This is an optimization exercise on Yosys and OpenROAD, whose aim is small area and a short achievable clock period, not a production implementation.
RTL that was checked went through simulation tests only; none was proved equivalent to the original.
The series may have gaps, and a smaller design here may also do less where the tests do not look.
The RTL of run 2 was laid out without a check of its function.
No activity file was given, so power comes from the tool's default toggle rates.

Run 1, sizing map:
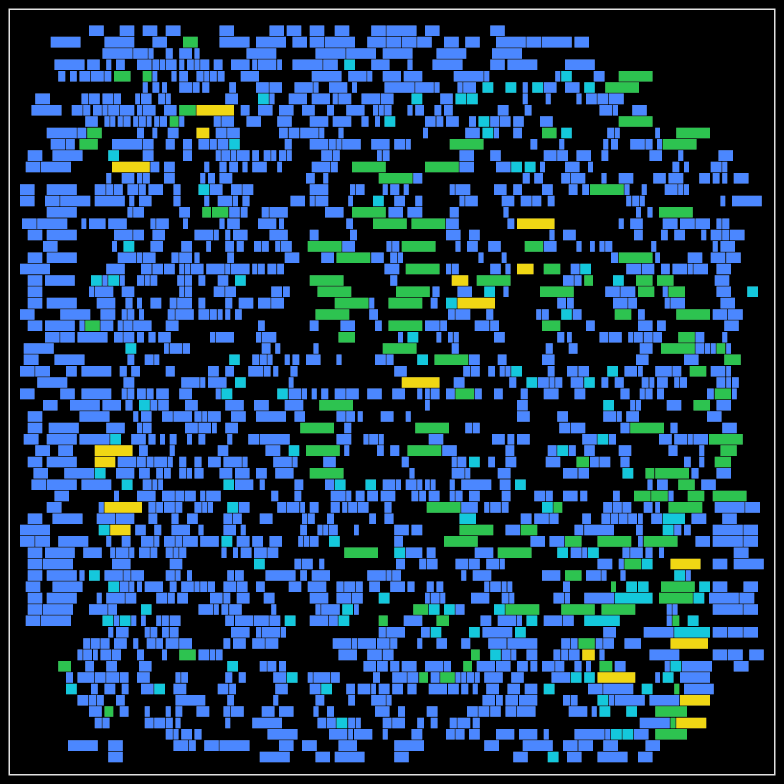
Run 1, sequential cells grouped by signal name:
Other sequential cells in the stronger gray, the rest of the logic in the fainter gray.
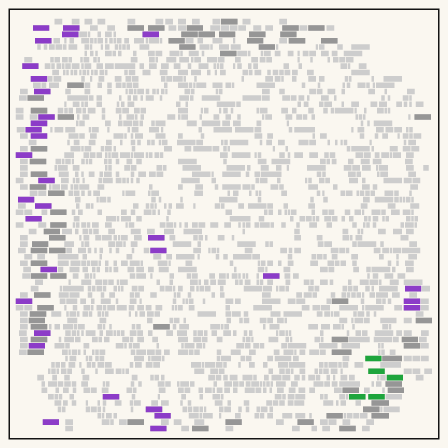
Run 1, port wiring:
The bar under the picture is 50 µm long.
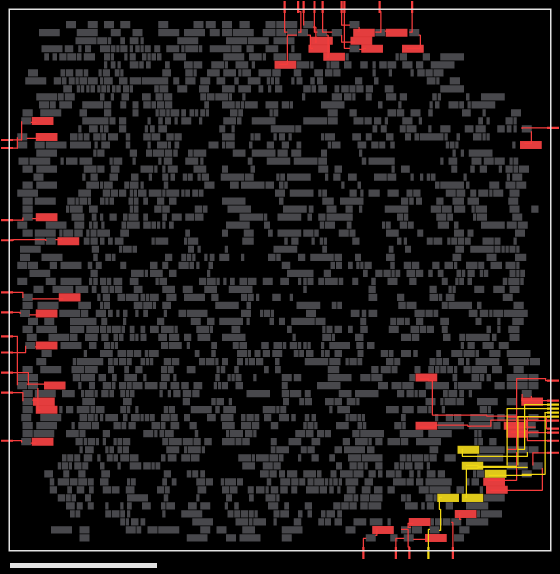
Run 1, full-chip view from the flow's report step:
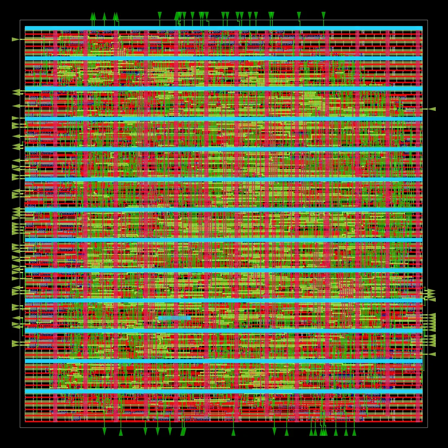
`constraint.sdc`:
```
create_clock -name core_clock -period 5.5 [get_ports {clk}]
set_input_delay 1.1000 -clock core_clock [delete_from_list [all_inputs] [get_ports {clk}]]
set_output_delay 1.1000 -clock core_clock [all_outputs]
set_load 0.01 [all_outputs]
```
`design.v`:
```
module ula (
    input [31:0] In1,    
    input [31:0] In2,    
    input [4:0] OP,    
    output reg [31:0] Result,    
    output reg Zero_flag    
);
    always @(*) begin
        case (OP)
            5'b00000: begin    
                Result = In1 & In2;
            end
            5'b00001: begin    
                Result = In1 | In2;
            end
            5'b00010: begin    
                Result = In1 + In2;
            end
            5'b00011: begin    
                Result = In1 ^ In2;
            end
            5'b00100: begin    
                Result = ~(In1 | In2);
            end
            5'b00101: begin    
                Result = (In1 < In2) ? 32'h1 : 32'h0;
            end
            5'b00110: begin    
                Result = In1 - In2;
            end
            5'b00111: begin    
                Result = ($unsigned(In1) < $unsigned(In2)) ? 32'h1 : 32'h0;
            end
            5'b01000: begin    
                Result = In1 << In2[4:0];
            end
            5'b01001: begin    
                Result = In1 >> In2[4:0];
            end
            5'b01010: begin    
                Result = $signed(In1) >>> In2[4:0];
            end
            5'b01011: begin    
                Result = In1 << (In2 & 5'h1F);
            end
            5'b01100: begin    
                Result = In1 >> (In2 & 5'h1F);
            end
            5'b01101: begin    
                Result = $signed(In1) >>> (In2 & 5'h1F);
            end
            5'b01110: begin    
                Result = In1;
            end
            5'b01111: begin    
                Result = 32'h0;
            end
            5'b10000: begin    
                Result = In1 + {16'b0, In2};
            end
            5'b10001: begin    
                Result = In1 & {16'b0, In2};
            end
            5'b10010: begin    
                Result = In1 | {16'b0, In2};
            end
            5'b10011: begin    
                Result = In1 ^ {16'b0, In2};
            end
            5'b10100: begin    
                Result = In1 == In2 ? 32'h1 : 32'h0;
            end
            5'b10101: begin    
                Result = In1 != In2 ? 32'h1 : 32'h0;
            end
            5'b10111: begin    
                Result = (In1 < {16'b0, In2}) ? 32'h1 : 32'h0;
            end
            5'b11000: begin    
                Result = ($unsigned(In1) < {16'b0, In2}) ? 32'h1 : 32'h0;
            end
            5'b11001: begin    
                Result = {In2, 16'b0};
            end
            5'b11010: begin    
                Result = In1;
            end
            5'b11011: begin    
                Result = In1;
            end
            default: begin    
                Result = 32'h0;
            end
        endcase
    end
    always @(*) begin
        Zero_flag = (Result == 32'h0) ? 1'b1 : 1'b0;
    end
endmodule
module ula_top (
    input         clk,
    input  [31:0] in1,
    input  [31:0] in2,
    input  [4:0]  op,
    output [31:0] result,
    output        zero
);
    reg [31:0] in1_q, in2_q;
    reg [4:0]  op_q;
    reg [31:0] result_q;
    reg        zero_q;
    wire [31:0] alu_result;
    wire        alu_zero;
    ula u_ula (
        .In1(in1_q),
        .In2(in2_q),
        .OP(op_q),
        .Result(alu_result),
        .Zero_flag(alu_zero)
    );
    always @(posedge clk) begin
        in1_q    <= in1;
        in2_q    <= in2;
        op_q     <= op;
        result_q <= alu_result;
        zero_q   <= alu_zero;
    end
    assign result = result_q;
    assign zero   = zero_q;
endmodule
```
`config.mk`:
```
export PLATFORM = sky130hd
export DESIGN_NAME = ula_top
export DESIGN_NICKNAME = ula_top
export VERILOG_FILES = /design/flow/design.v
export SDC_FILE = /design/flow/constraint.sdc
export NUM_CORES = 4
export LEC_CHECK = 0
export CAP_MARGIN = 20
export CORE_MARGIN = 2
export CORE_UTILIZATION = 40
export SLEW_MARGIN = 20
```
`run.sh`:
```
#!/bin/bash
# synth_recipe.tcl (not shown) runs the flow's synth.tcl, then flattens the netlist and writes it again
# the make line also repeats each setting of config.mk as NAME=value (left out here)
make -C /OpenROAD-flow-scripts/flow DESIGN_CONFIG=/design/flow/config.mk WORK_HOME=/design/flow/orfs CLKGATE_MAP_FILE= SYNTH_SCRIPT=/design/flow/synth_recipe.tcl finish
```
==> summary.txt, run 1 <==
- Yosys reg bits: about 100
- Type of the worst setup path: register to register
- Final worst path period need: 5290 ps
- Async SR Flop Fraction: 0%
- Max Fclk: 0.189 GHz
- Remaining DRCs: 0
- Final Power: 2.94 mW
- R2R cell count: 12
- Commonest non-fill, non-tap cell in the layout: nor2_1
- Place WS: 429 ps
- IO Pins: a little over 100
- Htree depth: 3
- WP depth: 12
- Core area: 31600 µm²
- Starting density of the core: 40.7%
- Final net count: roughly 1900
- Dpl cells: ~2100
- Synth warn: 2
- Fin cells: 2098
- 1st-iter DRT viols: 2338
- HP Class: register to register
- Endpoints failing hold: 0
- Final Cycle Share: 96.1%
- Via count of the first global-routing pass: 13812
- Crit-path max cell delay: 680 ps
- Critical path endpoint category: register
- Final Worst Setup Slack: 214 ps
- CP max-delay cell: dfxtp_4
- Max FO, Critical Path: 34
- Setup violators final: 0
- Drt pass-1 iters: 7
- Largest net degree at the start of global routing: 70
- Most frequent cells in the layout: nor2_1 (117), nand2_1 (114), buf_4 (107)
- Final HPWL from detailed placement: 51.2 mm
- Syn Std Cell Area: 12800 µm²
- Status: timing/DRC/antenna clean
- Share of post-route cells with drive strength above 1: 14.4%
- Syn nets: 1781
- Fillers: between 3000 and 4000
- CTS Buffer Depth: 2
- Hold-fix buffers, CTS: 0
- VDD IR max: 0.170 mV
- Clk latency of the worst-skew pair: 410 ps
- Library cells used by synthesis: 95
- CP most frequent cell: or4_1
- Antenna-violating nets left: 0
- Clock net sink count: 102
- Required @ worst endpoint: 5800 ps
- Post-CTS Setup Inserts: 0
- Pwr per Cell Area: 197 nW/µm²
- Seq/Total Area, Yosys: 15.9%
- Post-synth EDFFs: 0
- Layout Skew: 23.9 ps
- Buffers on Ports: around 100
- Util after Layout: between 40% and 50%
- WHS: slightly below 900 ps
- Root Buffer: clkbuf_16
- WL/cell: 32.0 µm
- RSZ-0062 raised after global routing: false
- Clock-pin slew on the worst setup and hold paths: 100 ps
- First-pass GRT wire length: just under 100 mm
- Slew headroom: 12.7%
- P_leak: 6.05 nW
- Die area: about 34000 µm²
- Crit-path cells: buf_4 -> mux4_2 -> o21ai_0 -> a211oi_1 -> o32ai_1 -> o2111ai_1 -> a2111oi_0 -> nand3b_1 -> or4_1 -> or4_1 -> nand4bb_1 -> nor4_2
- Synth area leader: dfxtp_1
- Layout area overhead: 16.2%
- Initial antenna violation count: 3
- Grt ovf: 0
- Max-cap violation count: 0
- Syn avg cell area: ~8 µm²
- Die width: 183 µm
- TritonCTS clock tree: built
- Synth top area cells: dfxtp_1 (16%), mux4_2 (9.6%), ha_1 (9.5%)
- Final instance area: about 15000 µm²
- Max-slew violations: 0
- CP Buf/Inv Count: 1
- GPL Wtd Cong: between 1 and 1.5
- Arr. time, crit path: 5590 ps
Back to the opening pictures, 'sizing map':
| size | color | cells | share |
|---|---|---|---|
| x2 | green | 114 | 6.7% |
| x6 and larger | yellow | 18 | 1.1% |
| x1 and smaller | blue | 1451 | 86% |
| x3 and x4 | cyan | 112 | 6.6% |

Back to the opening pictures, 'sequential cells grouped by signal name':
| name in the netlist | color | placed flops |
|---|---|---|
| op_q | green | 5 |
| result_q | purple | 32 |
not colored: 65

Back to the opening pictures, 'port wiring':
| port | color | direction | edge | end cells | wire |
|---|---|---|---|---|---|
| in1 | red | input | 11 left, 9 top, 8 right, 4 bottom | 32 | 595 µm |
| op | yellow | input | 4 right, 1 bottom | 5 | 224 µm |

Back to the opening pictures, 'full-chip view from the flow's report step':
total wire length: 67.2 mm
Rows: 65
Die Height: 183 µm

## run 1: cell usage after synthesis (17+ instances only)
master    count
xnor2_1      18
nor2_1      119
nand3_1      43
nand2_1     114
a21oi_1     104
nand2b_1     17
buf_2        24
dfxtp_1     102
o22ai_1      19
nand4_1      18
ha_1         97
a31oi_1      20
a21o_1       22
o21ai_0      70
mux2i_1      62
mux2_2       24
a211o_1      21
nor4_1       17
nor3_1       43
a211oi_1     26
a222oi_1     18
clkbuf_1     87
inv_1        91
mux4_2       55
o211ai_1     31
nor2b_1      17
## run 1: worst min-delay path, cell delays in order (launching register included)
cell and delay, ps:
dfxtp_1 330, inv_1 60, ha_1 160, a222oi_1 90, nand3_1 90, a221o_1 130
## run 1: sequential cells by signal, summed over array words and instances, names as in the netlist
name	cells
op_q	5
in1_q	32
result_q	32
zero_q	1
in2_q	32
## run 1: power breakdown
group          switching [mW]  leakage (nW)  internal [mW]  total, mW
combinational           0.814          5.04          0.545       1.36
clock                   0.362         0.150          0.342      0.704
sequential             0.0671         0.859          0.805      0.872
total                    1.24          6.05           1.69       2.94
## run 1: metal layers
layer | global-route usage, % | part of all wire, %
met3 | 11.5 | 13
met4 | 21.9 | 6.4
met1 | 54.4 | 41
met5 | 0 | 0.018
met2 | 55.2 | 40
## run 1: worst paths after layout
kind	slack, ps	startpoint	to
worst min-delay path	880	in1_q[18]	result_q[18]
worst max-delay path	210	in2_q[0]	zero_q
worst min register to register	880	in1_q[18]	result_q[18]
worst max register to register	210	in2_q[0]	zero_q
## run 1: cell type report
type                       count  area [µm²]  area share [%]
clock buffer                  11         253            1.70
sequential                   102        2050            13.8
antenna                        1        2.50          0.0168
multi-input combinational   1270        9810            65.8
tap                          402         503            3.37
inverter                      95         357            2.39
timing repair buffer         212        1880            12.6
clock inverter                 5        45.0           0.302
## run 1: logic make-up after synthesis
logic type	count (synthesis)	share of synthesized area, %
xor+xnor	22	1.50
compound gates	513	28.6
simple gates	494	19.6
buf+inv	240	7.90
flops	102	15.9
mux	142	16.7
fa+ha+maj	99	9.77
Run 1, clock nets:
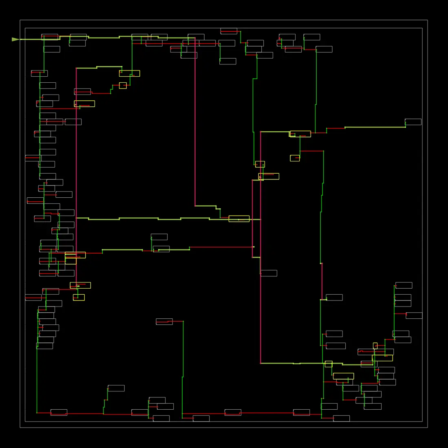

==> inputs of run 2 (changes only) <==
==> design.v (replaced) <==
module ula (
    input  [31:0] In1,
    input  [31:0] In2,
    input  [4:0]  OP,
    output [31:0] Result
);
    reg c_and, c_or, c_add, c_xor, c_nor, c_lt, c_sub, c_sll, c_srl, c_sra,
        c_pass, c_eq, c_ne, c_lui;
    always @(*) begin
        {c_and, c_or, c_add, c_xor, c_nor, c_lt, c_sub, c_sll, c_srl, c_sra,
         c_pass, c_eq, c_ne, c_lui} = 14'b0;
        case (OP)
            5'd0, 5'd17:                c_and  = 1'b1;
            5'd1, 5'd18:                c_or   = 1'b1;
            5'd2, 5'd16:                c_add  = 1'b1;
            5'd3, 5'd19:                c_xor  = 1'b1;
            5'd4:                       c_nor  = 1'b1;
            5'd5, 5'd7, 5'd23, 5'd24:   c_lt   = 1'b1;
            5'd6:                       c_sub  = 1'b1;
            5'd8, 5'd11:                c_sll  = 1'b1;
            5'd9, 5'd12:                c_srl  = 1'b1;
            5'd10, 5'd13:               c_sra  = 1'b1;
            5'd14, 5'd26, 5'd27:        c_pass = 1'b1;
            5'd20:                      c_eq   = 1'b1;
            5'd21:                      c_ne   = 1'b1;
            5'd25:                      c_lui  = 1'b1;
            default: ;
        endcase
    end
    wire        inv = c_sub | c_lt;
    wire [31:0] bx  = In2 ^ {32{inv}};
    wire [33:0] s1  = {1'b0, In1, 1'b1} + {1'b0, bx, inv};
    wire [31:0] sum = s1[32:1];
    wire        ltu = ~s1[33];
    wire [31:0] x  = In1 ^ In2;
    wire        eq = ~|x;
    wire [4:0]  sh = In2[4:0];
    wire [30:0] hi = c_sll ? {1'b0, In1[31:1]} : {31{c_sra & In1[31]}};
    wire [31:0] lo = c_sll ? {In1[0], 31'b0} : In1;
    wire [4:0]  s  = c_sll ? ~sh : sh;
    wire [62:0] fx = {hi, lo} >> s;
    wire [31:0] shf = fx[31:0];
    assign Result =
          ({32{c_and}}          & (In1 & In2))
        | ({32{c_or}}           & (In1 | In2))
        | ({32{c_xor}}          & x)
        | ({32{c_nor}}          & ~(In1 | In2))
        | ({32{c_add | c_sub}}  & sum)
        | ({32{c_sll | c_srl | c_sra}} & shf)
        | ({32{c_pass}}         & In1)
        | ({32{c_lui}}          & {In2[15:0], 16'h0000})
        | {31'b0, (c_lt & ltu) | (c_eq & eq) | (c_ne & ~eq)};
endmodule
module ula_top (
    input         clk,
    input  [31:0] in1,
    input  [31:0] in2,
    input  [4:0]  op,
    output [31:0] result,
    output        zero
);
    reg [31:0] in1_q, in2_q;
    reg [4:0]  op_q;
    reg [31:0] result_q;
    wire [31:0] alu_result;
    ula u_ula (
        .In1(in1_q),
        .In2(in2_q),
        .OP(op_q),
        .Result(alu_result)
    );
    always @(posedge clk) begin
        in1_q    <= in1;
        in2_q    <= in2;
        op_q     <= op;
        result_q <= alu_result;
    end
    assign result = result_q;
    assign zero   = ~|result_q;
endmodule
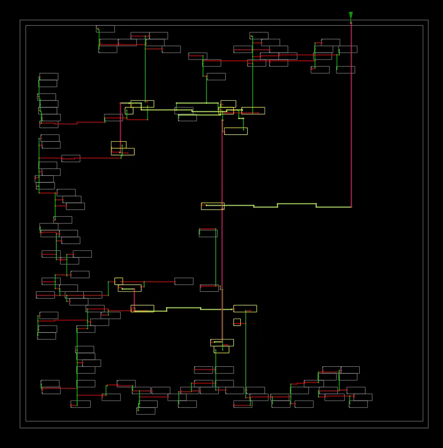
Run 2: clock nets
clk latency of the worst-skew pair: 370 ps
Seq cells: 110
total CTS buffers: 9

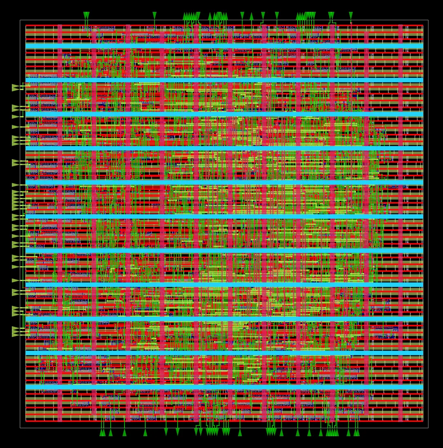
Run 2: full-chip view from the flow's report step
die width: 163 µm
IO Pins: 103

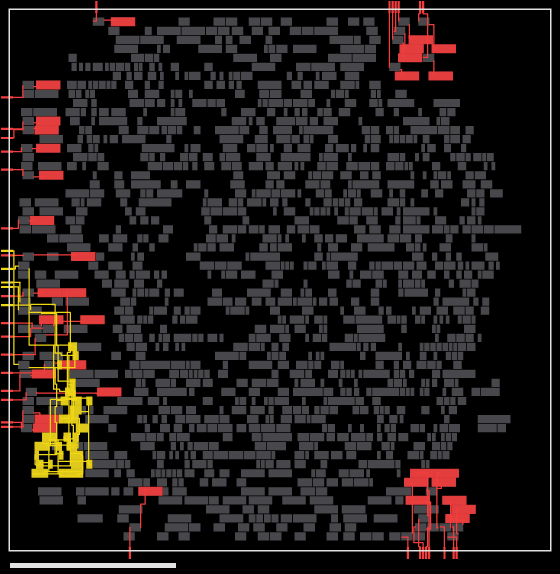
Run 2: port wiring
The bar under the picture is 50 µm long.
| port | color | direction | edge | end cells | wire |
|---|---|---|---|---|---|
| in1 | red | input | 16 left, 9 bottom, 7 top | 32 | 482 µm |
| op | yellow | input | left | 32 | 528 µm |

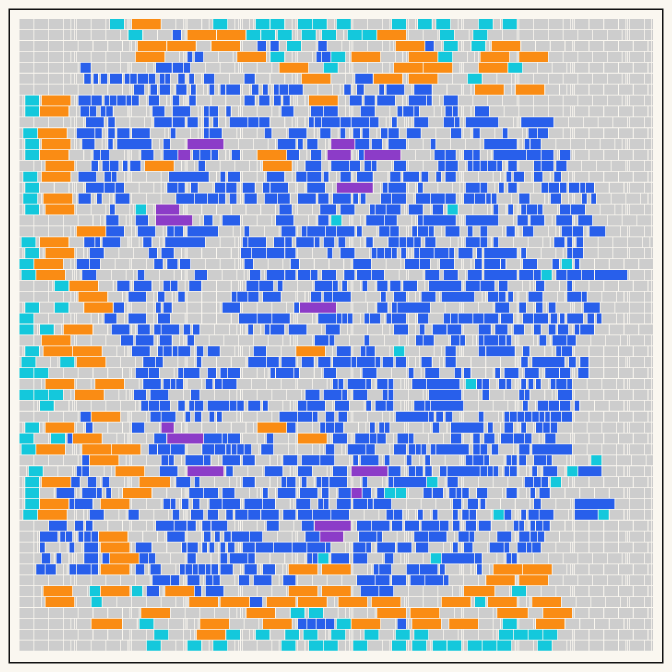
Run 2: cell classes on the final placement
Fill, decap, tap and diode cells in gray.
| class | color | cells |
|---|---|---|
| clock drivers and dummy loads | purple | 16 |
| remaining logic cells | blue | 1010 |
| registers | orange | 110 |
| remaining buffers and delay cells | cyan | 123 |

==> summary.txt, run 2 <==
- Most frequent cells after synthesis: nand2_1 (111), dfxtp_1 (110), ha_1 (104)
- Yosys reg bits: 110 (+7.8%)
- Synth top area cells: dfxtp_1 (22%), ha_1 (13%), mux2i_1 (8.5%)
- Regs by FF count: in1_q x32, in2_q x32, result_q x32
- Syn avg cell area: 8.38 µm² (+5.3%)
- Arr. time, crit path: 4020 ps (-1570 ps)
- Initial antenna violation count: 0 (-3)
- Fin cells: 1589 (-24%)
- Max-slew violations: 0 (unchanged)
- R2r setup slk: 1730 ps (+1510 ps)
- Grt ovf: 0 (unchanged)
- Endpoints failing hold: 0 (unchanged)
- Library cells used by synthesis: 73 (-23%)
- Busiest grt layer: met2
- Async SR Flop Fraction: 0% (unchanged)
- Via count of the first global-routing pass: 9280 (-33%)
- Layout Skew: 11.1 ps (-12.8 ps)
- Die area: 26500 µm² (-21%)
- Multi-input gate area: 7300 µm² (-26%)
- Final Power: 2.76 mW (-5.9%)
- HP Class: register to register
- R2R cell count: 11 (-1)
- Antenna-violating nets left: 0 (unchanged)
- Pwr per Cell Area: 236 nW/µm² (+20%)
- Status: timing/DRC/antenna clean
- Htree depth: 3 (unchanged)
- Reg2reg end: result_q[30]
- Synth warn: 2 (unchanged)
- Final net count: 1428 (-23%)
- Synth area leader: dfxtp_1
- Seq/Total Area, Yosys: 21.9% (+6.0 points)
- Grt met1 use: 41.3% (-13 points)
- Max-cap violation count: 0 (unchanged)
- Hold Crit Start: u_ula.c_lt
- Reg area: 2210 µm² (+7.6%)
- 1st-iter DRT viols: 1296 (-45%)
- Setup violators final: 0 (unchanged)
- Post-synth EDFFs: 0 (unchanged)
- Final HPWL from detailed placement: 30.4 mm (-41%)
- Largest net degree at the start of global routing: 44 (-37%)
- Crit path to: result_q[30]
- Required @ worst endpoint: 5750 ps (-50 ps)
- Met3 usage: 4.28% (-7.3 points)
- Util after Layout: 46.8% (-0.44 points)
- Final worst path period need: 3770 ps (-1510 ps)
- CTS Buffer Depth: 2 (unchanged)
- TritonCTS clock tree: built
- ANT cells: 0 (-1)
- Core area: 25000 µm² (-21%)
- Type of the worst setup path: register to register
- Share of post-route cells with drive strength above 1: 7.39% (-7.0 points)
- P_leak: 4.80 nW (-21%)
- Syn Std Cell Area: 10100 µm² (-22%)
- GPL Wtd Cong: 0.984 (-3.3%)
- Root Buffer: clkbuf_16
- M2 GR Usage: 45.2% (-10 points)
- Slew headroom: 26.5% (+14 points)
- Post-CTS Setup Inserts: 0 (unchanged)
- Clock-pin slew on the worst setup and hold paths: 90 ps (about the same)
- Syn nets: 1375 (-23%)
- Top-count cell post-synth: nand2_1
- Commonest non-fill, non-tap cell in the layout: nand2_1
- Dpl cells: 1573 (-24%)
- Final Cycle Share: 68.6% (-27 points)
- WHS: 715 ps (-162 ps)
- RSZ-0062 raised after global routing: false
- Rows: 58 (-11%)
- First-pass GRT wire length: 58.1 mm (-40%)
[run 2: changes by cell type after synthesis, sizes merged, moves of 19 or more]
cell,delta
nor2,-64
a22oi,+47
clkbuf,-41
a21oi,-39
mux4,-34
xnor2,+34
mux2i,+25
buf,-23
inv,-22
nor3,-20
mux2,-19
o21ai,-19
[run 2: worst min path at each step]
stage                  end  slack [ps]
5_1_grt        result_q[0]         760
3_3_place_gp   result_q[0]         680
4_1_cts        result_q[0]         710
6_report       result_q[0]         720
2_1_floorplan  result_q[0]         520
3_5_place_dp   result_q[0]         690
[run 2: stage by stage]
step / area, µm² / worst slack (ps)
4_1_cts: 11700 / 1750
3_5_place_dp: 11400 / 1780
2_1_floorplan: 10100 / 2110
3_3_place_gp: 11400 / 1830
6_report: 11700 / 1730
5_1_grt: 11700 / 1520
[run 2: area by class of cell]
| cell class | count | share of cell area [%] |
|---|---|---|
| Timing Repair Buffer | 123 | 10.1 |
| Sequential cell | 110 | 18.9 |
| Clock buffer | 9 | 1.93 |
| Tap cell | 330 | 3.53 |
| Clock inverter | 7 | 0.771 |
| Inverter | 73 | 2.34 |
| Multi-Input combinational cell | 937 | 62.5 |
[run 2: worst max-delay path, cell delays in order, from the launching register on]
cell,delay (ps)
dfxtp_1,370
nor2_4,720
buf_4,360
xnor2_1,100
ha_1,220
a21o_1,240
a2111oi_4,380
a31oi_4,170
a2111oi_4,330
nor3_2,120
nor4b_4,140
or4_1,480
[run 2: power by group]
group          switching (mW)  internal [mW]  total, mW
logic                   0.622          0.479       1.10
registers               0.109          0.866      0.975
clock network           0.357          0.328      0.685
total                    1.09           1.67       2.76
[run 2: cell families after synthesis]
logic type	share of synthesized area, %
and+or+nand+nor	15.7
DFF	21.9
adders and majority gates	12.9
buffers and inverters	6.26
xor gates and xnor gates	5.39
muxes	14.1
AOI/OAI and AO/OA	23.7
[run 2: per-layer routing]
metal  vias to the layer above  share of wire (%)
met3                       107                9.3
met4                         0                4.8
li1                       4585                  -
met1                      4707                 43
met5                         -                  0
met2                       568                 43
Run 2, metal 2:
The bar under the picture is 50 µm long.
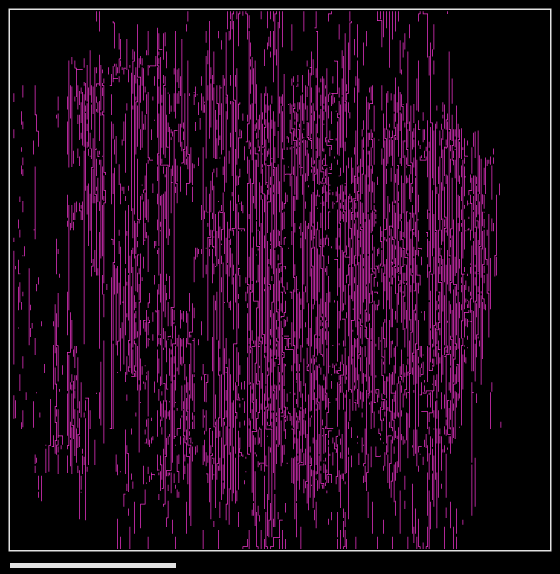

==> inputs of run 3 (changes only) <==
==> design.v (replaced) <==
module ula (
    input  [31:0] A,        
    input  [31:0] B,        
    input         Cin,      
    input         Fill,     
    input         SelSum,   
    input         SelShr,   
    input         SelShl,   
    input         SelSet,   
    input         SetInv,
    output [31:0] Result
);
    wire [33:0] s    = {1'b0, A, 1'b1} + {1'b0, B, Cin};
    wire [31:0] sum  = s[32:1];
    wire        cout = s[33];
    wire [4:0]  sh = B[4:0];
    wire [31:0] r0 = sh[0] ? {{1{Fill}},  A[31:1]}  : A;
    wire [31:0] r1 = sh[1] ? {{2{Fill}},  r0[31:2]} : r0;
    wire [31:0] r2 = sh[2] ? {{4{Fill}},  r1[31:4]} : r1;
    wire [31:0] r3 = sh[3] ? {{8{Fill}},  r2[31:8]} : r2;
    wire [31:0] shr = sh[4] ? {{16{Fill}}, r3[31:16]} : r3;
    wire [31:0] shl;
    genvar i;
    generate
        for (i = 0; i < 32; i = i + 1) begin : g_rev
            assign shl[i] = shr[31 - i];
        end
    endgenerate
    assign Result = ({32{SelSum}} & sum)
                  | ({32{SelShr}} & shr)
                  | ({32{SelShl}} & shl)
                  | {31'b0, SelSet & (cout ^ SetInv)};
endmodule
module ula_top (
    input         clk,
    input  [31:0] in1,
    input  [31:0] in2,
    input  [4:0]  op,
    output [31:0] result,
    output        zero
);
    reg [3:0] lut;
    reg       rev, lui, bkeep, binv, cin, sel_sum, sel_shr, sel_shl, sel_set,
              set_inv, sra;
    always @(*) begin
        lut = 4'b1100;    
        {rev, lui, bkeep, binv, cin, sel_sum, sel_shr, sel_shl, sel_set,
         set_inv, sra} = 11'b0;
        case (op)
            5'd0, 5'd17: begin lut = 4'b1000; sel_sum = 1'b1; end   
            5'd1, 5'd18: begin lut = 4'b1110; sel_sum = 1'b1; end   
            5'd3, 5'd19: begin lut = 4'b0110; sel_sum = 1'b1; end   
            5'd4:        begin lut = 4'b0001; sel_sum = 1'b1; end   
            5'd2, 5'd16: begin bkeep = 1'b1; sel_sum = 1'b1; end    
            5'd6: begin bkeep = 1'b1; binv = 1'b1; cin = 1'b1; sel_sum = 1'b1; end  
            5'd5, 5'd7, 5'd23, 5'd24: begin                         
                bkeep = 1'b1; binv = 1'b1; cin = 1'b1; sel_set = 1'b1; set_inv = 1'b1;
            end
            5'd20: begin lut = 4'b0110; binv = 1'b1; sel_set = 1'b1; set_inv = 1'b1; end  
            5'd21: begin lut = 4'b0110; binv = 1'b1; sel_set = 1'b1; end  
            5'd8, 5'd11:  begin lut = 4'b0000; rev = 1'b1; bkeep = 1'b1; sel_shl = 1'b1; end  
            5'd9, 5'd12:  begin bkeep = 1'b1; sel_shr = 1'b1; end    
            5'd10, 5'd13: begin bkeep = 1'b1; sel_shr = 1'b1; sra = 1'b1; end  
            5'd14, 5'd26, 5'd27: sel_sum = 1'b1;                     
            5'd25: begin lut = 4'b0000; lui = 1'b1; sel_sum = 1'b1; end  
            default: begin lut = 4'b0000; sel_sum = 1'b1; end        
        endcase
    end
    wire [31:0] a_n, b_n;
    genvar i;
    generate
        for (i = 0; i < 32; i = i + 1) begin : g_prep
            wire l = lut[{in1[i], in2[i]}];
            wire r = rev & in1[31 - i];
            if (i >= 16) begin : g_hi
                assign a_n[i] = l | r | (lui & in2[i - 16]);
            end else begin : g_lo
                assign a_n[i] = l | r;
            end
        end
    endgenerate
    assign b_n = (in2 & {32{bkeep}}) ^ {32{binv}};
    reg [31:0] a_q, b_q;
    reg        cin_q, fill_q, sel_sum_q, sel_shr_q, sel_shl_q, sel_set_q, set_inv_q;
    reg [31:0] result_q;
    wire [31:0] alu_result;
    ula u_ula (
        .A(a_q),
        .B(b_q),
        .Cin(cin_q),
        .Fill(fill_q),
        .SelSum(sel_sum_q),
        .SelShr(sel_shr_q),
        .SelShl(sel_shl_q),
        .SelSet(sel_set_q),
        .SetInv(set_inv_q),
        .Result(alu_result)
    );
    always @(posedge clk) begin
        a_q       <= a_n;
        b_q       <= b_n;
        cin_q     <= cin;
        fill_q    <= sra & in1[31];
        sel_sum_q <= sel_sum;
        sel_shr_q <= sel_shr;
        sel_shl_q <= sel_shl;
        sel_set_q <= sel_set;
        set_inv_q <= set_inv;
        result_q  <= alu_result;
    end
    assign result = result_q;
    assign zero   = ~|result_q;
endmodule
--- a/config.mk
+++ b/config.mk
@@ -9,3 +9,4 @@
 export CORE_MARGIN = 2
 export CORE_UTILIZATION = 40
+export SETUP_SLACK_MARGIN = 2.5
 export SLEW_MARGIN = 20
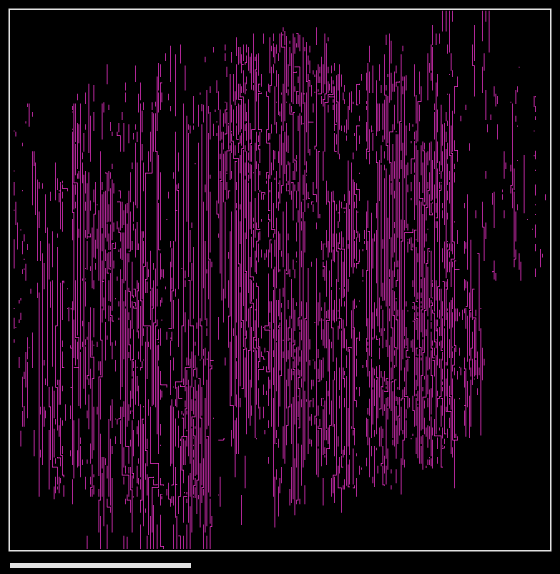
Run 3: metal 2
The bar under the picture is 50 µm long.
main direction: vertical
nets with wire on the layer: 955
wire length on this layer: 14000 µm

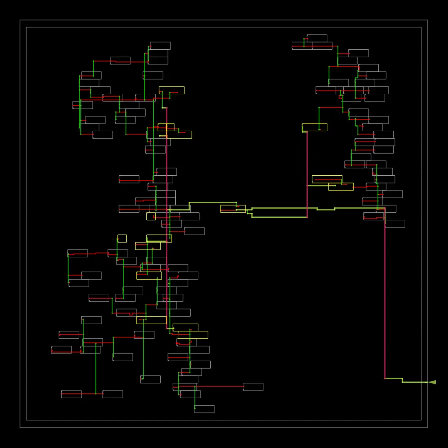
Run 3: clock nets
final-layout clock buffer total: 9
Layout Skew: 12.4 ps
clk latency of the worst-skew pair: 360 ps

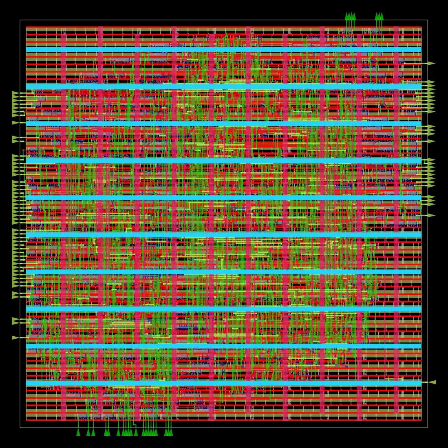
Run 3: full-chip view from the flow's report step
die width: 150 µm
fin cells: 1343
final instance area: 10100 µm²

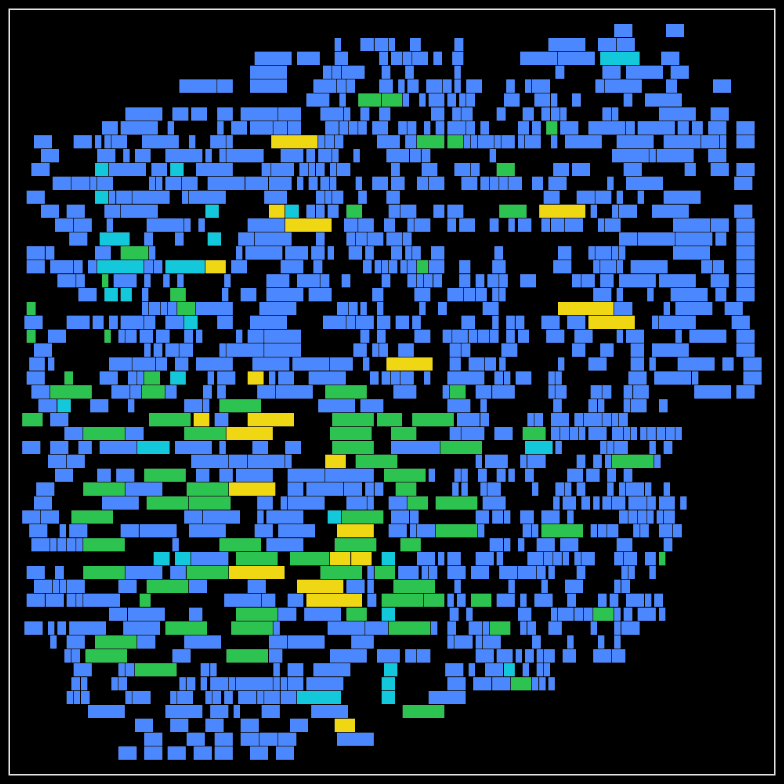
Run 3: sizing map
| size | color | cells | share |
|---|---|---|---|
| x6 and larger | yellow | 21 | 2.0% |
| x2 | green | 80 | 7.5% |
| x1 and smaller | blue | 940 | 88% |
| x3 and x4 | cyan | 27 | 2.5% |

==> summary.txt, run 3 <==
- Endpoints failing hold: 0 (unchanged)
- Share of post-route cells with drive strength above 1: 12.0% (+4.6 points)
- Syn avg cell area: 8.47 µm² (+1.1%)
- Slew headroom: 26.9% (+0.36 points)
- Library cells used by synthesis: 71 (-2.7%)
- P_leak: 3.98 nW (-17%)
- RSZ-0062 raised after global routing: true
- Grt ovf: 0 (unchanged)
- Most frequent cells after synthesis: nand2_1 (125), dfxtp_1 (103), nor2_1 (76)
- Synth warn: 1 (-1)
- Setup violators final: 0 (unchanged)
- IO Pins: 103 (unchanged)
- End of the worst hold path: result_q[0]
- First-pass GRT wire length: 45.4 mm (-22%)
- Synth top area cells: dfxtp_1 (24%), mux4_2 (11%), ha_1 (5.9%)
- Post-synth EDFFs: 0 (unchanged)
- Via count of the first global-routing pass: 7584 (-18%)
- Yosys reg bits: 103 (-6.4%)
- HP Class: register to register
- Status: timing/DRC/antenna clean
- Antenna-violating nets left: 0 (unchanged)
- Vias per std cell: 6.15
- Syn nets: 1111 (-19%)
- R2R cell count: 9 (-2)
- Largest net degree at the start of global routing: 55 (+25%)
- R2r setup slk: 2610 ps (+890 ps)
- Total CTS buffers: 9 (unchanged)
- Reg2reg end: result_q[0]
- Die area: 22400 µm² (-15%)
- Syn Std Cell Area: 8470 µm² (-16%)
- Regs by FF count: a_q x32, b_q x32, result_q x32
- Final Power: 3.59 mW (+30%)
- Commonest non-fill, non-tap cell in the layout: nand2_1
- TritonCTS clock tree: built
- Pwr per Cell Area: 355 nW/µm² (+50%)
- DP Area: 9570 µm² (-16%)
- Final Cycle Share: 52.5% (-16 points)
- Required @ worst endpoint: 5730 ps (-20 ps)
- CTS Buffer Depth: 2 (unchanged)
- Root Buffer: clkbuf_16
- Hold Crit Start: sel_set_q
- GPL Wtd Cong: 0.968 (-1.7%)
- ANT cells: 0 (unchanged)
- 1st-iter DRT viols: 791 (-39%)
- Initial antenna violation count: 0 (unchanged)
- Max-slew violations: 0 (unchanged)
- All-layer global routing usage: 27.0%
- Max-cap violation count: 0 (unchanged)
- Final net count: 1174 (-18%)
- Clock-pin slew on the worst setup and hold paths: 70 ps (-20 ps)
- Async SR Flop Fraction: 0% (unchanged)
- Seq/Total Area, Yosys: 24.3% (+2.5 points)
- Final worst path period need: 2890 ps (-886 ps)
- Type of the worst setup path: register to register
- Core area: 20900 µm² (-16%)
-- run 3: logic make-up after synthesis --
| logic type | Yosys count | share of synthesized area, % |
|---|---|---|
| mux | 95 | 18.2 |
| fa+ha+maj | 41 | 6.14 |
| xor+xnor | 59 | 6.10 |
| simple gates | 289 | 15.0 |
| compound gates | 304 | 24.1 |
| flops | 103 | 24.3 |
| buf+inv | 109 | 6.04 |
-- run 3: worst max-delay path by stage --
stage                 from            to  slack (ps)  depth (start not counted)
CTS                 b_q[3]  result_q[30]        2520                          9
floorplan            op[0]       a_q[16]        2510                          9
finish              b_q[0]   result_q[0]        2610                          9
global route        b_q[0]   result_q[0]        2460                          9
global placement     op[0]       a_q[23]        1430                         10
detailed placement   op[0]       a_q[18]        1380                         10
-- run 3: area by class of cell --
type	instances	area [µm²]	share of cell area, %
multi-input cells	791	6030	59.6
flip-flops and latches	103	2070	20.4
repair buffers	122	1190	11.7
well taps	275	344	3.40
clock buffers	9	225	2.23
inverters	36	140	1.38
clock inverters	7	124	1.22
-- run 3: timing repair --
action                                  in CTS  in global routing
resized for setup                           24                 23
endpoints found under the setup margin      89                 81
setup buffers                                2                  8
hold buffers                                 0                  0
cloned                                       2                  1
pin swaps                                    1                  3
-- run 3: power breakdown --
part           internal, mW  total, mW  switching (mW)
combinational         0.792       1.78           0.990
clock                 0.450      0.752           0.302
sequential            0.905       1.06           0.155
total                  2.15       3.59            1.45
-- run 3: worst max-delay path, stage by stage, from the launching register on --
cell,delay (ps)
dfxtp_1,380
buf_4,300
mux4_2,650
mux2_4,320
a22oi_2,180
nor2_1,50
a221o_1,330
a221oi_2,280
a21boi_1,170
o21ai_1,110
-- run 3: routing by layer --
metal  wire, µm  up-vias  global-route usage [%]
li1           -     3866                       -
met1      13100     3885                    36.9
met2      14000      435                    43.1
met3       2150       67                    2.93
met4       1370        0                    12.0
met5          0        -                       0
-- run 3: metrics by stage --
step	utilization [%]	setup WS, ps
6_report	48.4	2610
5_1_grt	48.4	2460
4_1_cts	47.8	2520
3_5_place_dp	45.8	1380
3_3_place_gp	45.8	1430
2_1_floorplan	-	2510
Run 3, cell classes on the final placement:
Fill, decap, tap and diode cells in gray.
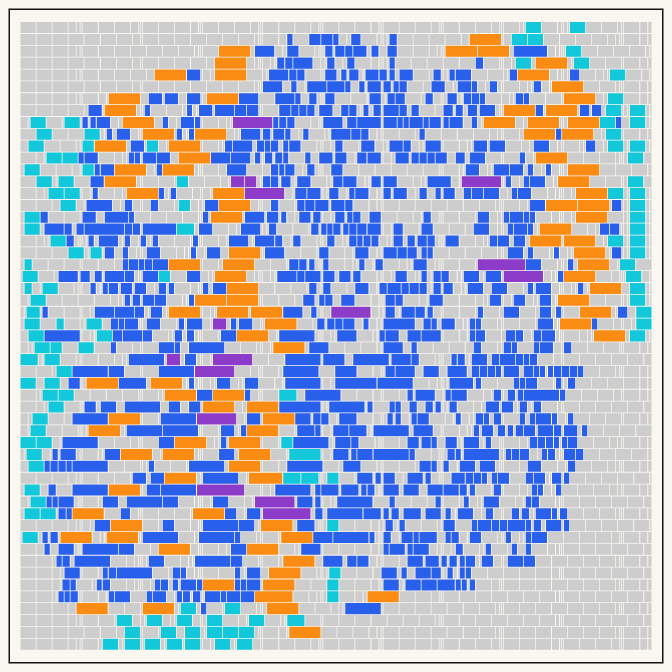

==> inputs of run 4 (changes only) <==
==> flow/run.sh (new file) <==
#!/bin/bash
# Standard layout, with plain buf_1 cells as the port buffers.
export BUFFER_PORTS_ARGS="-buffer_cell sky130_fd_sc_hd__buf_1"
bash standard.sh > standard.log 2>&1
==> standard.sh (new file) <==
#!/bin/bash
# synth_recipe.tcl (not shown) runs the flow's synth.tcl, then flattens the netlist and writes it again
# the make line also repeats each setting of config.mk as NAME=value (left out here)
make -C /OpenROAD-flow-scripts/flow DESIGN_CONFIG=/design/flow/config.mk WORK_HOME=/design/flow/orfs CLKGATE_MAP_FILE= SYNTH_SCRIPT=/design/flow/synth_recipe.tcl "${@:-finish}"
removed: run.sh
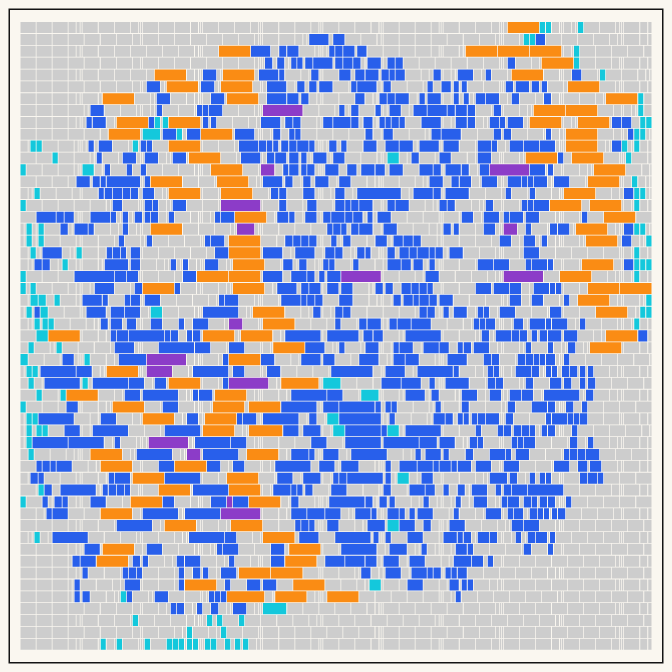
Run 4: cell classes on the final placement
Fill, decap, tap and diode cells in gray.
| class | color | cells |
|---|---|---|
| clock drivers and dummy loads | purple | 16 |
| remaining logic cells | blue | 824 |
| registers | orange | 103 |
| remaining buffers and delay cells | cyan | 116 |

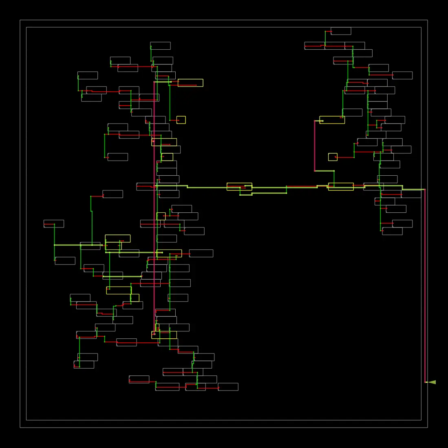
Run 4: clock nets
clock net sink count: 103
Seq cells: 103
clock-net power: 0.624 mW
Layout Skew: 9.01 ps

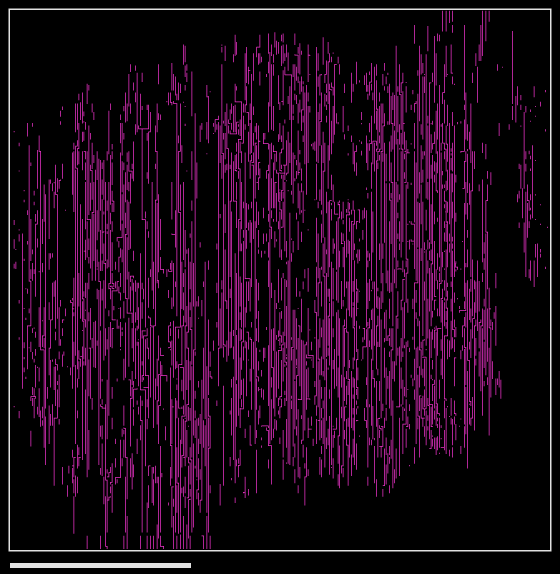
Run 4: metal 2
The bar under the picture is 50 µm long.
longest straight run: 69.7 µm
nets with wire on the layer: 947
main direction: vertical
share of all routed wire: 44%
wire length on this layer: 13500 µm

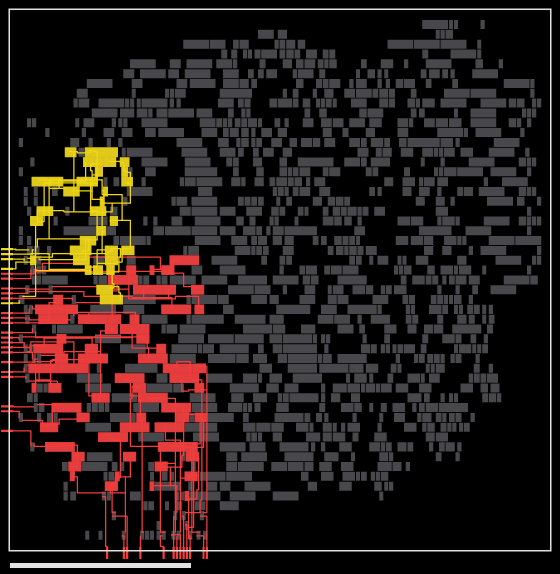
Run 4: port wiring
The bar under the picture is 50 µm long.
| port | color | direction | edge | end cells | wire |
|---|---|---|---|---|---|
| op | yellow | input | left | 44 | 471 µm |
| in1 | red | input | 19 left, 13 bottom | 65 | 1350 µm |

==> summary.txt, run 4 <==
- Status: timing/DRC/antenna clean
- Buffers on Ports: between 100 and 150
- Endpoints failing hold: 0 (unchanged)
- CTS Buffer Depth: 2 (unchanged)
- HP Class: register to register
- Arr. time, crit path: 3160 ps
- Critical path endpoint category: register
- Max Fclk: roughly 0.34 GHz
- Die area: 22400 µm² (unchanged)
- Max-slew violations: 0 (unchanged)
- ANT cells: 0 (unchanged)
- Most used DFF post-synth: dfxtp_1
- Library cells used by synthesis: 71 (unchanged)
- Setup TNS: 0 ps
- Die Height: approximately 150 µm
- Hold path cells: 2
- Largest net degree at the start of global routing: 54 (-1.8%)
- First-pass GRT wire length: 44.9 mm (-1.2%)
- Total wire length: 30.3 mm
- Grt ovf: 0 (unchanged)
- Final HPWL from detailed placement: 23.6 mm
- Compound-cell area share of the yosys netlist: 24.1% (unchanged)
- All-layer global routing usage: 27.0% (-0.037 points)
- Dpl cells: 1314
- Vias per std cell: 6.10 (-0.65%)
- Root Buffer: clkbuf_16
- Final Cycle Share: 53.1% (+0.64 points)
- Synth Area in Simple Gates: 15.0% (unchanged)
- Fillers: about 2100
- Most frequent cells after synthesis: nand2_1 (125), dfxtp_1 (103), nor2_1 (76)
- Synth warn: 1 (unchanged)
- Largest family of logic cells by synthesized area: compound AO/OA/AOI/OAI gates
- Worst-Margin Slew: 1130 ps
- Post-synth EDFFs: 0 (unchanged)
- Most frequent cells in the layout: nand2_1 (125), dfxtp_1 (100), buf_1 (98)
- Initial antenna violation count: 0 (unchanged)
- Share of post-route cells with drive strength above 1: 11.0% (-1.0 points)
- Synth top area cells: dfxtp_1 (24%), mux4_2 (11%), ha_1 (5.9%)
- Setup violators final: 0 (unchanged)
- Layout area overhead: 10.3%
- Yosys reg bits: 103 (unchanged)
- Critical Path Source Type: input port
- RSZ-0062 raised after global routing: false
- Clk latency of the worst-skew pair: 360 ps (about the same)
- Mux share of post-synthesis cell area: 18.2% (unchanged)
- Fin cells: 1334 (-0.67%)
- Total CTS buffers: 9 (unchanged)
- Top-area cell type share of the netlist area: 24.3%
- Final net count: 1165 (-0.77%)
- Type of the worst setup path: input port to register
- Top-count cell post-synth: nand2_1
- Slew headroom: 24.8% (-2.0 points)
- Synth area leader: dfxtp_1
- VDD IR max: 0.131 mV
- Remaining DRCs: 0
- Starting density of the core: a little over 40%
- GPL Wtd Cong: 0.904 (-6.6%)
- Post-Syn Instances: 1000
- Routed vias: 8144
- TritonCTS clock tree: built
- Seq/Total Area, Yosys: 24.3% (unchanged)
- Die width: 150 µm (unchanged)
- 1st-iter DRT viols: 946 (+20%)
- Rows: 53
- Async SR Flop Fraction: 0% (unchanged)
- Hold-fix buffers, CTS: 0 (unchanged)
- Max-cap violation count: 0 (unchanged)
- R2R cell count: 7 (-2)
- Syn nets: 1111 (unchanged)
- Htree depth: 3
- P_leak: 3.65 nW (-8.3%)
- Max FO, Critical Path: 32
- Drt pass-1 iters: 6
- Syn avg cell area: 8.47 µm² (unchanged)
- IO Pins: 103 (unchanged)
- Core area: 20900 µm² (unchanged)
- Post-synthesis xor/xnor area fraction: 6.10% (unchanged)
- Commonest non-fill, non-tap cell in the layout: nand2_1
- Syn Std Cell Area: 8470 µm² (unchanged)
- Required @ worst endpoint: 5740 ps (about the same)
- Adder-cell area share of the yosys netlist: 6.14% (unchanged)
- Pwr per Cell Area: 353 nW/µm² (-0.69%)
- WL/cell: 22.7 µm
- Via count of the first global-routing pass: 7476 (-1.4%)
- Regs by FF count: a_q x32, b_q x32, result_q x32
- Antenna-violating nets left: 0 (unchanged)
- Final worst path period need: 2920 ps (+35.4 ps)
- Clock-pin slew on the worst setup and hold paths: 70 ps (about the same)
[run 4: cell counts after synthesis]
Identical to the previous run, type by type.
[run 4: logic make-up after synthesis]
kind of cell	count (synthesis)
compound gates	304
simple gates	289
buf+inv	109
flops	103
mux	95
xor+xnor	59
fa+ha+maj	41
[run 4: power breakdown]
group	switching (mW)	internal [mW]
sequential	0.164	0.906
clock	0.305	0.319
combinational	0.965	0.637
[run 4: metal layers]
layer  share of wire [%]  wire length, µm  track usage (%)  up-vias
li1                    -                -                -     3846
met1                  44            13400             37.1     3859
met2                  44            13500             41.3      372
met3                 6.6             1990             3.23       67
met4                 4.9             1490             14.3        0
met5                   0                0                0        -
[run 4: final timing paths]
kind                   from            to  slack (ps)
setup / recovery      op[1]       a_q[30]        2580
hold / removal    sel_set_q   result_q[0]         620
setup reg to reg     b_q[1]  result_q[22]        2640
hold reg to reg   sel_set_q   result_q[0]         620
[run 4: critical path: stages]
cell and delay [ps]:
buf_2 160, inv_2 90, ha_4 260, nand2b_1 120, o22ai_1 100, nor2_1 90, a21oi_1 60, or2_4 380
mux4_2 500, a221o_1 290
[run 4: layout make-up]
cell class / instances / area [µm²] / share of cell area [%]
Sequential cell: 103 / 2070 / 22.2
Multi-Input combinational cell: 788 / 5990 / 64.1
Timing Repair Buffer: 116 / 512 / 5.48
Clock inverter: 6 / 62.6 / 0.669
Clock buffer: 10 / 229 / 2.45
Tap cell: 275 / 344 / 3.68
Inverter: 36 / 138 / 1.47
[run 4: what timing repair did]
| action | CTS | global route |
|---|---|---|
| setup endpoints to repair | 86 | 75 |
| setup buffers | 0 | 4 |
| resized for setup | 14 | 13 |
| pin swaps | 0 | 5 |
[run 4: through the flow]
stage / instance area, µm² / setup slack [ps] / power [mW] / hold WS [ps] / utilization, %
detailed placement: 8940 / 1640 / 2.63 / 598 / 42.8
floorplan: 8530 / 2510 / 2.15 / 479 / -
global placement: 8940 / 1730 / 2.63 / 592 / 42.8
CTS: 9260 / 2490 / 3.26 / 598 / 44.3
global route: 9350 / 2500 / 3.49 / 634 / 44.7
finish: 9350 / 2580 / 3.30 / 616 / 44.7
Run 4, full-chip view from the flow's report step:
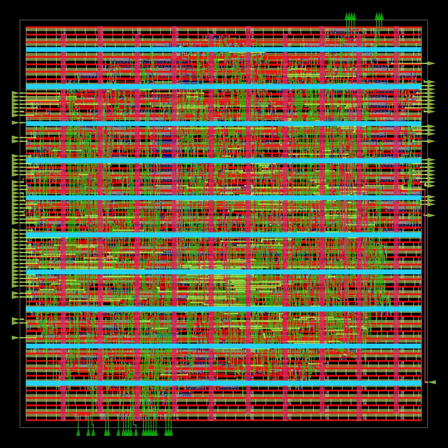

==> inputs of run 5 (changes only) <==
==> flow/run.sh (replaced) <==
#!/bin/bash
# Own layout flow: the standard flow (standard.sh) with two changes:
#  - synthesis maps the logic with the ABC script in flow/abc.script
#    (registers are mapped by the standard steps, unchanged);
#  - the port buffers are plain buf_1 cells.
# Each tool's output goes to a log file in this folder.
set -euo pipefail
HERE=$(pwd)
# synthesis script: the standard one, with ORFS's synth.tcl calling abc with our script
sed "s#log_cmd abc {\*}\$abc_args#set abc_args [lreplace \$abc_args 1 1 $HERE/flow/abc.script]\n  log_cmd abc {*}\$abc_args#" \
    "$FLOW_HOME/scripts/synth.tcl" > "$HERE/synth_own.tcl"
grep -q "flow/abc.script" "$HERE/synth_own.tcl"
sed "s#source \$::env(SCRIPTS_DIR)/synth.tcl#source $HERE/synth_own.tcl#" synth_recipe.tcl > synth_recipe_own.tcl
grep -q "synth_own.tcl" synth_recipe_own.tcl
export BUFFER_PORTS_ARGS="-buffer_cell sky130_fd_sc_hd__buf_1"
bash standard.sh SYNTH_SCRIPT="$HERE/synth_recipe_own.tcl" finish > standard.log 2>&1
==> flow/abc.script (new file) <==
&get -n
&st
&dch
&nf -D 1500
&put
buffer -c
topo
stime -c
upsize -c
dnsize -c
--- a/config.mk
+++ b/config.mk
@@ -9,4 +9,4 @@
 export CORE_MARGIN = 2
 export CORE_UTILIZATION = 40
-export SETUP_SLACK_MARGIN = 2.5
+export SETUP_SLACK_MARGIN = 3.2
 export SLEW_MARGIN = 20
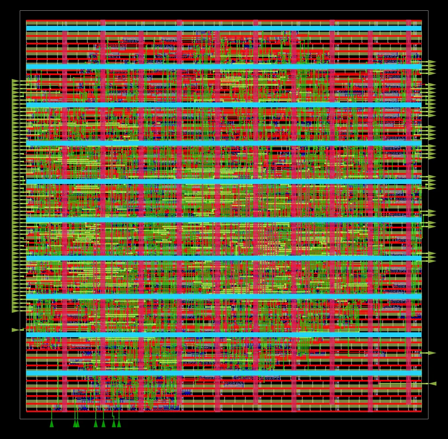
Run 5: full-chip view from the flow's report step
Util after Layout: 56.8%
die area: 21000 µm²
final instance area: 11100 µm²

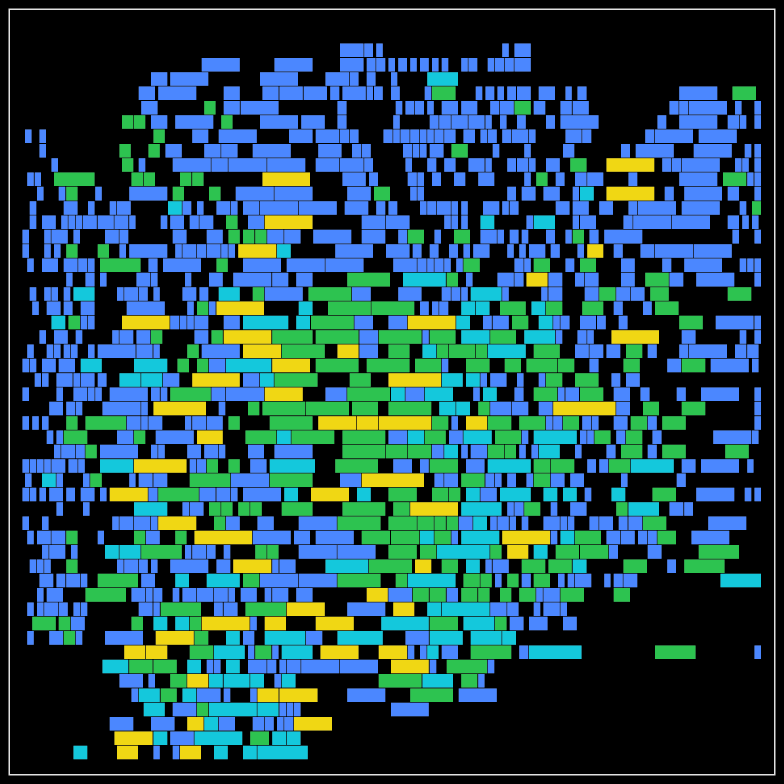
Run 5: sizing map
| size | color | cells | share |
|---|---|---|---|
| x6 and larger | yellow | 56 | 4.8% |
| x1 and smaller | blue | 768 | 66% |
| x2 | green | 226 | 19% |
| x3 and x4 | cyan | 110 | 9.5% |

==> summary.txt, run 5 <==
- WL/cell: 22.8 µm (+0.21%)
- Crit path to: zero
- Rows: 51 (-3.8%)
- Final worst path period need: 2500 ps (-424 ps)
- Top-area cell type share of the netlist area: 25.9% (+1.6 points)
- Slew headroom: 37.5% (+13 points)
- Most used DFF post-synth: dfxtp_1
- Setup violators final: 0 (unchanged)
- Largest net degree at the start of global routing: 40 (-26%)
- Synth warn: 1 (unchanged)
- Post-synth EDFFs: 0 (unchanged)
- Type of the worst setup path: register to output port
- Crit-path max cell delay: 340 ps (-160 ps)
- Pwr per Cell Area: 341 nW/µm² (-3.5%)
- Reg2reg end: result_q[27]
- HP Class: register to register
- Status: timing/DRC/antenna clean
- VDD IR max: 0.158 mV (+20%)
- Fillers: 1732 (-19%)
- Most frequent cells after synthesis: nand2_1 (177), dfxtp_1 (103), nor2_1 (90)
- Htree depth: 3 (unchanged)
- RSZ-0062 raised after global routing: true
- Syn nets: 1125 (+1.3%)
- Commonest non-fill, non-tap cell in the layout: nand2_1
- CP Launch Point: result_q[1]
- Core area: 19500 µm² (-6.8%)
- Layout area overhead: 39.0%
- Total CTS buffers: 9 (unchanged)
- Post-Syn Instances: 1014 (+1.4%)
- Layout Skew: 10.3 ps (+1.25 ps)
- Remaining DRCs: 0 (unchanged)
- Hold Crit Start: sel_set_q
- CTS Buffer Depth: 2 (unchanged)
- 1st-iter DRT viols: 852 (-9.9%)
- R2R cell count: 11 (+4)
- Seq/Total Area, Yosys: 25.9% (+1.6 points)
- Clock-pin slew on the worst setup and hold paths: 70 ps (about the same)
- Crit-path cells: nor4_4 -> nand4_1 -> nor2_1 -> buf_2
- Top-count cell post-synth: nand2_1
- Root Buffer: clkbuf_16
- Antenna-violating nets left: 0 (unchanged)
- Hold path cells: 2 (unchanged)
- Max FO, Critical Path: 2 (-94%)
- Most frequent cells in the layout: nand2_1 (110), buf_1 (96), dfxtp_1 (82)
- Via count of the first global-routing pass: 7751 (+3.7%)
- R2r setup slk: 3070 ps (+430 ps)
- Required @ worst endpoint: 4400 ps (-1340 ps)
- Routed vias: 8704 (+6.9%)
- All-layer global routing usage: 28.1% (+1.1 points)
- Regs by FF count: a_q x32, b_q x32, result_q x32
- Max Fclk: 0.400 GHz (+17%)
- Max-cap violation count: 0 (unchanged)
- Setup TNS: 0 ps (unchanged)
- Final HPWL from detailed placement: 21.7 mm (-8.0%)
- GPL Wtd Cong: 1.02 (+13%)
- First-pass GRT wire length: 45.8 mm (+2.0%)
- TritonCTS clock tree: built
- Clock net sink count: 103 (unchanged)
- Die width: 145 µm (-3.0%)
- Critical path endpoint category: output port
- Critical Path Source Type: register
- Drt pass-1 iters: 6 (unchanged)
- Synth area leader: dfxtp_1
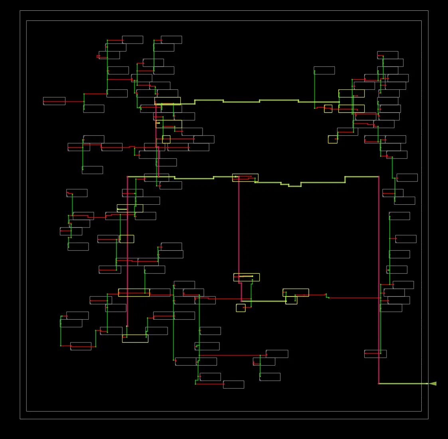
Run 5: clock nets
final-layout clock buffer total: 10
clk latency of the worst-skew pair: 370 ps

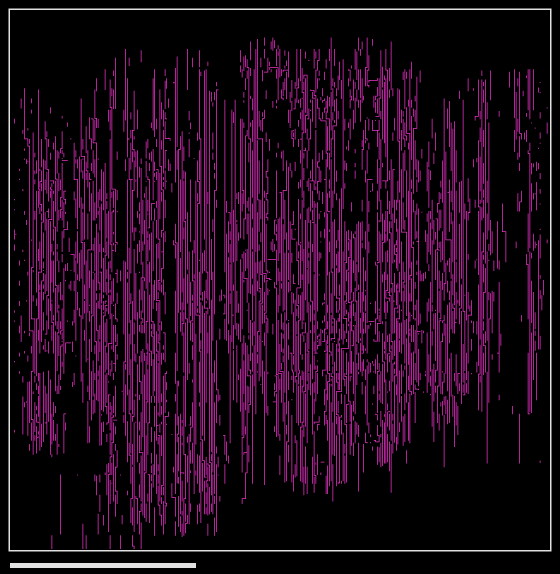
Run 5: metal 2
The bar under the picture is 50 µm long.
longest straight run: 62.2 µm
nets with wire on the layer: 1031

[run 5: kinds of logic after synthesis]
family                     Yosys count  share of synthesized area [%]
muxes                               59                           11.7
adders and majority gates           41                           6.54
AOI/OAI and AO/OA                  367                           29.2
xor gates and xnor gates            64                           7.05
buffers and inverters               73                           3.98
and+or+nand+nor                    307                           15.6
DFF                                103                           25.9
[run 5: layout make-up]
class                           instances  share of cell area [%]
Clock buffer                           10                    2.16
Clock inverter                          6                   0.668
Inverter                               15                   0.713
Multi-Input combinational cell        845                    61.7
Sequential cell                       103                    19.0
Tap cell                              265                    3.00
Timing Repair Buffer                  180                    12.7
Timing Repair inverter                  1                  0.0679
[run 5: through the flow]
stage               util (%)  instances  total power [mW]  hold WS (ps)  setup slack, ps
floorplan                  -       1014              2.06           418             2960
CTS                     51.6       1396              3.43           498             2990
detailed placement      44.5       1333              2.50           496             2120
finish                  56.8       1425              3.77           499             3000
global route            56.8       1425              3.93           527             2950
global placement        44.4       1333              2.50           498             1820
[run 5: worst min-delay path by stage]
stage | slack, ps | endpoint
global route | 530 | result_q[0]
detailed placement | 500 | result_q[0]
CTS | 500 | result_q[0]
global placement | 500 | result_q[0]
finish | 500 | result_q[0]
floorplan | 420 | result_q[0]
[run 5: power breakdown]
group	switching (mW)	internal, mW	leakage [nW]	total [mW]
Clock	0.311	0.372	0.148	0.683
Combinational	1.16	0.850	2.96	2.01
Sequential	0.158	0.915	0.869	1.07
Total	1.63	2.14	3.98	3.77
[run 5: critical path, delay by kind of cell, from the launching register on]
family | cells | cell delay, ps
and+or+nand+nor | 3 | 560
buffers and inverters | 1 | 130
DFF | 1 | 340
[run 5: what timing repair did]
action	in CTS	in global routing
hold endpoints to repair	0	0
resized for setup	146	182
hold buffers	0	0
setup buffers	36	22
cloned	11	7
pin swaps	35	84
endpoints found under the setup margin	97	95
[run 5: layer usage]
layer  track usage, %  part of all wire (%)
met5                0                     0
met3             3.96                   7.9
met4             13.8                   4.7
met2             43.8                    45
met1             38.1                    42
Run 5, cell classes on the final placement:
Fill, decap, tap and diode cells in gray.
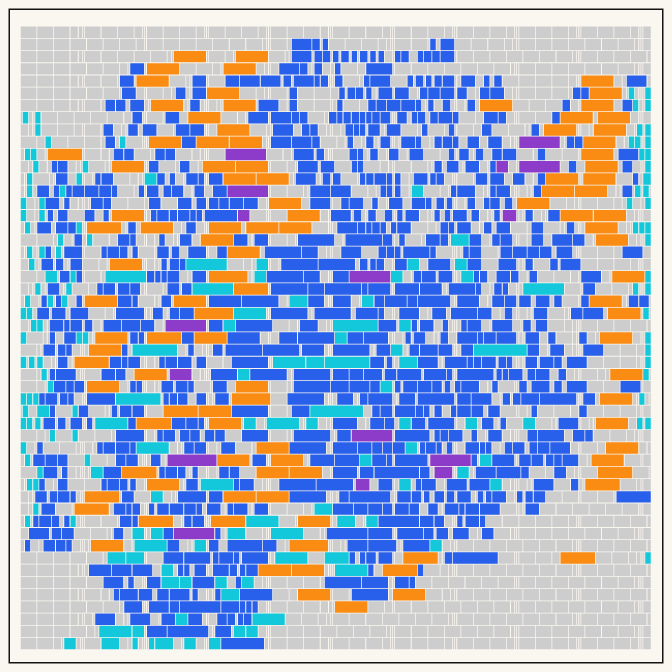

==> inputs of run 6 (changes only) <==
--- a/config.mk
+++ b/config.mk
@@ -9,4 +9,4 @@
 export CORE_MARGIN = 2
 export CORE_UTILIZATION = 40
-export SETUP_SLACK_MARGIN = 3.2
+export SETUP_SLACK_MARGIN = 3.5
 export SLEW_MARGIN = 20
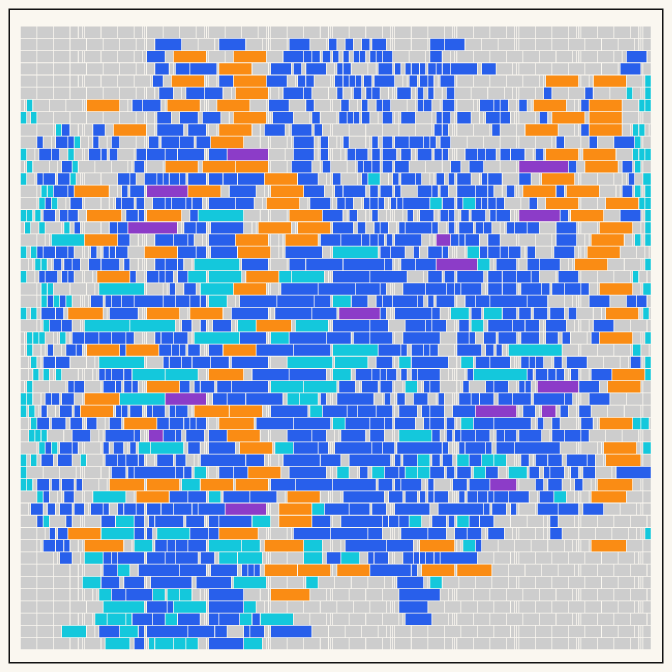
Run 6: cell classes on the final placement
Fill, decap, tap and diode cells in gray.
| class | color | cells |
|---|---|---|
| remaining buffers and delay cells | cyan | 203 |
| registers | orange | 103 |
| clock drivers and dummy loads | purple | 15 |
| remaining logic cells | blue | 860 |

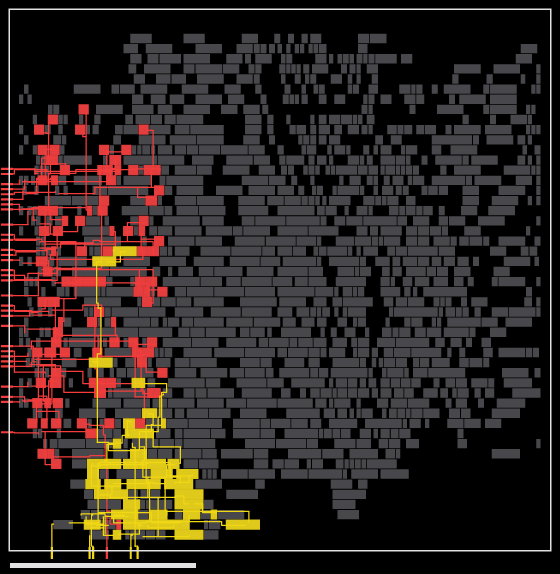
Run 6: port wiring
The bar under the picture is 50 µm long.
| port | color | direction | edge | end cells | wire |
|---|---|---|---|---|---|
| op | yellow | input | bottom | 43 | 614 µm |
| in1 | red | input | 31 left, 1 bottom | 97 | 1380 µm |

==> summary.txt, run 6 <==
- TritonCTS clock tree: built
- Seq/Total Area, Yosys: 25.9% (unchanged)
- Hold-fix buffers, CTS: 0 (unchanged)
- Critical path endpoint category: register
- Commonest non-fill, non-tap cell in the layout: nand2_1
- Layout area overhead: 49.6%
- Final Worst Setup Slack: 2870 ps (-128 ps)
- Die area: 21000 µm² (unchanged)
- Arr. time, crit path: 2940 ps
- Initial antenna violation count: 0
- Antenna-violating nets left: 0 (unchanged)
- Max FO, Critical Path: 9 (+7)
- Final Cycle Share: 47.8%
- Core area: 19500 µm² (unchanged)
- Total wire length: 34.5 mm
- Max-cap violation count: 0 (unchanged)
- First-pass GRT wire length: 49.4 mm (+7.9%)
- Rows: 51 (unchanged)
- Top-area cell type share of the netlist area: 25.9% (unchanged)
- Syn Std Cell Area: 7950 µm²
- Layout Skew: 16.7 ps (+6.43 ps)
- VDD IR max: 0.171 mV (+8.0%)
- Starting density of the core: 40.9%
- Via count of the first global-routing pass: 8317 (+7.3%)
- Most used DFF post-synth: dfxtp_1
- Final worst path period need: 2630 ps (+128 ps)
- WHS: 512 ps (+12.5 ps)
- Multi-input gate area: 7250 µm²
- Fillers: 1577 (-8.9%)
- Max Fclk: 0.381 GHz (-4.9%)
- Pwr per Cell Area: 335 nW/µm² (-1.7%)
- Type of the worst setup path: input port to register
- Post-synth EDFFs: 0 (unchanged)
- WL/cell: 23.8 µm (+4.7%)
- Setup TNS: 0 ps (unchanged)
- ANT cells: 0
- 1st-iter DRT viols: 894 (+4.9%)
- GPL Wtd Cong: 0.989 (-2.8%)
- Status: timing/DRC/antenna clean
- CTS Buffer Depth: 2 (unchanged)
- Final instance area: 11900 µm² (+7.6%)
- Drt pass-1 iters: 6 (unchanged)
- Synth area leader: dfxtp_1
- Slew headroom: 37.0% (-0.50 points)
- Htree depth: 3 (unchanged)
- Die width: 145 µm (unchanged)
- Syn avg cell area: 7.84 µm²
- Clock net sink count: 103 (unchanged)
- DP Area: 8710 µm²
- Grt ovf: 0
- Total CTS buffers: 9 (unchanged)
- HP Class: register to register
- Largest net degree at the start of global routing: 34 (-15%)
- Reg area: between 2000 and 2500 µm²
- Synth warn: 1 (unchanged)
- Fin cells: 1446 (+1.5%)
- Clock-pin slew on the worst setup and hold paths: 70 ps (about the same)
- Die Height: 145 µm
- Post-Syn Instances: 1014 (unchanged)
- Remaining DRCs: 0 (unchanged)
- Share of post-route cells with drive strength above 1: 38.0%
- Syn nets: 1125 (unchanged)
- CP max-delay cell: or3_4
- Most frequent cells after synthesis: nand2_1 (177), dfxtp_1 (103), nor2_1 (90)
- Max-slew violations: 0
- All-layer global routing usage: 30.2% (+2.2 points)
- Most frequent cells in the layout: nand2_1 (110), buf_1 (91), dfxtp_1 (83)
- Dpl cells: 1332 (-0.075%)
- Top-count cell post-synth: nand2_1
- Async SR Flop Fraction: 0%
- P_leak: 4.43 nW
- Setup violators final: 0 (unchanged)
- Regs by FF count: a_q x32, b_q x32, result_q x32
- Critical Path Source Type: input port
- Final HPWL from detailed placement: 21.9 mm (+0.94%)
- Crit-path max cell delay: 510 ps (+170 ps)
- Vias per std cell: 6.27
- Place WS: 2160 ps (+34.9 ps)
- Endpoints failing hold: 0
- IO Pins: 103
- Synth top area cells: dfxtp_1 (26%), nand2_1 (8.4%), mux4_2 (7.4%)
- Buffers on Ports: slightly above 100
- Library cells used by synthesis: 56
- Crit-path cells: buf_8 -> nand2b_2 -> or3_4 -> o311ai_2 -> a21oi_2 -> buf_4 -> buf_6 -> buf_16 -> nand2_2 -> o211ai_1 -> nand2_1
- RSZ-0062 raised after global routing: true
- Worst-Margin Slew: 944 ps
- Clk latency of the worst-skew pair: 380 ps (about the same)
- Required @ worst endpoint: 5810 ps (+1410 ps)
- Root Buffer: clkbuf_16
- Yosys reg bits: around 100
- Final net count: roughly 1300
- Routed vias: 9068 (+4.2%)
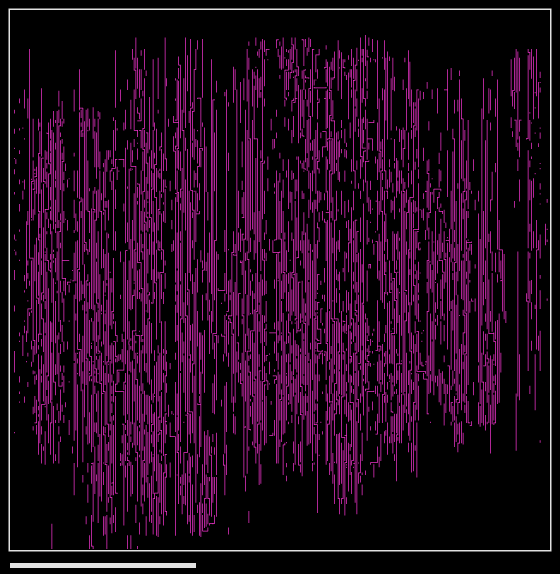
Run 6: metal 2
The bar under the picture is 50 µm long.
nets with wire on the layer: 1101
longest straight run: 63.9 µm
share of all routed wire: 45%

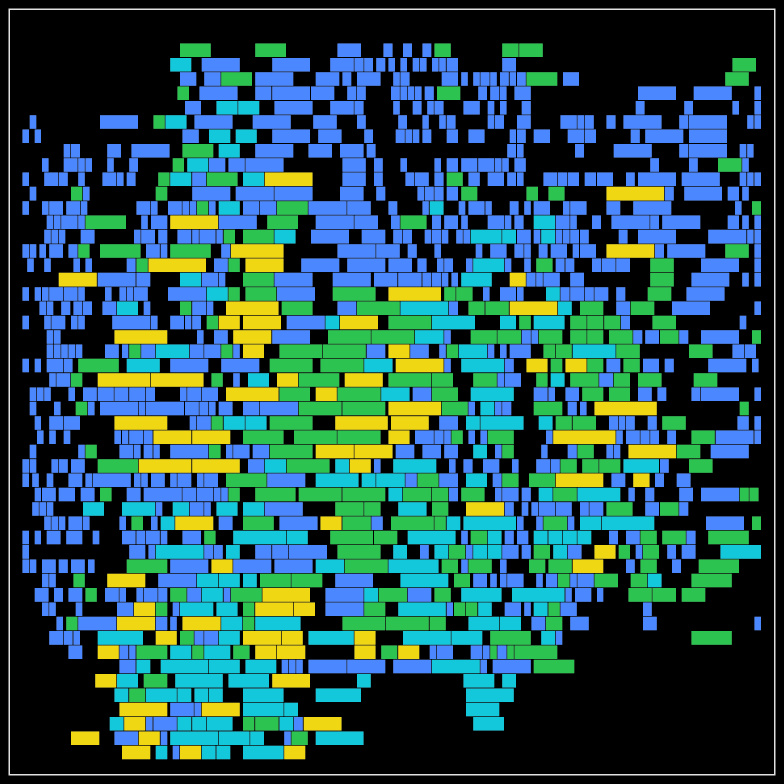
Run 6: sizing map
| size | color | cells | share |
|---|---|---|---|
| x1 and smaller | blue | 732 | 62% |
| x3 and x4 | cyan | 149 | 13% |
| x2 | green | 222 | 19% |
| x6 and larger | yellow | 78 | 6.6% |

run 6: worst paths after layout:
check | depth (start not counted) | end | from | slack (ps)
max | 11 | a_q[10] | op[3] | 2870
min reg2reg | 2 | result_q[0] | sel_set_q | 510
min | 2 | result_q[0] | sel_set_q | 510
max reg2reg | 8 | result_q[26] | a_q[9] | 3000
run 6: cell families after synthesis:
group	after synthesis	share of synthesized area, %
AOI/OAI and AO/OA	367	29.2
xor gates and xnor gates	64	7.05
and+or+nand+nor	307	15.6
buffers and inverters	73	3.98
DFF	103	25.9
adders and majority gates	41	6.54
muxes	59	11.7
run 6: power by group:
group / internal, mW / switching (mW)
sequential: 0.915 / 0.163
clock: 0.405 / 0.329
combinational: 0.953 / 1.22
run 6: area by class of cell:
| cell class | instances | share of cell area (%) |
|---|---|---|
| multi-input combinational | 844 | 60.9 |
| sequential | 103 | 17.6 |
| timing repair buffer | 203 | 15.2 |
| tap | 265 | 2.79 |
| clock buffer | 9 | 1.89 |
| clock inverter | 6 | 0.862 |
| inverter | 15 | 0.620 |
| timing repair inverter | 1 | 0.0631 |
run 6: layer usage:
metal	wire length, µm	track usage, %	vias to the layer above
met2	15500	49.3	587
met4	2290	14.3	0
met5	0	0	-
li1	-	-	4093
met3	2830	4.21	145
met1	13800	39.6	4243
run 6: worst max-delay path: cells and delay by family:
kind	cells	cell delay, ps
AND/OR/NAND/NOR	4	970
buffers and inverters	4	560
AO/OA/AOI/OAI	3	320
run 6: per-stage QoR:
stage          utilization [%]  power (mW)
2_1_floorplan                -        2.08
5_1_grt                   61.1        4.14
3_5_place_dp              44.8        2.53
3_3_place_gp              44.7        2.52
6_report                  61.1        3.98
4_1_cts                   56.5        3.68
run 6: what timing repair did:
action                                  in CTS  in global routing
pin swaps                                   90                 84
endpoints found under the setup margin     103                107
setup buffers                               52                 26
resized for setup                          272                150
endpoints found under the hold margin        0                  0
gates cloned                                20                  1
Run 6, clock nets:
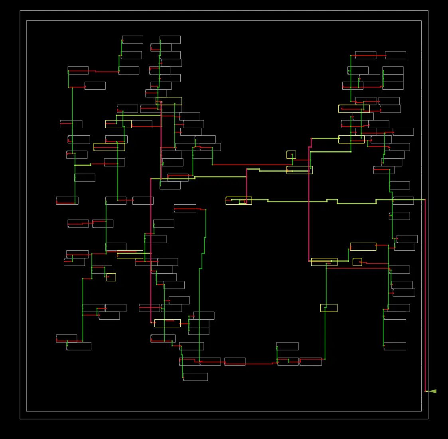

==> inputs of run 7 (changes only) <==
--- a/config.mk
+++ b/config.mk
@@ -9,4 +9,4 @@
 export CORE_MARGIN = 2
 export CORE_UTILIZATION = 40
-export SETUP_SLACK_MARGIN = 3.5
+export SETUP_SLACK_MARGIN = 2.5
 export SLEW_MARGIN = 20
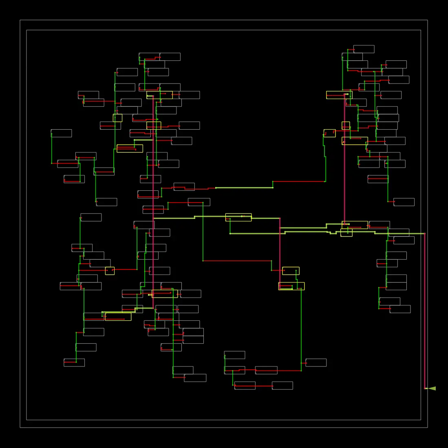
Run 7: clock nets
clock-net power: 0.661 mW
Layout Skew: 21.4 ps

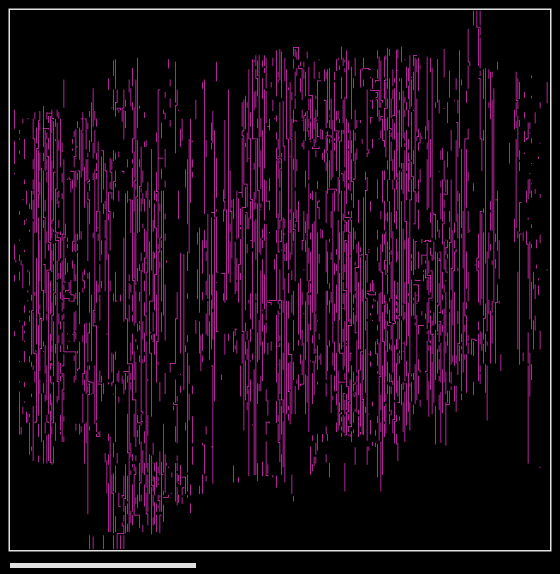
Run 7: metal 2
The bar under the picture is 50 µm long.
nets with wire on the layer: 952
share of all routed wire: 42%
wire length on this layer: 11600 µm
longest straight run: 57.5 µm

==> summary.txt, run 7 <==
- Top-area cell type share of the netlist area: 25.9% (unchanged)
- Slew headroom: 35.5% (-1.5 points)
- Status: timing/DRC/antenna clean
- Pwr per Cell Area: 357 nW/µm² (+6.6%)
- Max FO, Critical Path: 33 (+24)
- Clock-pin slew on the worst setup and hold paths: 80 ps (about the same)
- Fillers: 1994 (+26%)
- Root Buffer: clkbuf_16
- HP Class: register to register
- Synth area leader: dfxtp_1
- Hold-fix buffers, CTS: 0 (unchanged)
- Sw frac: 43.2% (+0.25 points)
- Type of the worst setup path: register to register
- Library cells used by synthesis: 56 (unchanged)
- Yosys reg bits: 103 (unchanged)
- Max-slew violations: 0 (unchanged)
- VDD IR max: 0.146 mV (-15%)
- Regs by FF count: a_q x32, b_q x32, result_q x32
- Die Height: 145 µm (unchanged)
- Crit-path max cell delay: 380 ps (-130 ps)
- Commonest non-fill, non-tap cell in the layout: nand2_1
- Synth warn: 1 (unchanged)
- ANT cells: 0 (unchanged)
- GPL Wtd Cong: 0.933 (-5.6%)
- Final worst path period need: 2840 ps (+215 ps)
- Post-synth EDFFs: 0 (unchanged)
- Core area: 19500 µm² (unchanged)
- Total CTS buffers: 9 (unchanged)
- Arr. time, crit path: 3100 ps (+160 ps)
- Share of post-route cells with drive strength above 1: 7.80% (-30 points)
- Die width: 145 µm (unchanged)
- Clock net sink count: 103 (unchanged)
- Final Worst Setup Slack: 2660 ps (-215 ps)
- Remaining DRCs: 0 (unchanged)
- WL/cell: 20.4 µm (-14%)
- Most frequent cells after synthesis: nand2_1 (177), dfxtp_1 (103), nor2_1 (90)
- Required @ worst endpoint: 5750 ps (-60 ps)
- Endpoints failing hold: 0 (unchanged)
- Syn avg cell area: 7.84 µm² (unchanged)
- DP Area: 8520 µm² (-2.1%)
- Int Power: 1.80 mW (-21%)
- Starting density of the core: 40.9% (unchanged)
- Max Fclk: 0.352 GHz (-7.6%)
- Final net count: 1196 (-7.1%)
- All-layer global routing usage: 25.9% (-4.4 points)
- Most used DFF post-synth: dfxtp_1
- R2R Path Start: b_q[1]
- Final Cycle Share: 51.7% (+3.9 points)
- Most frequent cells in the layout: nand2_1 (176), dfxtp_1 (100), buf_1 (99)
- Hold path cells: 2 (unchanged)
- Setup TNS: 0 ps (unchanged)
- End of the worst hold path: result_q[0]
- Largest net degree at the start of global routing: 40 (+18%)
- Critical Path Source Type: register
- RSZ-0062 raised after global routing: false
- TritonCTS clock tree: built
- CP max-delay cell: a21oi_1
- Drt pass-1 iters: 5 (-1)
- Syn nets: 1125 (unchanged)
- CTS Buffer Depth: 2 (unchanged)
- Initial antenna violation count: 0 (unchanged)
- Layout area overhead: 11.8%
- R2R cell count: 9 (+1)
- Synth top area cells: dfxtp_1 (26%), nand2_1 (8.4%), mux4_2 (7.4%)
- Place WS: 1940 ps (-219 ps)
- Syn Std Cell Area: 7950 µm² (unchanged)
- Final HPWL from detailed placement: 21.7 mm (-0.99%)
- Max-cap violation count: 0 (unchanged)
- 1st-iter DRT viols: 782 (-13%)
- Crit-path cells: buf_6 -> ha_1 -> a21oi_1 -> o21ai_0 -> a211oi_2 -> o21ai_0 -> a21oi_1 -> xor2_1 -> o21ai_1
- Buffers on Ports: 102 (unchanged)
- Grt ovf: 0 (unchanged)
- R2r setup slk: 2660 ps (-340 ps)
- Via count of the first global-routing pass: 7409 (-11%)
- Die area: 21000 µm² (unchanged)
- Worst-Margin Slew: 967 ps (+23.1 ps)
- Async SR Flop Fraction: 0% (unchanged)
- Hold Crit Start: sel_set_q
- Critical path endpoint category: register
- Clock power share: 20.8% (+2.4 points)
- P_leak: 3.34 nW (-25%)
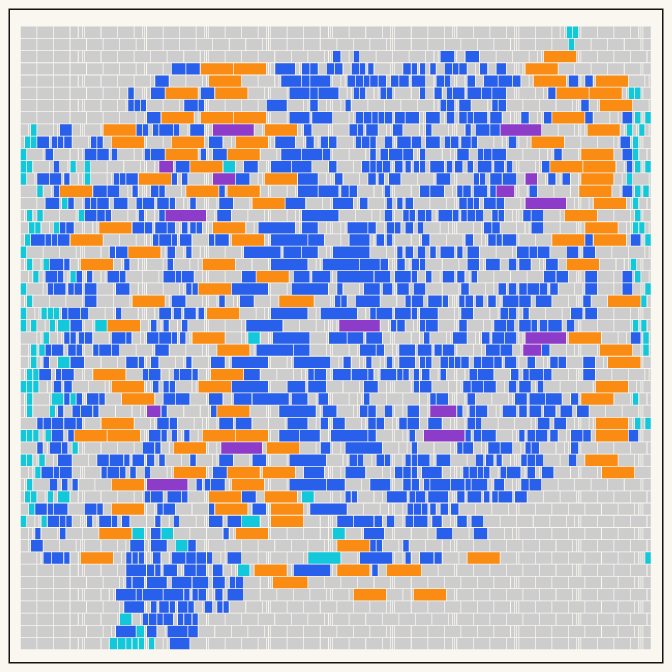
Run 7: cell classes on the final placement
Fill, decap, tap and diode cells in gray.
| class | color | cells |
|---|---|---|
| remaining logic cells | blue | 853 |
| registers | orange | 103 |
| remaining buffers and delay cells | cyan | 118 |
| clock drivers and dummy loads | purple | 16 |

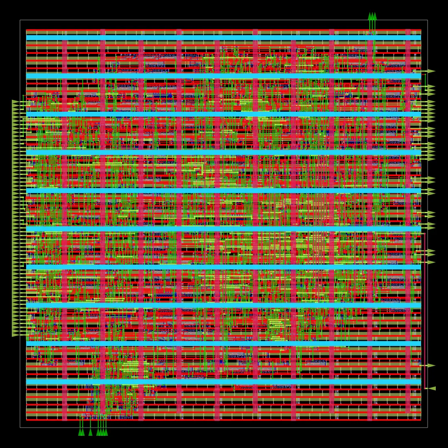
Run 7: full-chip view from the flow's report step
final instance area: 8890 µm²
Rows: 51
fin cells: 1355
total wire length: 27.7 mm

-- run 7: cell types whose count changed in the layout (fill, tap and decap cells not counted), moves of 21 or more --
| cell | change |
|---|---|
| buf_6 | -25 |
| nand2_4 | -28 |
| a21oi_1 | +28 |
| o21ai_0 | +31 |
| nand2_1 | +66 |
| a21oi_2 | -21 |
| buf_4 | -30 |
| nand2_2 | -39 |
-- run 7: area by class of cell --
class | instances | area, µm² | share of cell area (%)
inverters | 15 | 56.3 | 0.633
clock inverters | 6 | 63.8 | 0.718
clock buffers | 10 | 239 | 2.69
well taps | 265 | 332 | 3.73
repair buffers | 118 | 523 | 5.88
multi-input cells | 838 | 5610 | 63.1
flip-flops and latches | 103 | 2070 | 23.2
-- run 7: worst max path at each step --
stage | startpoint | end | slack, ps | cells after the start
after floorplan | op[0] | a_q[12] | 2760 | 10
after global placement | op[1] | b_q[17] | 1980 | 9
after detailed placement | op[0] | b_q[28] | 1940 | 7
after CTS | b_q[0] | result_q[27] | 2540 | 10
after global routing | b_q[0] | result_q[27] | 2520 | 10
final | b_q[1] | result_q[0] | 2660 | 9
-- run 7: critical path, delay by kind of cell, from the launching register on --
| family | cells | cell delay (ps) |
|---|---|---|
| buffers and inverters | 1 | 290 |
| xor gates and xnor gates | 1 | 180 |
| adders and majority gates | 1 | 370 |
| DFF | 1 | 330 |
| AOI/OAI and AO/OA | 6 | 1580 |
-- run 7: what timing repair did --
action                     4_1_cts  5_1_grt
setup endpoints to repair       34       44
buffers inserted                 0        4
gates cloned                     0        0
resized for setup                5        9
-- run 7: layer usage --
| metal | wire (µm) | up-vias | track usage, % |
|---|---|---|---|
| met5 | 0 | - | 0 |
| met4 | 1160 | 0 | 11.8 |
| met3 | 1960 | 55 | 3.62 |
| met2 | 11600 | 426 | 38.2 |
| met1 | 12900 | 3669 | 37.3 |
| li1 | - | 3888 | - |
-- run 7: power by group through the flow --
stage               combinational [mW]  sequential [mW]  clock (mW)
finish                            1.47             1.04       0.661
global route                      1.59             1.07       0.700
CTS                               1.43             1.04       0.671
detailed placement                1.42             1.06           0
global placement                  1.42             1.06           0
floorplan                        0.979             1.05           0
-- run 7: metrics by stage --
| stage | utilization (%) | hold WS [ps] | instances | power [mW] |
|---|---|---|---|---|
| after floorplan | - | 418 | 1014 | 2.03 |
| after global placement | 43.8 | 440 | 1335 | 2.48 |
| after detailed placement | 43.8 | 450 | 1335 | 2.48 |
| after CTS | 45.4 | 462 | 1351 | 3.14 |
| after global routing | 45.7 | 489 | 1355 | 3.36 |
| final | 45.7 | 462 | 1355 | 3.17 |
-- run 7: logic make-up after synthesis --
group	synth area share, %
flip-flops	25.9
buffers and inverters	3.98
adder cells (fa/ha/maj)	6.54
AO/OA/AOI/OAI	29.2
XOR/XNOR	7.05
AND/OR/NAND/NOR	15.6
multiplexers	11.7
Run 7, port wiring:
The bar under the picture is 50 µm long.
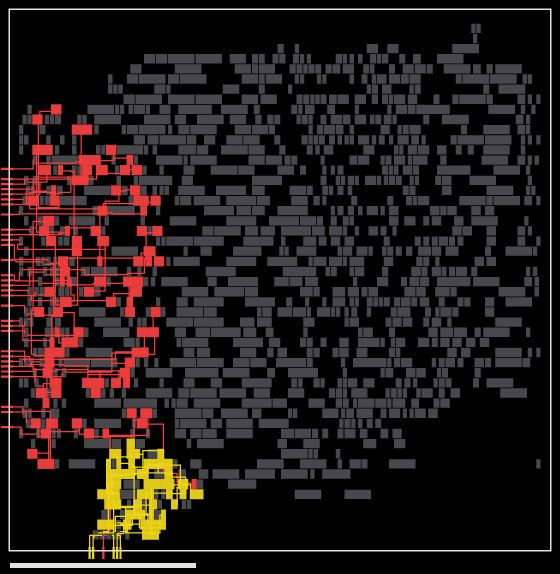

==> inputs of run 8 (changes only) <==
--- a/config.mk
+++ b/config.mk
@@ -9,4 +9,4 @@
 export CORE_MARGIN = 2
 export CORE_UTILIZATION = 40
-export SETUP_SLACK_MARGIN = 2.5
+export SETUP_SLACK_MARGIN = 2.9
 export SLEW_MARGIN = 20
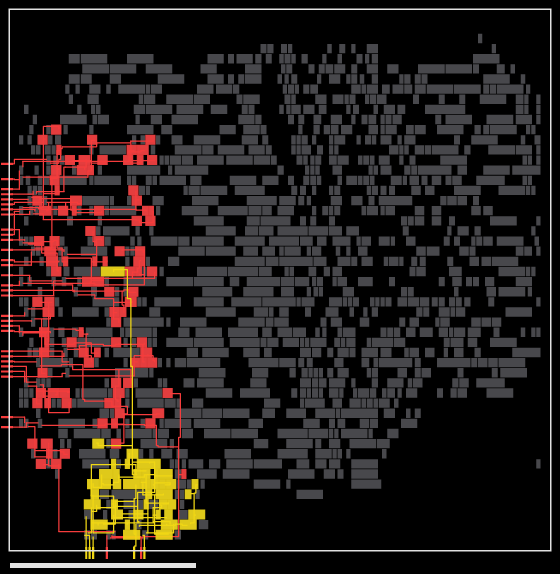
Run 8: port wiring
The bar under the picture is 50 µm long.
| port | color | direction | edge | end cells | wire |
|---|---|---|---|---|---|
| op | yellow | input | bottom | 41 | 413 µm |
| in1 | red | input | 30 left, 2 bottom | 97 | 1280 µm |

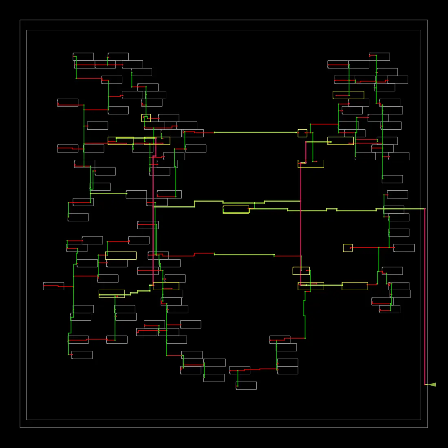
Run 8: clock nets
clock-net power: 0.721 mW
Layout Skew: 13.1 ps
clk latency of the worst-skew pair: 360 ps
final-layout clock buffer total: 9

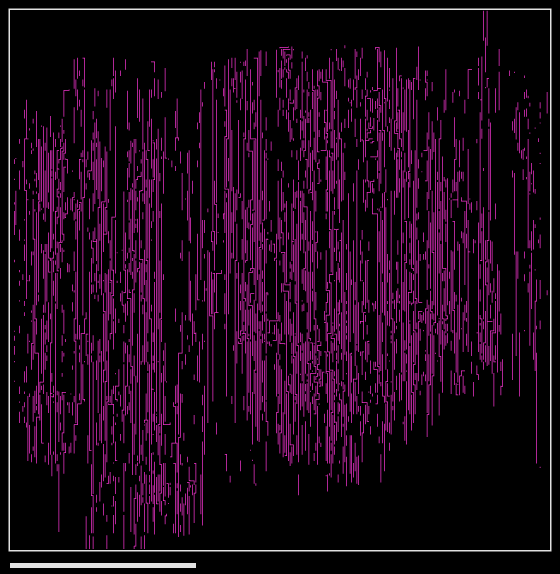
Run 8: metal 2
The bar under the picture is 50 µm long.
nets with wire on the layer: 947
wire length on this layer: 12200 µm
main direction: vertical
longest straight run: 67.8 µm

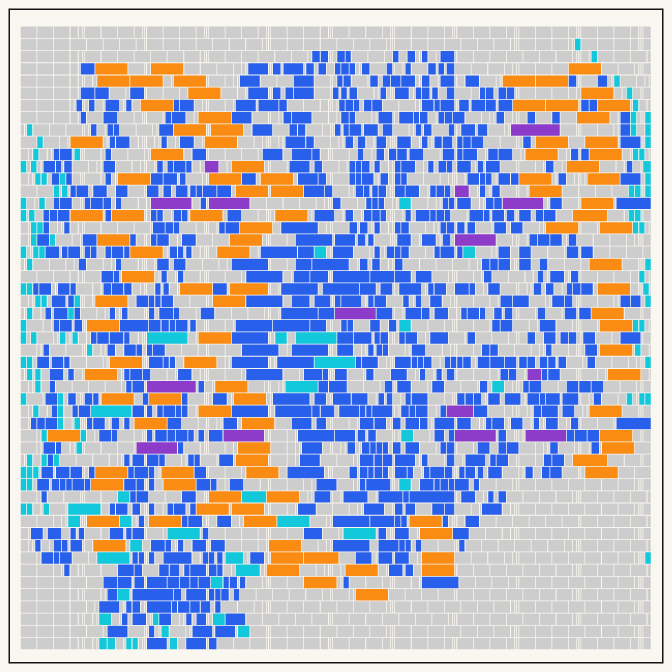
Run 8: cell classes on the final placement
Fill, decap, tap and diode cells in gray.
| class | color | cells |
|---|---|---|
| remaining buffers and delay cells | cyan | 131 |
| clock drivers and dummy loads | purple | 15 |
| registers | orange | 103 |
| remaining logic cells | blue | 855 |

==> summary.txt, run 8 <==
- Place WS: 1750 ps (-187 ps)
- Clock-pin slew on the worst setup and hold paths: 80 ps (about the same)
- TritonCTS clock tree: built
- Syn Std Cell Area: 7950 µm² (unchanged)
- Final worst path period need: 2560 ps (-284 ps)
- Compound-cell area share of the yosys netlist: 29.2% (unchanged)
- Yosys reg bits: 103 (unchanged)
- Library cells used by synthesis: 56 (unchanged)
- Largest net degree at the start of global routing: 40 (unchanged)
- Post-synth EDFFs: 0 (unchanged)
- Type of the worst setup path: input port to register
- Final Worst Setup Slack: 2940 ps (+284 ps)
- Pwr per Cell Area: 360 nW/µm² (+0.82%)
- Layout area overhead: 17.8%
- Remaining DRCs: 0 (unchanged)
- Final HPWL from detailed placement: 21.7 mm (about the same)
- P_leak: 3.49 nW (+4.3%)
- Worst-Margin Slew: 1120 ps (+157 ps)
- Hold Crit Start: sel_set_q
- Slew headroom: 25.0% (-11 points)
- Most frequent cells in the layout: nand2_1 (177), dfxtp_1 (99), buf_1 (96)
- Total wire length: 28.9 mm (+4.3%)
- Mux share of post-synthesis cell area: 11.7% (unchanged)
- Starting density of the core: 40.9% (unchanged)
- Dpl cells: 1334 (-0.075%)
- Top cell family by delay on the critical path: buffers and inverters
- Critical Path Source Type: input port
- Synth area leader: dfxtp_1
- Largest family of logic cells by synthesized area: compound AO/OA/AOI/OAI gates
- Setup TNS: 0 ps (unchanged)
- Via count of the first global-routing pass: 7393 (-0.22%)
- WL/cell: 21.1 µm (+3.3%)
- Max-cap violation count: 0 (unchanged)
- Critical path endpoint category: register
- Final instance area: 9370 µm² (+5.4%)
- Async SR Flop Fraction: 0% (unchanged)
- Crit-path cells: clkbuf_4 -> clkinvlp_4 -> ha_2 -> or3_1 -> o311ai_1 -> a21oi_2 -> buf_4 -> clkbuf_16 -> nand2_1 -> o211ai_1 -> o211ai_1
- R2R cell count: 9 (unchanged)
- Sw frac: 42.2% (-0.97 points)
- Most used DFF post-synth: dfxtp_1
- All-layer global routing usage: 26.1% (+0.24 points)
- Synth Area in Simple Gates: 15.6% (unchanged)
- Max FO, Critical Path: 8 (-76%)
- Post-synthesis xor/xnor area fraction: 7.05% (unchanged)
- Psw: 1.42 mW
- Fin cells: 1369 (+1.0%)
- WHS: 448 ps (-14.7 ps)
- Syn nets: 1125 (unchanged)
- Adder-cell area share of the yosys netlist: 6.54% (unchanged)
- Arr. time, crit path: 2850 ps (-250 ps)
- Root Buffer: clkbuf_16
- Status: timing/DRC/antenna clean
- Crit-path max cell delay: 410 ps (+30 ps)
- Rows: 51 (unchanged)
- Synth top area cells: dfxtp_1 (26%), nand2_1 (8.4%), mux4_2 (7.4%)
- Final net count: 1211 (+1.3%)
- Syn avg cell area: 7.84 µm² (unchanged)
- Share of post-route cells with drive strength above 1: 12.0% (+4.2 points)
- R2R Path Start: b_q[1]
- Initial antenna violation count: 0 (unchanged)
- VDD IR max: 0.161 mV (+11%)
- RSZ-0062 raised after global routing: true
- Grt ovf: 0 (unchanged)
- CP Buf/Inv Count: 4 (+3)
- Die width: 145 µm (unchanged)
- CTS Buffer Depth: 2 (unchanged)
- HP Class: register to register
- Clock net sink count: 103 (unchanged)
- CP max-delay cell: or3_1
- Drt pass-1 iters: 6 (+1)
- Commonest non-fill, non-tap cell in the layout: nand2_1
- DP Area: 8530 µm² (+0.13%)
- End of the worst hold path: result_q[0]
- Final Power: 3.37 mW (+6.2%)
- R2r setup slk: 2940 ps (+280 ps)
- Total CTS buffers: 9 (unchanged)
- Die area: 21000 µm² (unchanged)
- Hold path cells: 2 (unchanged)
- 1st-iter DRT viols: 748 (-4.3%)
- Post-Syn Instances: 1014
- Clock power share: 21.4% (+0.6 points)
- Util after Layout: 48.1% (+2.5 points)
- Final Cycle Share: 46.5% (-5.2 points)
- Int Power: 1.95 mW (+8.1%)
- Synth warn: 1 (unchanged)
- Core area: 19500 µm² (unchanged)
- GPL Wtd Cong: 0.942 (+0.90%)
- Endpoints failing hold: 0 (unchanged)
- Max Fclk: 0.391 GHz (+11%)
- Top-area cell type share of the netlist area: 25.9% (unchanged)
- Buffers on Ports: 102 (unchanged)
- Required @ worst endpoint: 5790 ps (+40 ps)
- CP most frequent cell: o211ai_1
==> run 8: cell counts after synthesis <==
Identical to the previous run, type by type.
==> run 8: worst max path at each step <==
stage | endpoint | from | slack, ps | cells after the start
6_report | a_q[2] | op[0] | 2940 | 11
5_1_grt | result_q[28] | b_q[1] | 2850 | 9
4_1_cts | result_q[24] | b_q[1] | 2910 | 9
3_5_place_dp | a_q[26] | op[0] | 1750 | 11
3_3_place_gp | a_q[26] | op[0] | 1840 | 11
2_1_floorplan | b_q[10] | op[3] | 2890 | 8
==> run 8: timing repair <==
item,in CTS,in global routing
setup endpoints to repair,97,84
hold buffers,0,0
gates resized for setup,32,42
pin swaps,2,13
buffers inserted,3,11
gates cloned,1,5
==> run 8: area by class of cell <==
cell class / instances / area (µm²)
fill: 1940 / 10100
multi-input combinational: 839 / 5790
sequential: 103 / 2070
timing repair buffer: 131 / 774
tap: 265 / 332
clock buffer: 9 / 225
clock inverter: 6 / 103
inverter: 15 / 63.8
timing repair inverter: 1 / 5.00
==> run 8: logic make-up after synthesis <==
family | count (synthesis)
compound gates | 367
xor+xnor | 64
fa+ha+maj | 41
buf+inv | 73
flops | 103
mux | 59
simple gates | 307
==> run 8: worst reg2reg max path: cells and delay by family (launching register included) <==
kind	cells	cell delay (ps)
compound gates	6	1240
xor+xnor	1	250
fa+ha+maj	1	350
buf+inv	1	220
flops	1	360
==> run 8: per-layer routing <==
metal	GRT usage, %	share of wire, %
met2	38.1	42
met5	0	0
met3	3.58	7.8
met4	13.8	5.2
met1	37.3	45
==> run 8: power by group through the flow <==
stage	sequential (mW)	combinational, mW	clock, mW
2_1_floorplan	1.05	0.982	0
3_3_place_gp	1.06	1.43	0
3_5_place_dp	1.06	1.42	0
4_1_cts	1.05	1.46	0.728
5_1_grt	1.09	1.70	0.756
6_report	1.07	1.58	0.721
Run 8, full-chip view from the flow's report step:
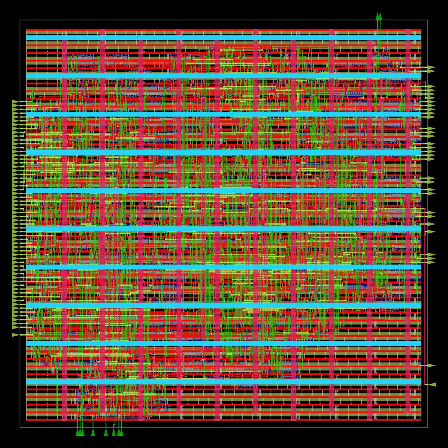

==> inputs of run 9 (changes only) <==
--- a/config.mk
+++ b/config.mk
@@ -9,4 +9,5 @@
 export CORE_MARGIN = 2
 export CORE_UTILIZATION = 40
+export CTS_BUF_LIST = sky130_fd_sc_hd__clkbuf_8
 export SETUP_SLACK_MARGIN = 2.9
 export SLEW_MARGIN = 20
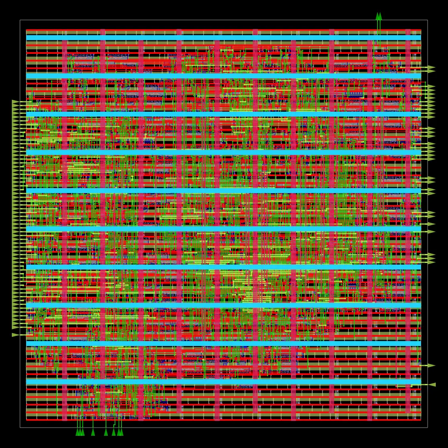
Run 9: full-chip view from the flow's report step
Die Height: 145 µm
final instance area: 9150 µm²

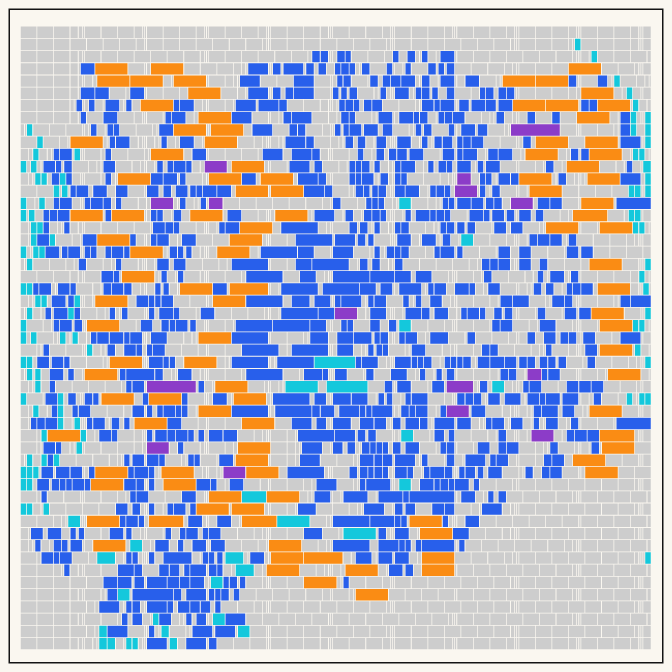
Run 9: cell classes on the final placement
Fill, decap, tap and diode cells in gray.
| class | color | cells |
|---|---|---|
| registers | orange | 103 |
| remaining logic cells | blue | 856 |
| remaining buffers and delay cells | cyan | 123 |
| clock drivers and dummy loads | purple | 15 |

==> summary.txt, run 9 <==
- Clock net sink count: 103 (unchanged)
- Library cells used by synthesis: 56 (unchanged)
- Syn Std Cell Area: 7950 µm² (unchanged)
- Antenna-violating nets left: 0
- Final worst path period need: 2570 ps (+15.3 ps)
- Syn avg cell area: 7.84 µm² (unchanged)
- Setup TNS: 0 ps (unchanged)
- Seq pwr share: approximately 34%
- Post-synth EDFFs: 0 (unchanged)
- End of the worst hold path: result_q[0]
- Via count of the first global-routing pass: 7327 (-0.89%)
- Max Fclk: 0.389 GHz (-0.59%)
- Hold-fix buffers, CTS: 0 (unchanged)
- R2R cell count: 9 (unchanged)
- Fillers: 1976 (+1.9%)
- Final net count: 1204 (-0.58%)
- Post-synthesis xor/xnor area fraction: 7.05% (unchanged)
- First-pass GRT wire length: 42.3 mm
- Worst-Margin Slew: 1110 ps (-10.3 ps)
- Largest family of logic cells by synthesized area: compound AO/OA/AOI/OAI gates
- Status: timing/DRC/antenna clean
- Max-slew violations: 0
- Slew headroom: 25.6% (+0.69 points)
- Psw: 1.40 mW (-1.5%)
- TritonCTS clock tree: built
- 1st-iter DRT viols: 660 (-12%)
- Grt ovf: 0 (unchanged)
- Required @ worst endpoint: 5760 ps (-30 ps)
- Crit-path cells: buf_8 -> ha_2 -> a21oi_2 -> o21ai_1 -> o211ai_1 -> a21oi_1 -> a31oi_1 -> xor2_1 -> o21ai_1
- Type of the worst setup path: register to register
- Hold Crit Start: sel_set_q
- Clock-pin slew on the worst setup and hold paths: 110 ps (+30 ps)
- Yosys reg bits: 103 (unchanged)
- Critical Path Source Type: register
- Most used DFF post-synth: dfxtp_1
- IO Pins: 103
- ANT cells: 0
- Regs by FF count: a_q x32, b_q x32, result_q x32
- R2r setup slk: 2930 ps (-20 ps)
- Initial antenna violation count: 0 (unchanged)
- Adder-cell area share of the yosys netlist: 6.54% (unchanged)
- Core area: 19500 µm² (unchanged)
- Most frequent cells in the layout: nand2_1 (177), dfxtp_1 (97), buf_1 (96)
- Post-Syn Instances: 1014 (unchanged)
- Clock power share: 17.5% (-3.9 points)
- Die width: 145 µm (unchanged)
- Endpoints failing hold: 0 (unchanged)
- Clk latency of the worst-skew pair: 400 ps (+40 ps)
- Root Buffer: clkbuf_8
- HP Class: register to register
- All-layer global routing usage: 25.7% (-0.43 points)
- Top cell family by delay on the critical path: compound AO/OA/AOI/OAI gates
- Sw frac: 44.0% (+1.8 points)
- Syn nets: 1125 (unchanged)
- CP Buf/Inv Count: 1 (-3)
- Largest net degree at the start of global routing: 40 (unchanged)
- R2R Path Start: b_q[3]
- Total CTS buffers: 9 (unchanged)
- Setup violators final: 0
- Top-area cell type share of the netlist area: 25.9% (unchanged)
- Most frequent cells after synthesis: nand2_1 (177), dfxtp_1 (103), nor2_1 (90)
- Synth warn: 1 (unchanged)
- Top-count cell post-synth: nand2_1
- Crit-path max cell delay: 380 ps (-30 ps)
- Final Power: 3.19 mW (-5.4%)
- Compound-cell area share of the yosys netlist: 29.2% (unchanged)
- Async SR Flop Fraction: 0% (unchanged)
- Drt pass-1 iters: 5 (-1)
- Max FO, Critical Path: 34 (+26)
- Arr. time, crit path: 2840 ps (about the same)
- Total wire length: 28.8 mm (-0.21%)
- Buffers on Ports: 102 (unchanged)
- Hold path cells: 2 (unchanged)
- Rows: 51 (unchanged)
- Max-cap violation count: 0 (unchanged)
- Critical path endpoint category: register
- Seq/Total Area, Yosys: 25.9%
- Htree depth: 3
- Pwr per Cell Area: 349 nW/µm² (-3.2%)
- Int Power: 1.79 mW (-8.3%)
- CP max-delay cell: ha_2
- Mux share of post-synthesis cell area: 11.7% (unchanged)
- RSZ-0062 raised after global routing: true
- Commonest non-fill, non-tap cell in the layout: nand2_1
- Share of post-route cells with drive strength above 1: 11.6% (-0.47 points)
- Die area: 21000 µm² (unchanged)
- CP most frequent cell: o21ai_1
- Routed vias: 8154
- Remaining DRCs: 0 (unchanged)
- Gate power share: 48.8%
- Reg2reg end: result_q[28]
- Starting density of the core: 40.9% (unchanged)
- Final HPWL from detailed placement: 21.7 mm (unchanged)
- Final Cycle Share: 46.8% (+0.28 points)
- Synth Area in Simple Gates: 15.6% (unchanged)
- GPL Wtd Cong: 0.942 (unchanged)
- Vias per std cell: 5.99
- Layout area overhead: 15.0%
- Synth area leader: dfxtp_1
- P_leak: 3.38 nW (-3.1%)
- CTS Buffer Depth: 2 (unchanged)
- VDD IR max: 0.130 mV (-19%)
- WL/cell: 21.2 µm (+0.30%)
- Synth top area cells: dfxtp_1 (26%), nand2_1 (8.4%), mux4_2 (7.4%)
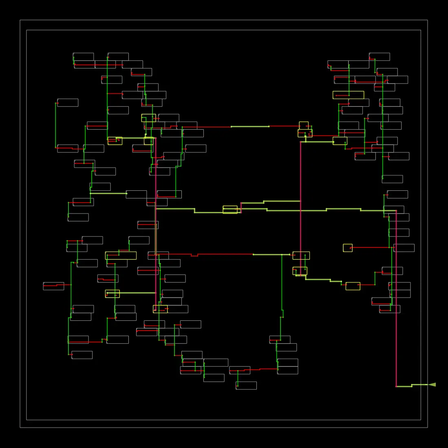
Run 9: clock nets
Layout Skew: 19.7 ps
clock-net power: 0.557 mW

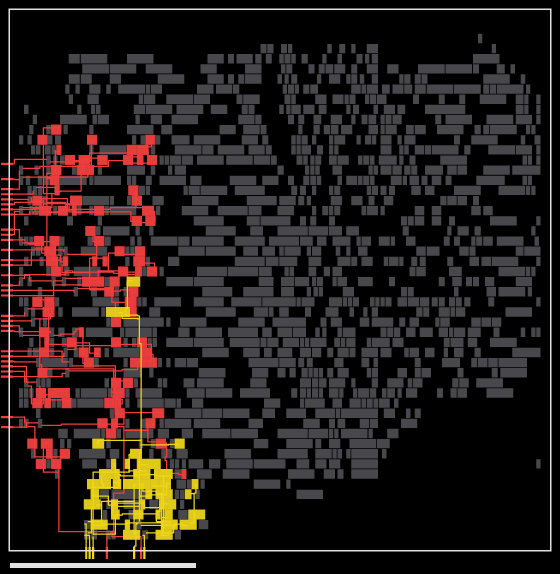
Run 9: port wiring
The bar under the picture is 50 µm long.
| port | color | direction | edge | end cells | wire |
|---|---|---|---|---|---|
| op | yellow | input | bottom | 42 | 430 µm |
| in1 | red | input | 30 left, 2 bottom | 97 | 1270 µm |

-- run 9: cell counts after synthesis --
No cell type changed its count.
-- run 9: cell families after synthesis --
| family | count (synthesis) |
|---|---|
| AO/OA/AOI/OAI | 367 |
| AND/OR/NAND/NOR | 307 |
| flip-flops | 103 |
| buffers and inverters | 73 |
| XOR/XNOR | 64 |
| multiplexers | 59 |
| adder cells (fa/ha/maj) | 41 |
-- run 9: timing repair --
item,4_1_cts,5_1_grt
pin swaps,3,13
gates resized for setup,30,41
buffers inserted,1,7
gates cloned,0,5
endpoints found under the setup margin,97,84
-- run 9: power groups by stage --
stage | logic, mW | clock network, mW | registers [mW]
floorplan | 0.982 | 0 | 1.05
global placement | 1.43 | 0 | 1.06
detailed placement | 1.42 | 0 | 1.06
CTS | 1.45 | 0.568 | 1.05
global route | 1.68 | 0.592 | 1.09
finish | 1.55 | 0.557 | 1.08
-- run 9: worst max-delay path by stage --
| stage | start | to | slack [ps] | cells after the start |
|---|---|---|---|---|
| 2_1_floorplan | op[3] | b_q[10] | 2890 | 8 |
| 3_3_place_gp | op[0] | a_q[26] | 1840 | 11 |
| 3_5_place_dp | op[0] | a_q[26] | 1750 | 11 |
| 4_1_cts | b_q[1] | result_q[24] | 2900 | 9 |
| 5_1_grt | b_q[3] | result_q[28] | 2850 | 9 |
| 6_report | b_q[3] | result_q[28] | 2930 | 9 |
-- run 9: metal layers --
metal	track usage (%)	share of wire [%]
met5	0	0
met4	12.7	4.6
met3	3.46	7.2
met2	37.6	43
met1	37.0	46
-- run 9: per-stage QoR --
stage	instance area (µm²)	util [%]	instances	hold WS, ps	setup WS, ps
final	9150	47.0	1362	456	2930
after global routing	9150	47.0	1362	490	2850
after floorplan	7980	-	1014	418	2890
after global placement	8530	43.9	1334	429	1840
after CTS	8870	45.6	1350	456	2900
after detailed placement	8530	43.9	1334	452	1750
-- run 9: layout make-up --
type	instances	area (µm²)	area share (%)
inverter	15	63.8	0.698
multi-input combinational	840	5810	63.5
tap	265	332	3.62
sequential	103	2070	22.7
clock inverter	6	103	1.12
timing repair inverter	1	5.00	0.0547
clock buffer	9	124	1.35
timing repair buffer	123	639	6.99
-- run 9: tightest hold or removal path: cells and delay by family, from the launching register on --
kind / cells / cell delay, ps
compound gates: 1 / 70
buf+inv: 1 / 50
flops: 1 / 310
Run 9, metal 2:
The bar under the picture is 50 µm long.
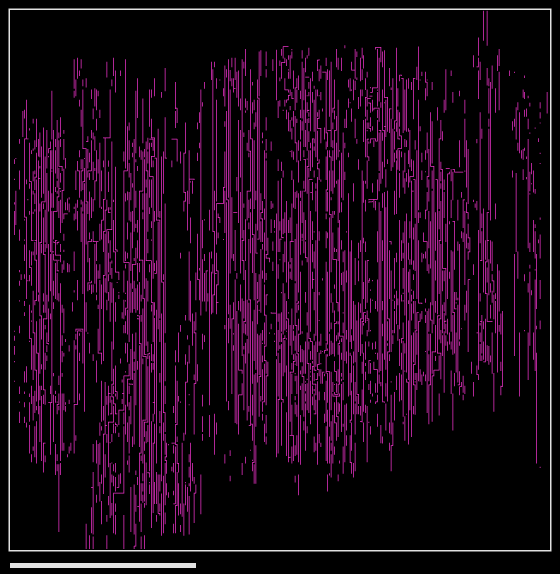

==> inputs of run 10 (changes only) <==
--- a/config.mk
+++ b/config.mk
@@ -8,5 +8,5 @@
 export CAP_MARGIN = 20
 export CORE_MARGIN = 2
-export CORE_UTILIZATION = 40
+export CORE_UTILIZATION = 70
 export CTS_BUF_LIST = sky130_fd_sc_hd__clkbuf_8
 export SETUP_SLACK_MARGIN = 2.9
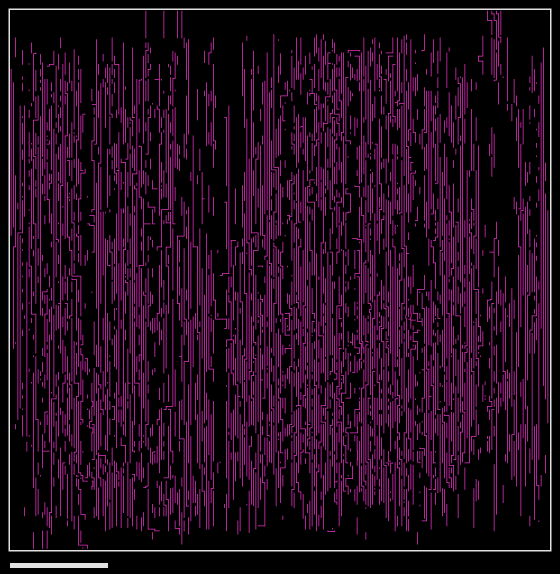
Run 10: metal 2
The bar under the picture is 20 µm long.
main direction: vertical
nets with wire on the layer: 1015
wire length on this layer: 11900 µm

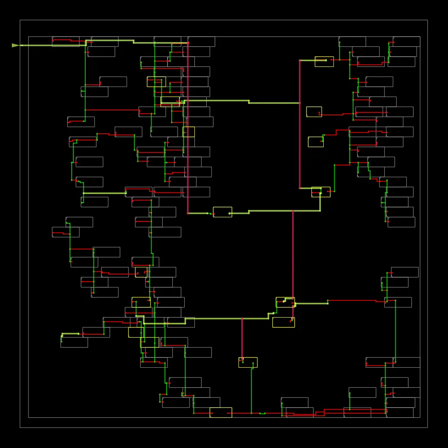
Run 10: clock nets
Layout Skew: 15.0 ps
clk latency of the worst-skew pair: 410 ps

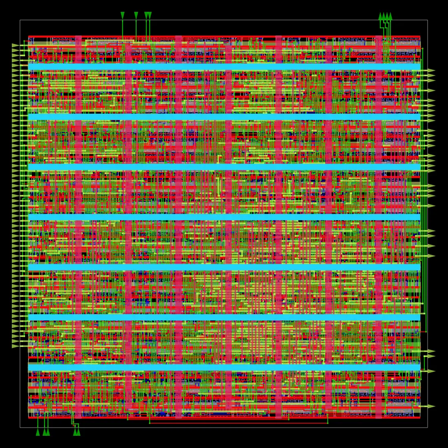
Run 10: full-chip view from the flow's report step
fin cells: 1239
Util after Layout: 81.5%
final instance area: 8950 µm²

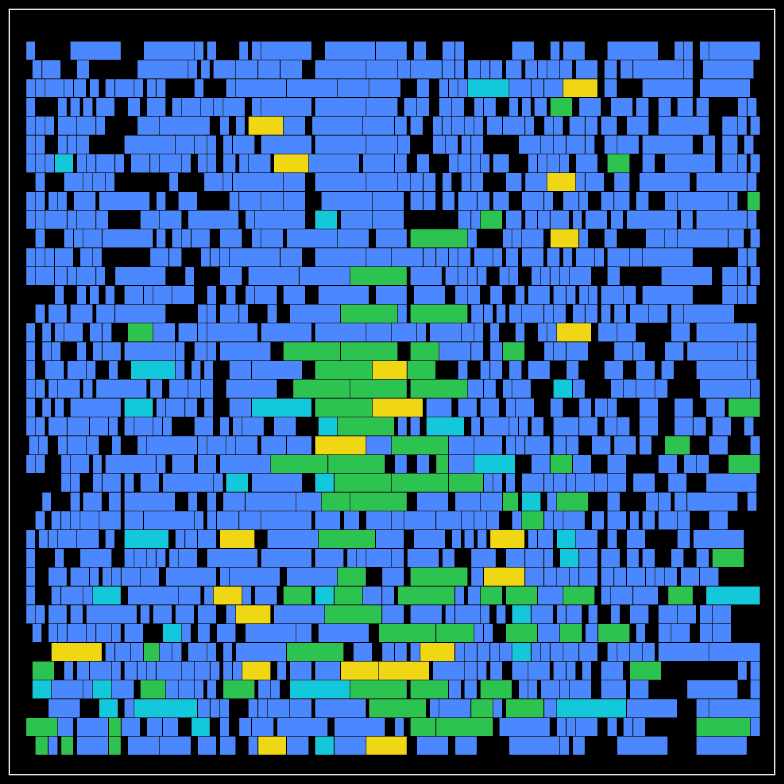
Run 10: sizing map
| size | color | cells | share |
|---|---|---|---|
| x2 | green | 73 | 6.6% |
| x1 and smaller | blue | 975 | 89% |
| x3 and x4 | cyan | 30 | 2.7% |
| x6 and larger | yellow | 21 | 1.9% |

==> summary.txt, run 10 <==
- Async SR Flop Fraction: 0% (unchanged)
- Clock-pin slew on the worst setup and hold paths: 100 ps (about the same)
- Required @ worst endpoint: 5770 ps (about the same)
- Slew headroom: 22.5% (-3.1 points)
- Regs by FF count: a_q x32, b_q x32, result_q x32
- All-layer global routing usage: 42.8% (+17 points)
- Type of the worst setup path: register to register
- Final Power: 3.12 mW (-2.2%)
- TritonCTS clock tree: built
- Vias per std cell: 7.04 (+18%)
- VDD IR max: 0.263 mV (+100%)
- Commonest non-fill, non-tap cell in the layout: nand2_1
- Top-area cell type share of the netlist area: 25.9% (unchanged)
- Most frequent cells in the layout: nand2_1 (177), dfxtp_1 (100), buf_1 (97)
- Via count of the first global-routing pass: 7740 (+5.6%)
- Hold-fix buffers, CTS: 0 (unchanged)
- P_leak: 3.36 nW (-0.51%)
- Remaining DRCs: 0 (unchanged)
- Routed vias: 8722 (+7.0%)
- Layout area overhead: 12.6%
- Crit-path cells: buf_12 -> ha_2 -> a21oi_4 -> o21ai_1 -> a211oi_2 -> o21ai_2 -> a21oi_4 -> xor2_1 -> o21ai_1
- Synth area leader: dfxtp_1
- Max Fclk: 0.347 GHz (-11%)
- Syn avg cell area: 7.84 µm² (unchanged)
- Yosys reg bits: 103 (unchanged)
- Antenna-violating nets left: 0 (unchanged)
- Final HPWL from detailed placement: 19.4 mm (-11%)
- Most used DFF post-synth: dfxtp_1
- Crit-path max cell delay: 530 ps (+150 ps)
- RSZ-0062 raised after global routing: true
- Post-synth EDFFs: 0 (unchanged)
- Endpoints failing hold: 0 (unchanged)
- Synth top area cells: dfxtp_1 (26%), nand2_1 (8.4%), mux4_2 (7.4%)
- HP Class: register to register
- Crit path to: result_q[0]
- R2R cell count: 9 (unchanged)
- Rows: 38 (-25%)
- Pwr per Cell Area: 348 nW/µm² (about the same)
- Drt pass-1 iters: 6 (+1)
- WL/cell: 22.4 µm (+5.9%)
- Total wire length: 27.8 mm (-3.6%)
- Die area: 12200 µm² (-42%)
- Top-count cell post-synth: nand2_1
- Library cells used by synthesis: 56 (unchanged)
- Total CTS buffers: 9 (unchanged)
- Clock net sink count: 103 (unchanged)
- Max-slew violations: 0 (unchanged)
- ANT cells: 0 (unchanged)
- CP Launch Point: b_q[1]
- Root Buffer: clkbuf_8
- First-pass GRT wire length: 41.5 mm (-1.9%)
- Setup violators final: 0 (unchanged)
- Share of post-route cells with drive strength above 1: 11.3% (-0.29 points)
- Core area: 11000 µm² (-44%)
- Post-Syn Instances: 1014 (unchanged)
- R2r setup slk: 2620 ps (-310 ps)
- Buffers on Ports: 102 (unchanged)
- Setup TNS: 0 ps (unchanged)
- Critical Path Source Type: register
- Synth warn: 1 (unchanged)
- Hold path cells: 2 (unchanged)
- Reg2reg end: result_q[0]
- CP max-delay cell: a211oi_2
- Starting density of the core: 72.4% (+32 points)
- DP Area: 8370 µm² (-1.9%)
- Syn Std Cell Area: 7950 µm² (unchanged)
- Max FO, Critical Path: 33 (-2.9%)
- CTS Buffer Depth: 2 (unchanged)
- 1st-iter DRT viols: 1250 (+89%)
- Most frequent cells after synthesis: nand2_1 (177), dfxtp_1 (103), nor2_1 (90)
- R2R Path Start: b_q[1]
- Htree depth: 3 (unchanged)
- Final net count: 1205 (+0.083%)
- Critical path endpoint category: register
- Die width: 111 µm (-24%)
- Worst-Margin Slew: 1160 ps (+46.7 ps)
- Seq/Total Area, Yosys: 25.9% (unchanged)
- Syn nets: 1125 (unchanged)
- WHS: 474 ps (+18.1 ps)
- Largest net degree at the start of global routing: 40 (unchanged)
- Status: timing/DRC/antenna clean
- IO Pins: 103 (unchanged)
- Arr. time, crit path: 3160 ps (+320 ps)
- Final Cycle Share: 52.4% (+5.7 points)
- Die Height: 111 µm (-24%)
- Initial antenna violation count: 0 (unchanged)
- Max-cap violation count: 0 (unchanged)
- GPL Wtd Cong: 1.18 (+25%)
- Grt ovf: 0 (unchanged)
- Final worst path period need: 2880 ps (+311 ps)
- Fillers: 755 (-62%)
## run 10: cell count changes in the layout (fill, tap and decap cells not counted), sizes merged
| cell | previous run | this run |
|---|---|---|
| buf | 119 | 121 |
| nor2 | 90 | 91 |
| clkinv | 2 | 4 |
| inv | 15 | 16 |
| clkbuf | 13 | 11 |
| bufinv | 2 | 0 |
## run 10: routing by layer
| metal | routed length [µm] | global-route usage [%] |
|---|---|---|
| met5 | 0 | 0 |
| met4 | 2240 | 25.1 |
| met3 | 3330 | 8.56 |
| met2 | 11900 | 66.7 |
| met1 | 10300 | 55.2 |
## run 10: stage by stage
step	utilization, %	worst slack [ps]	cells
after floorplan	-	2890	1014
after global placement	76.2	1990	1208
after detailed placement	76.2	1940	1208
after CTS	79.8	2900	1231
after global routing	81.5	2520	1239
final	81.5	2620	1239
## run 10: what timing repair did
item	in CTS	in global routing
setup buffers	5	6
pin swaps	4	11
gates cloned	2	2
setup endpoints to repair	97	83
resized for setup	37	37
## run 10: how the worst min path moves through the flow
stage	from	endpoint	slack, ps
final	sel_set_q	result_q[0]	470
after global routing	sel_set_q	result_q[0]	480
after CTS	sel_set_q	result_q[0]	470
after detailed placement	sel_set_q	result_q[0]	460
after global placement	sel_set_q	result_q[0]	450
after floorplan	sel_set_q	result_q[0]	420
## run 10: worst max-delay path: cells and delay by family (launching register included)
family	cells	cell delay, ps
DFF	1	370
adders and majority gates	1	400
buffers and inverters	1	220
xor gates and xnor gates	1	200
AOI/OAI and AO/OA	6	1550
## run 10: power by group
part | switching (mW) | internal (mW)
Sequential | 0.151 | 0.910
Combinational | 0.953 | 0.606
Clock | 0.316 | 0.183
Total | 1.42 | 1.70
## run 10: cells by family after synthesis
family | Yosys count | share of synthesized area, %
adder cells (fa/ha/maj) | 41 | 6.54
AND/OR/NAND/NOR | 307 | 15.6
XOR/XNOR | 64 | 7.05
multiplexers | 59 | 11.7
buffers and inverters | 73 | 3.98
AO/OA/AOI/OAI | 367 | 29.2
flip-flops | 103 | 25.9
## run 10: cell type report
class	count	area, µm²	share of cell area, %
multi-input cells	841	5820	65.0
flip-flops and latches	103	2070	23.1
repair buffers	123	612	6.83
well taps	140	175	1.96
clock buffers	9	124	1.38
clock inverters	7	83.8	0.936
inverters	15	63.8	0.713
repair inverters	1	5.00	0.0559

## Gallery

Sizing map.
image #1
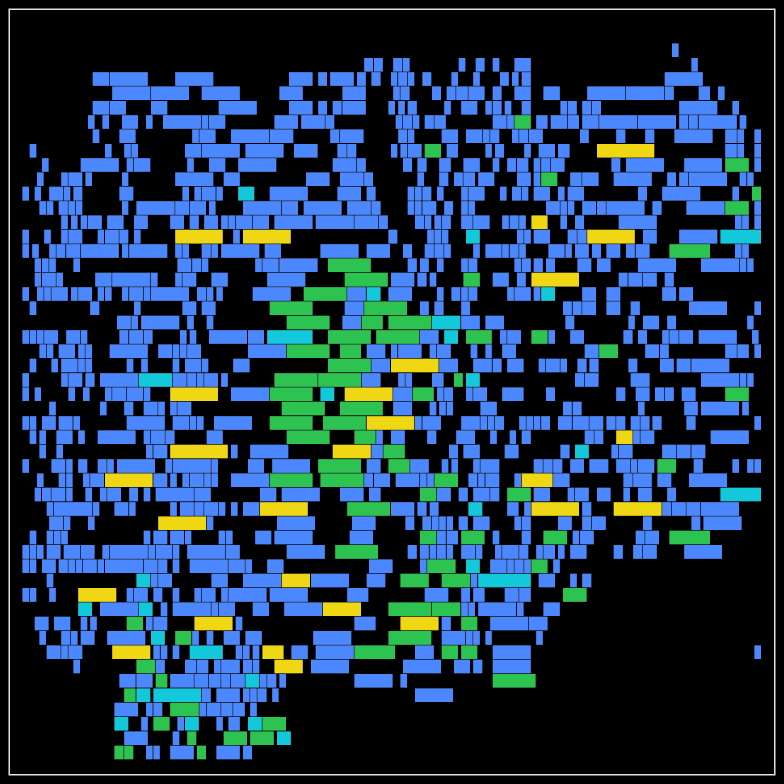
image #2
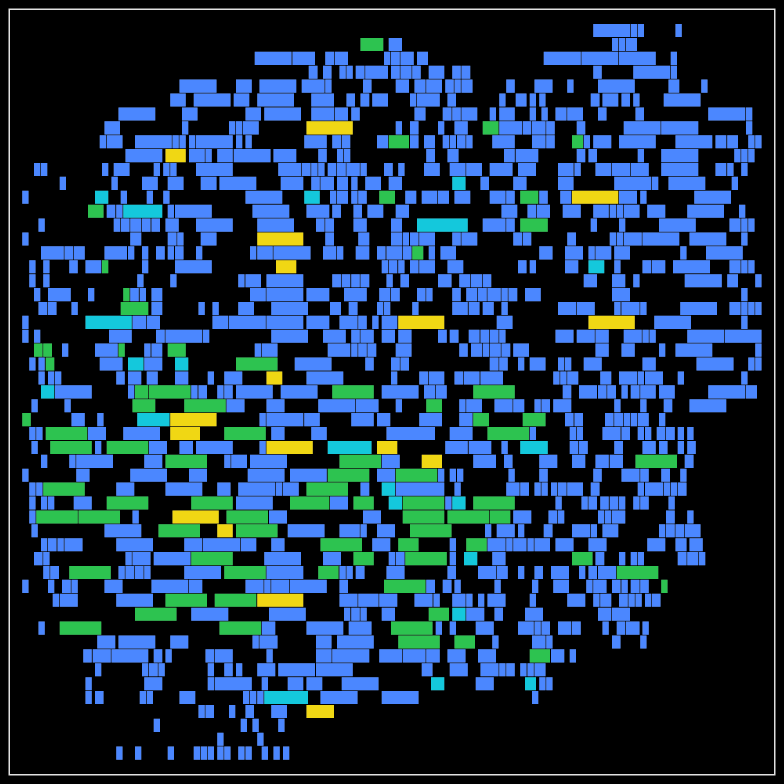
image #3
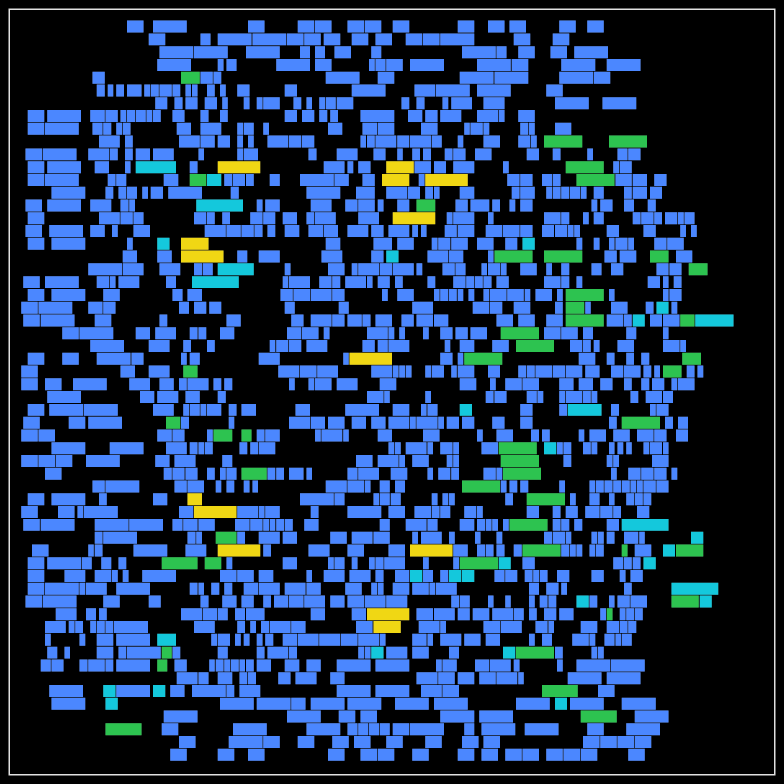
Run 2 is image #3.
Run 8 is image #1.
Run 4 is image #2.
Of these, most cells: image #3

Key to image #3:
| size | color | cells | share |
|---|---|---|---|
| x6 and larger | yellow | 14 | 1.1% |
| x2 | green | 47 | 3.7% |
| x1 and smaller | blue | 1166 | 93% |
| x3 and x4 | cyan | 32 | 2.5% |


==> notes/layouts.md <==
Pictures saved along the way, in no particular order.

Port wiring.
Plate I
The bar under the picture is 50 µm long.
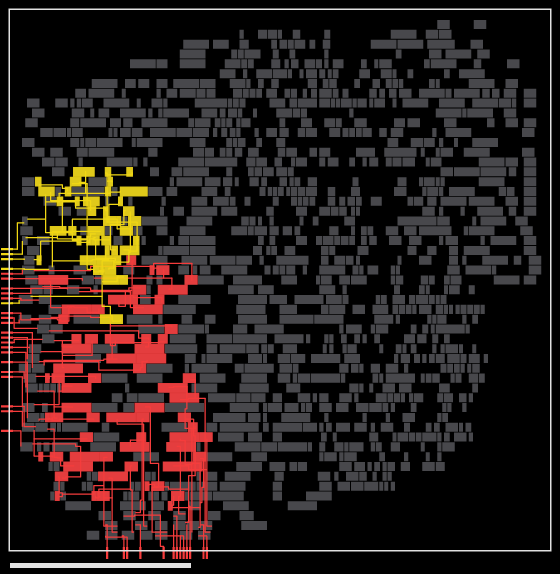
Plate II
The bar under the picture is 20 µm long.
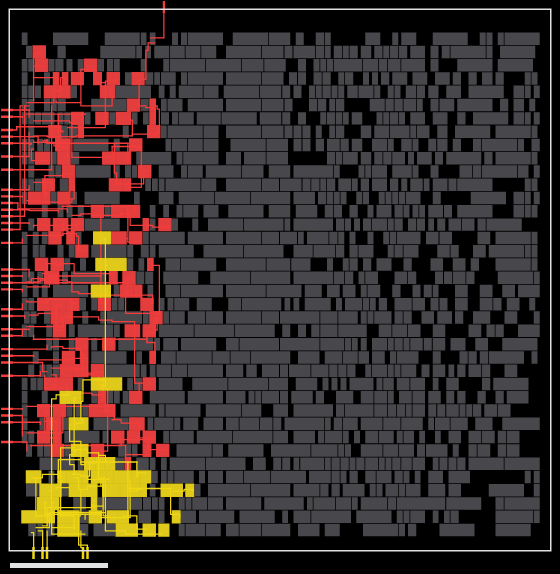
Plate III
The bar under the picture is 50 µm long.
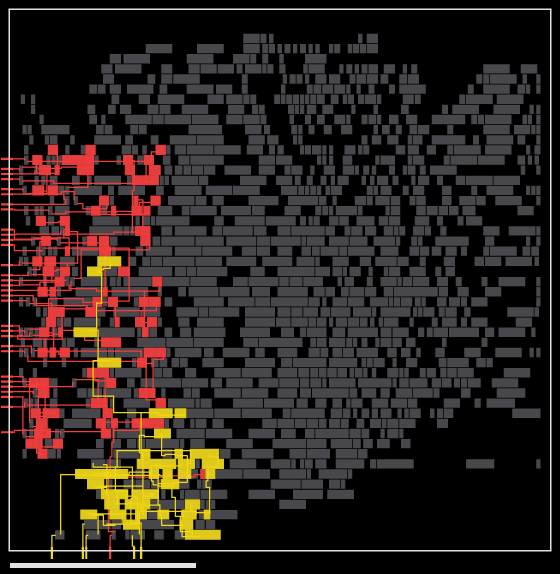
Plate I comes from run 3.
Plate II comes from run 10.
Plate III comes from run 5.
Of these, smallest die: Plate II

Key to Plate II:
| port | color | direction | edge | end cells | wire |
|---|---|---|---|---|---|
| in1 | red | input | 31 left, 1 top | 97 | 1070 µm |
| op | yellow | input | bottom | 43 | 401 µm |

separate check: timing with driven ports:
The flow's constraints put no driver on any port. The routed layouts listed below were extracted and timed again, unchanged, in two steps.
Step 1 (the two cells are an assumption about what drives the block):
set clk [get_ports {clk}]
set_driving_cell -lib_cell sky130_fd_sc_hd__clkbuf_16 $clk
set_driving_cell -lib_cell sky130_fd_sc_hd__buf_2 [delete_from_list [all_inputs] $clk]
Step 2 moves the port delays by t, midway between the first and last clock arrival at a register: inputs arrive t later, outputs are due t later. That takes back most of the time a late clock gives input paths.
Slacks: no drivers / after step 1 / after step 2; pairs: no drivers / after step 1.
run | t (ns) | setup slack, ns | hold slack, ns | latest minus earliest clock arrival (ns) | cell pins on the clock port's net
run 1 | 0.446 | 0.214 / 0.214 / 0.214 | 0.877 / 0.877 / 0.877 | 0.024 / 0.024 | 1
run 2 | 0.415 | 1.727 / 1.727 / 1.727 | 0.715 / 0.715 / 0.715 | 0.011 / 0.011 | 1
run 3 | 0.398 | 2.613 / 2.582 / 2.247 | 0.608 / 0.608 / 0.608 | 0.015 / 0.015 | 1
run 4 | 0.403 | 2.578 / 2.600 / 2.197 | 0.616 / 0.616 / 0.616 | 0.012 / 0.012 | 1
run 5 | 0.415 | 3.001 / 2.951 / 2.613 | 0.499 / 0.499 / 0.499 | 0.010 / 0.011 | 1
run 6 | 0.416 | 2.873 / 2.882 / 2.465 | 0.512 / 0.512 / 0.512 | 0.017 / 0.017 | 1
run 7 | 0.409 | 2.659 / 2.659 / 2.358 | 0.462 / 0.462 / 0.462 | 0.022 / 0.021 | 1
run 8 | 0.405 | 2.942 / 2.945 / 2.560 | 0.448 / 0.448 / 0.448 | 0.015 / 0.014 | 1
run 9 | 0.437 | 2.927 / 2.927 / 2.570 | 0.456 / 0.456 / 0.456 | 0.020 / 0.020 | 1
run 10 | 0.435 | 2.616 / 2.616 / 2.553 | 0.474 / 0.474 / 0.474 | 0.015 / 0.016 | 1
After both steps setup and hold are still met in every run listed. The setup slack of run 6, which loses most, moves by +0.009 ns with the drivers and by -0.408 ns with both steps.
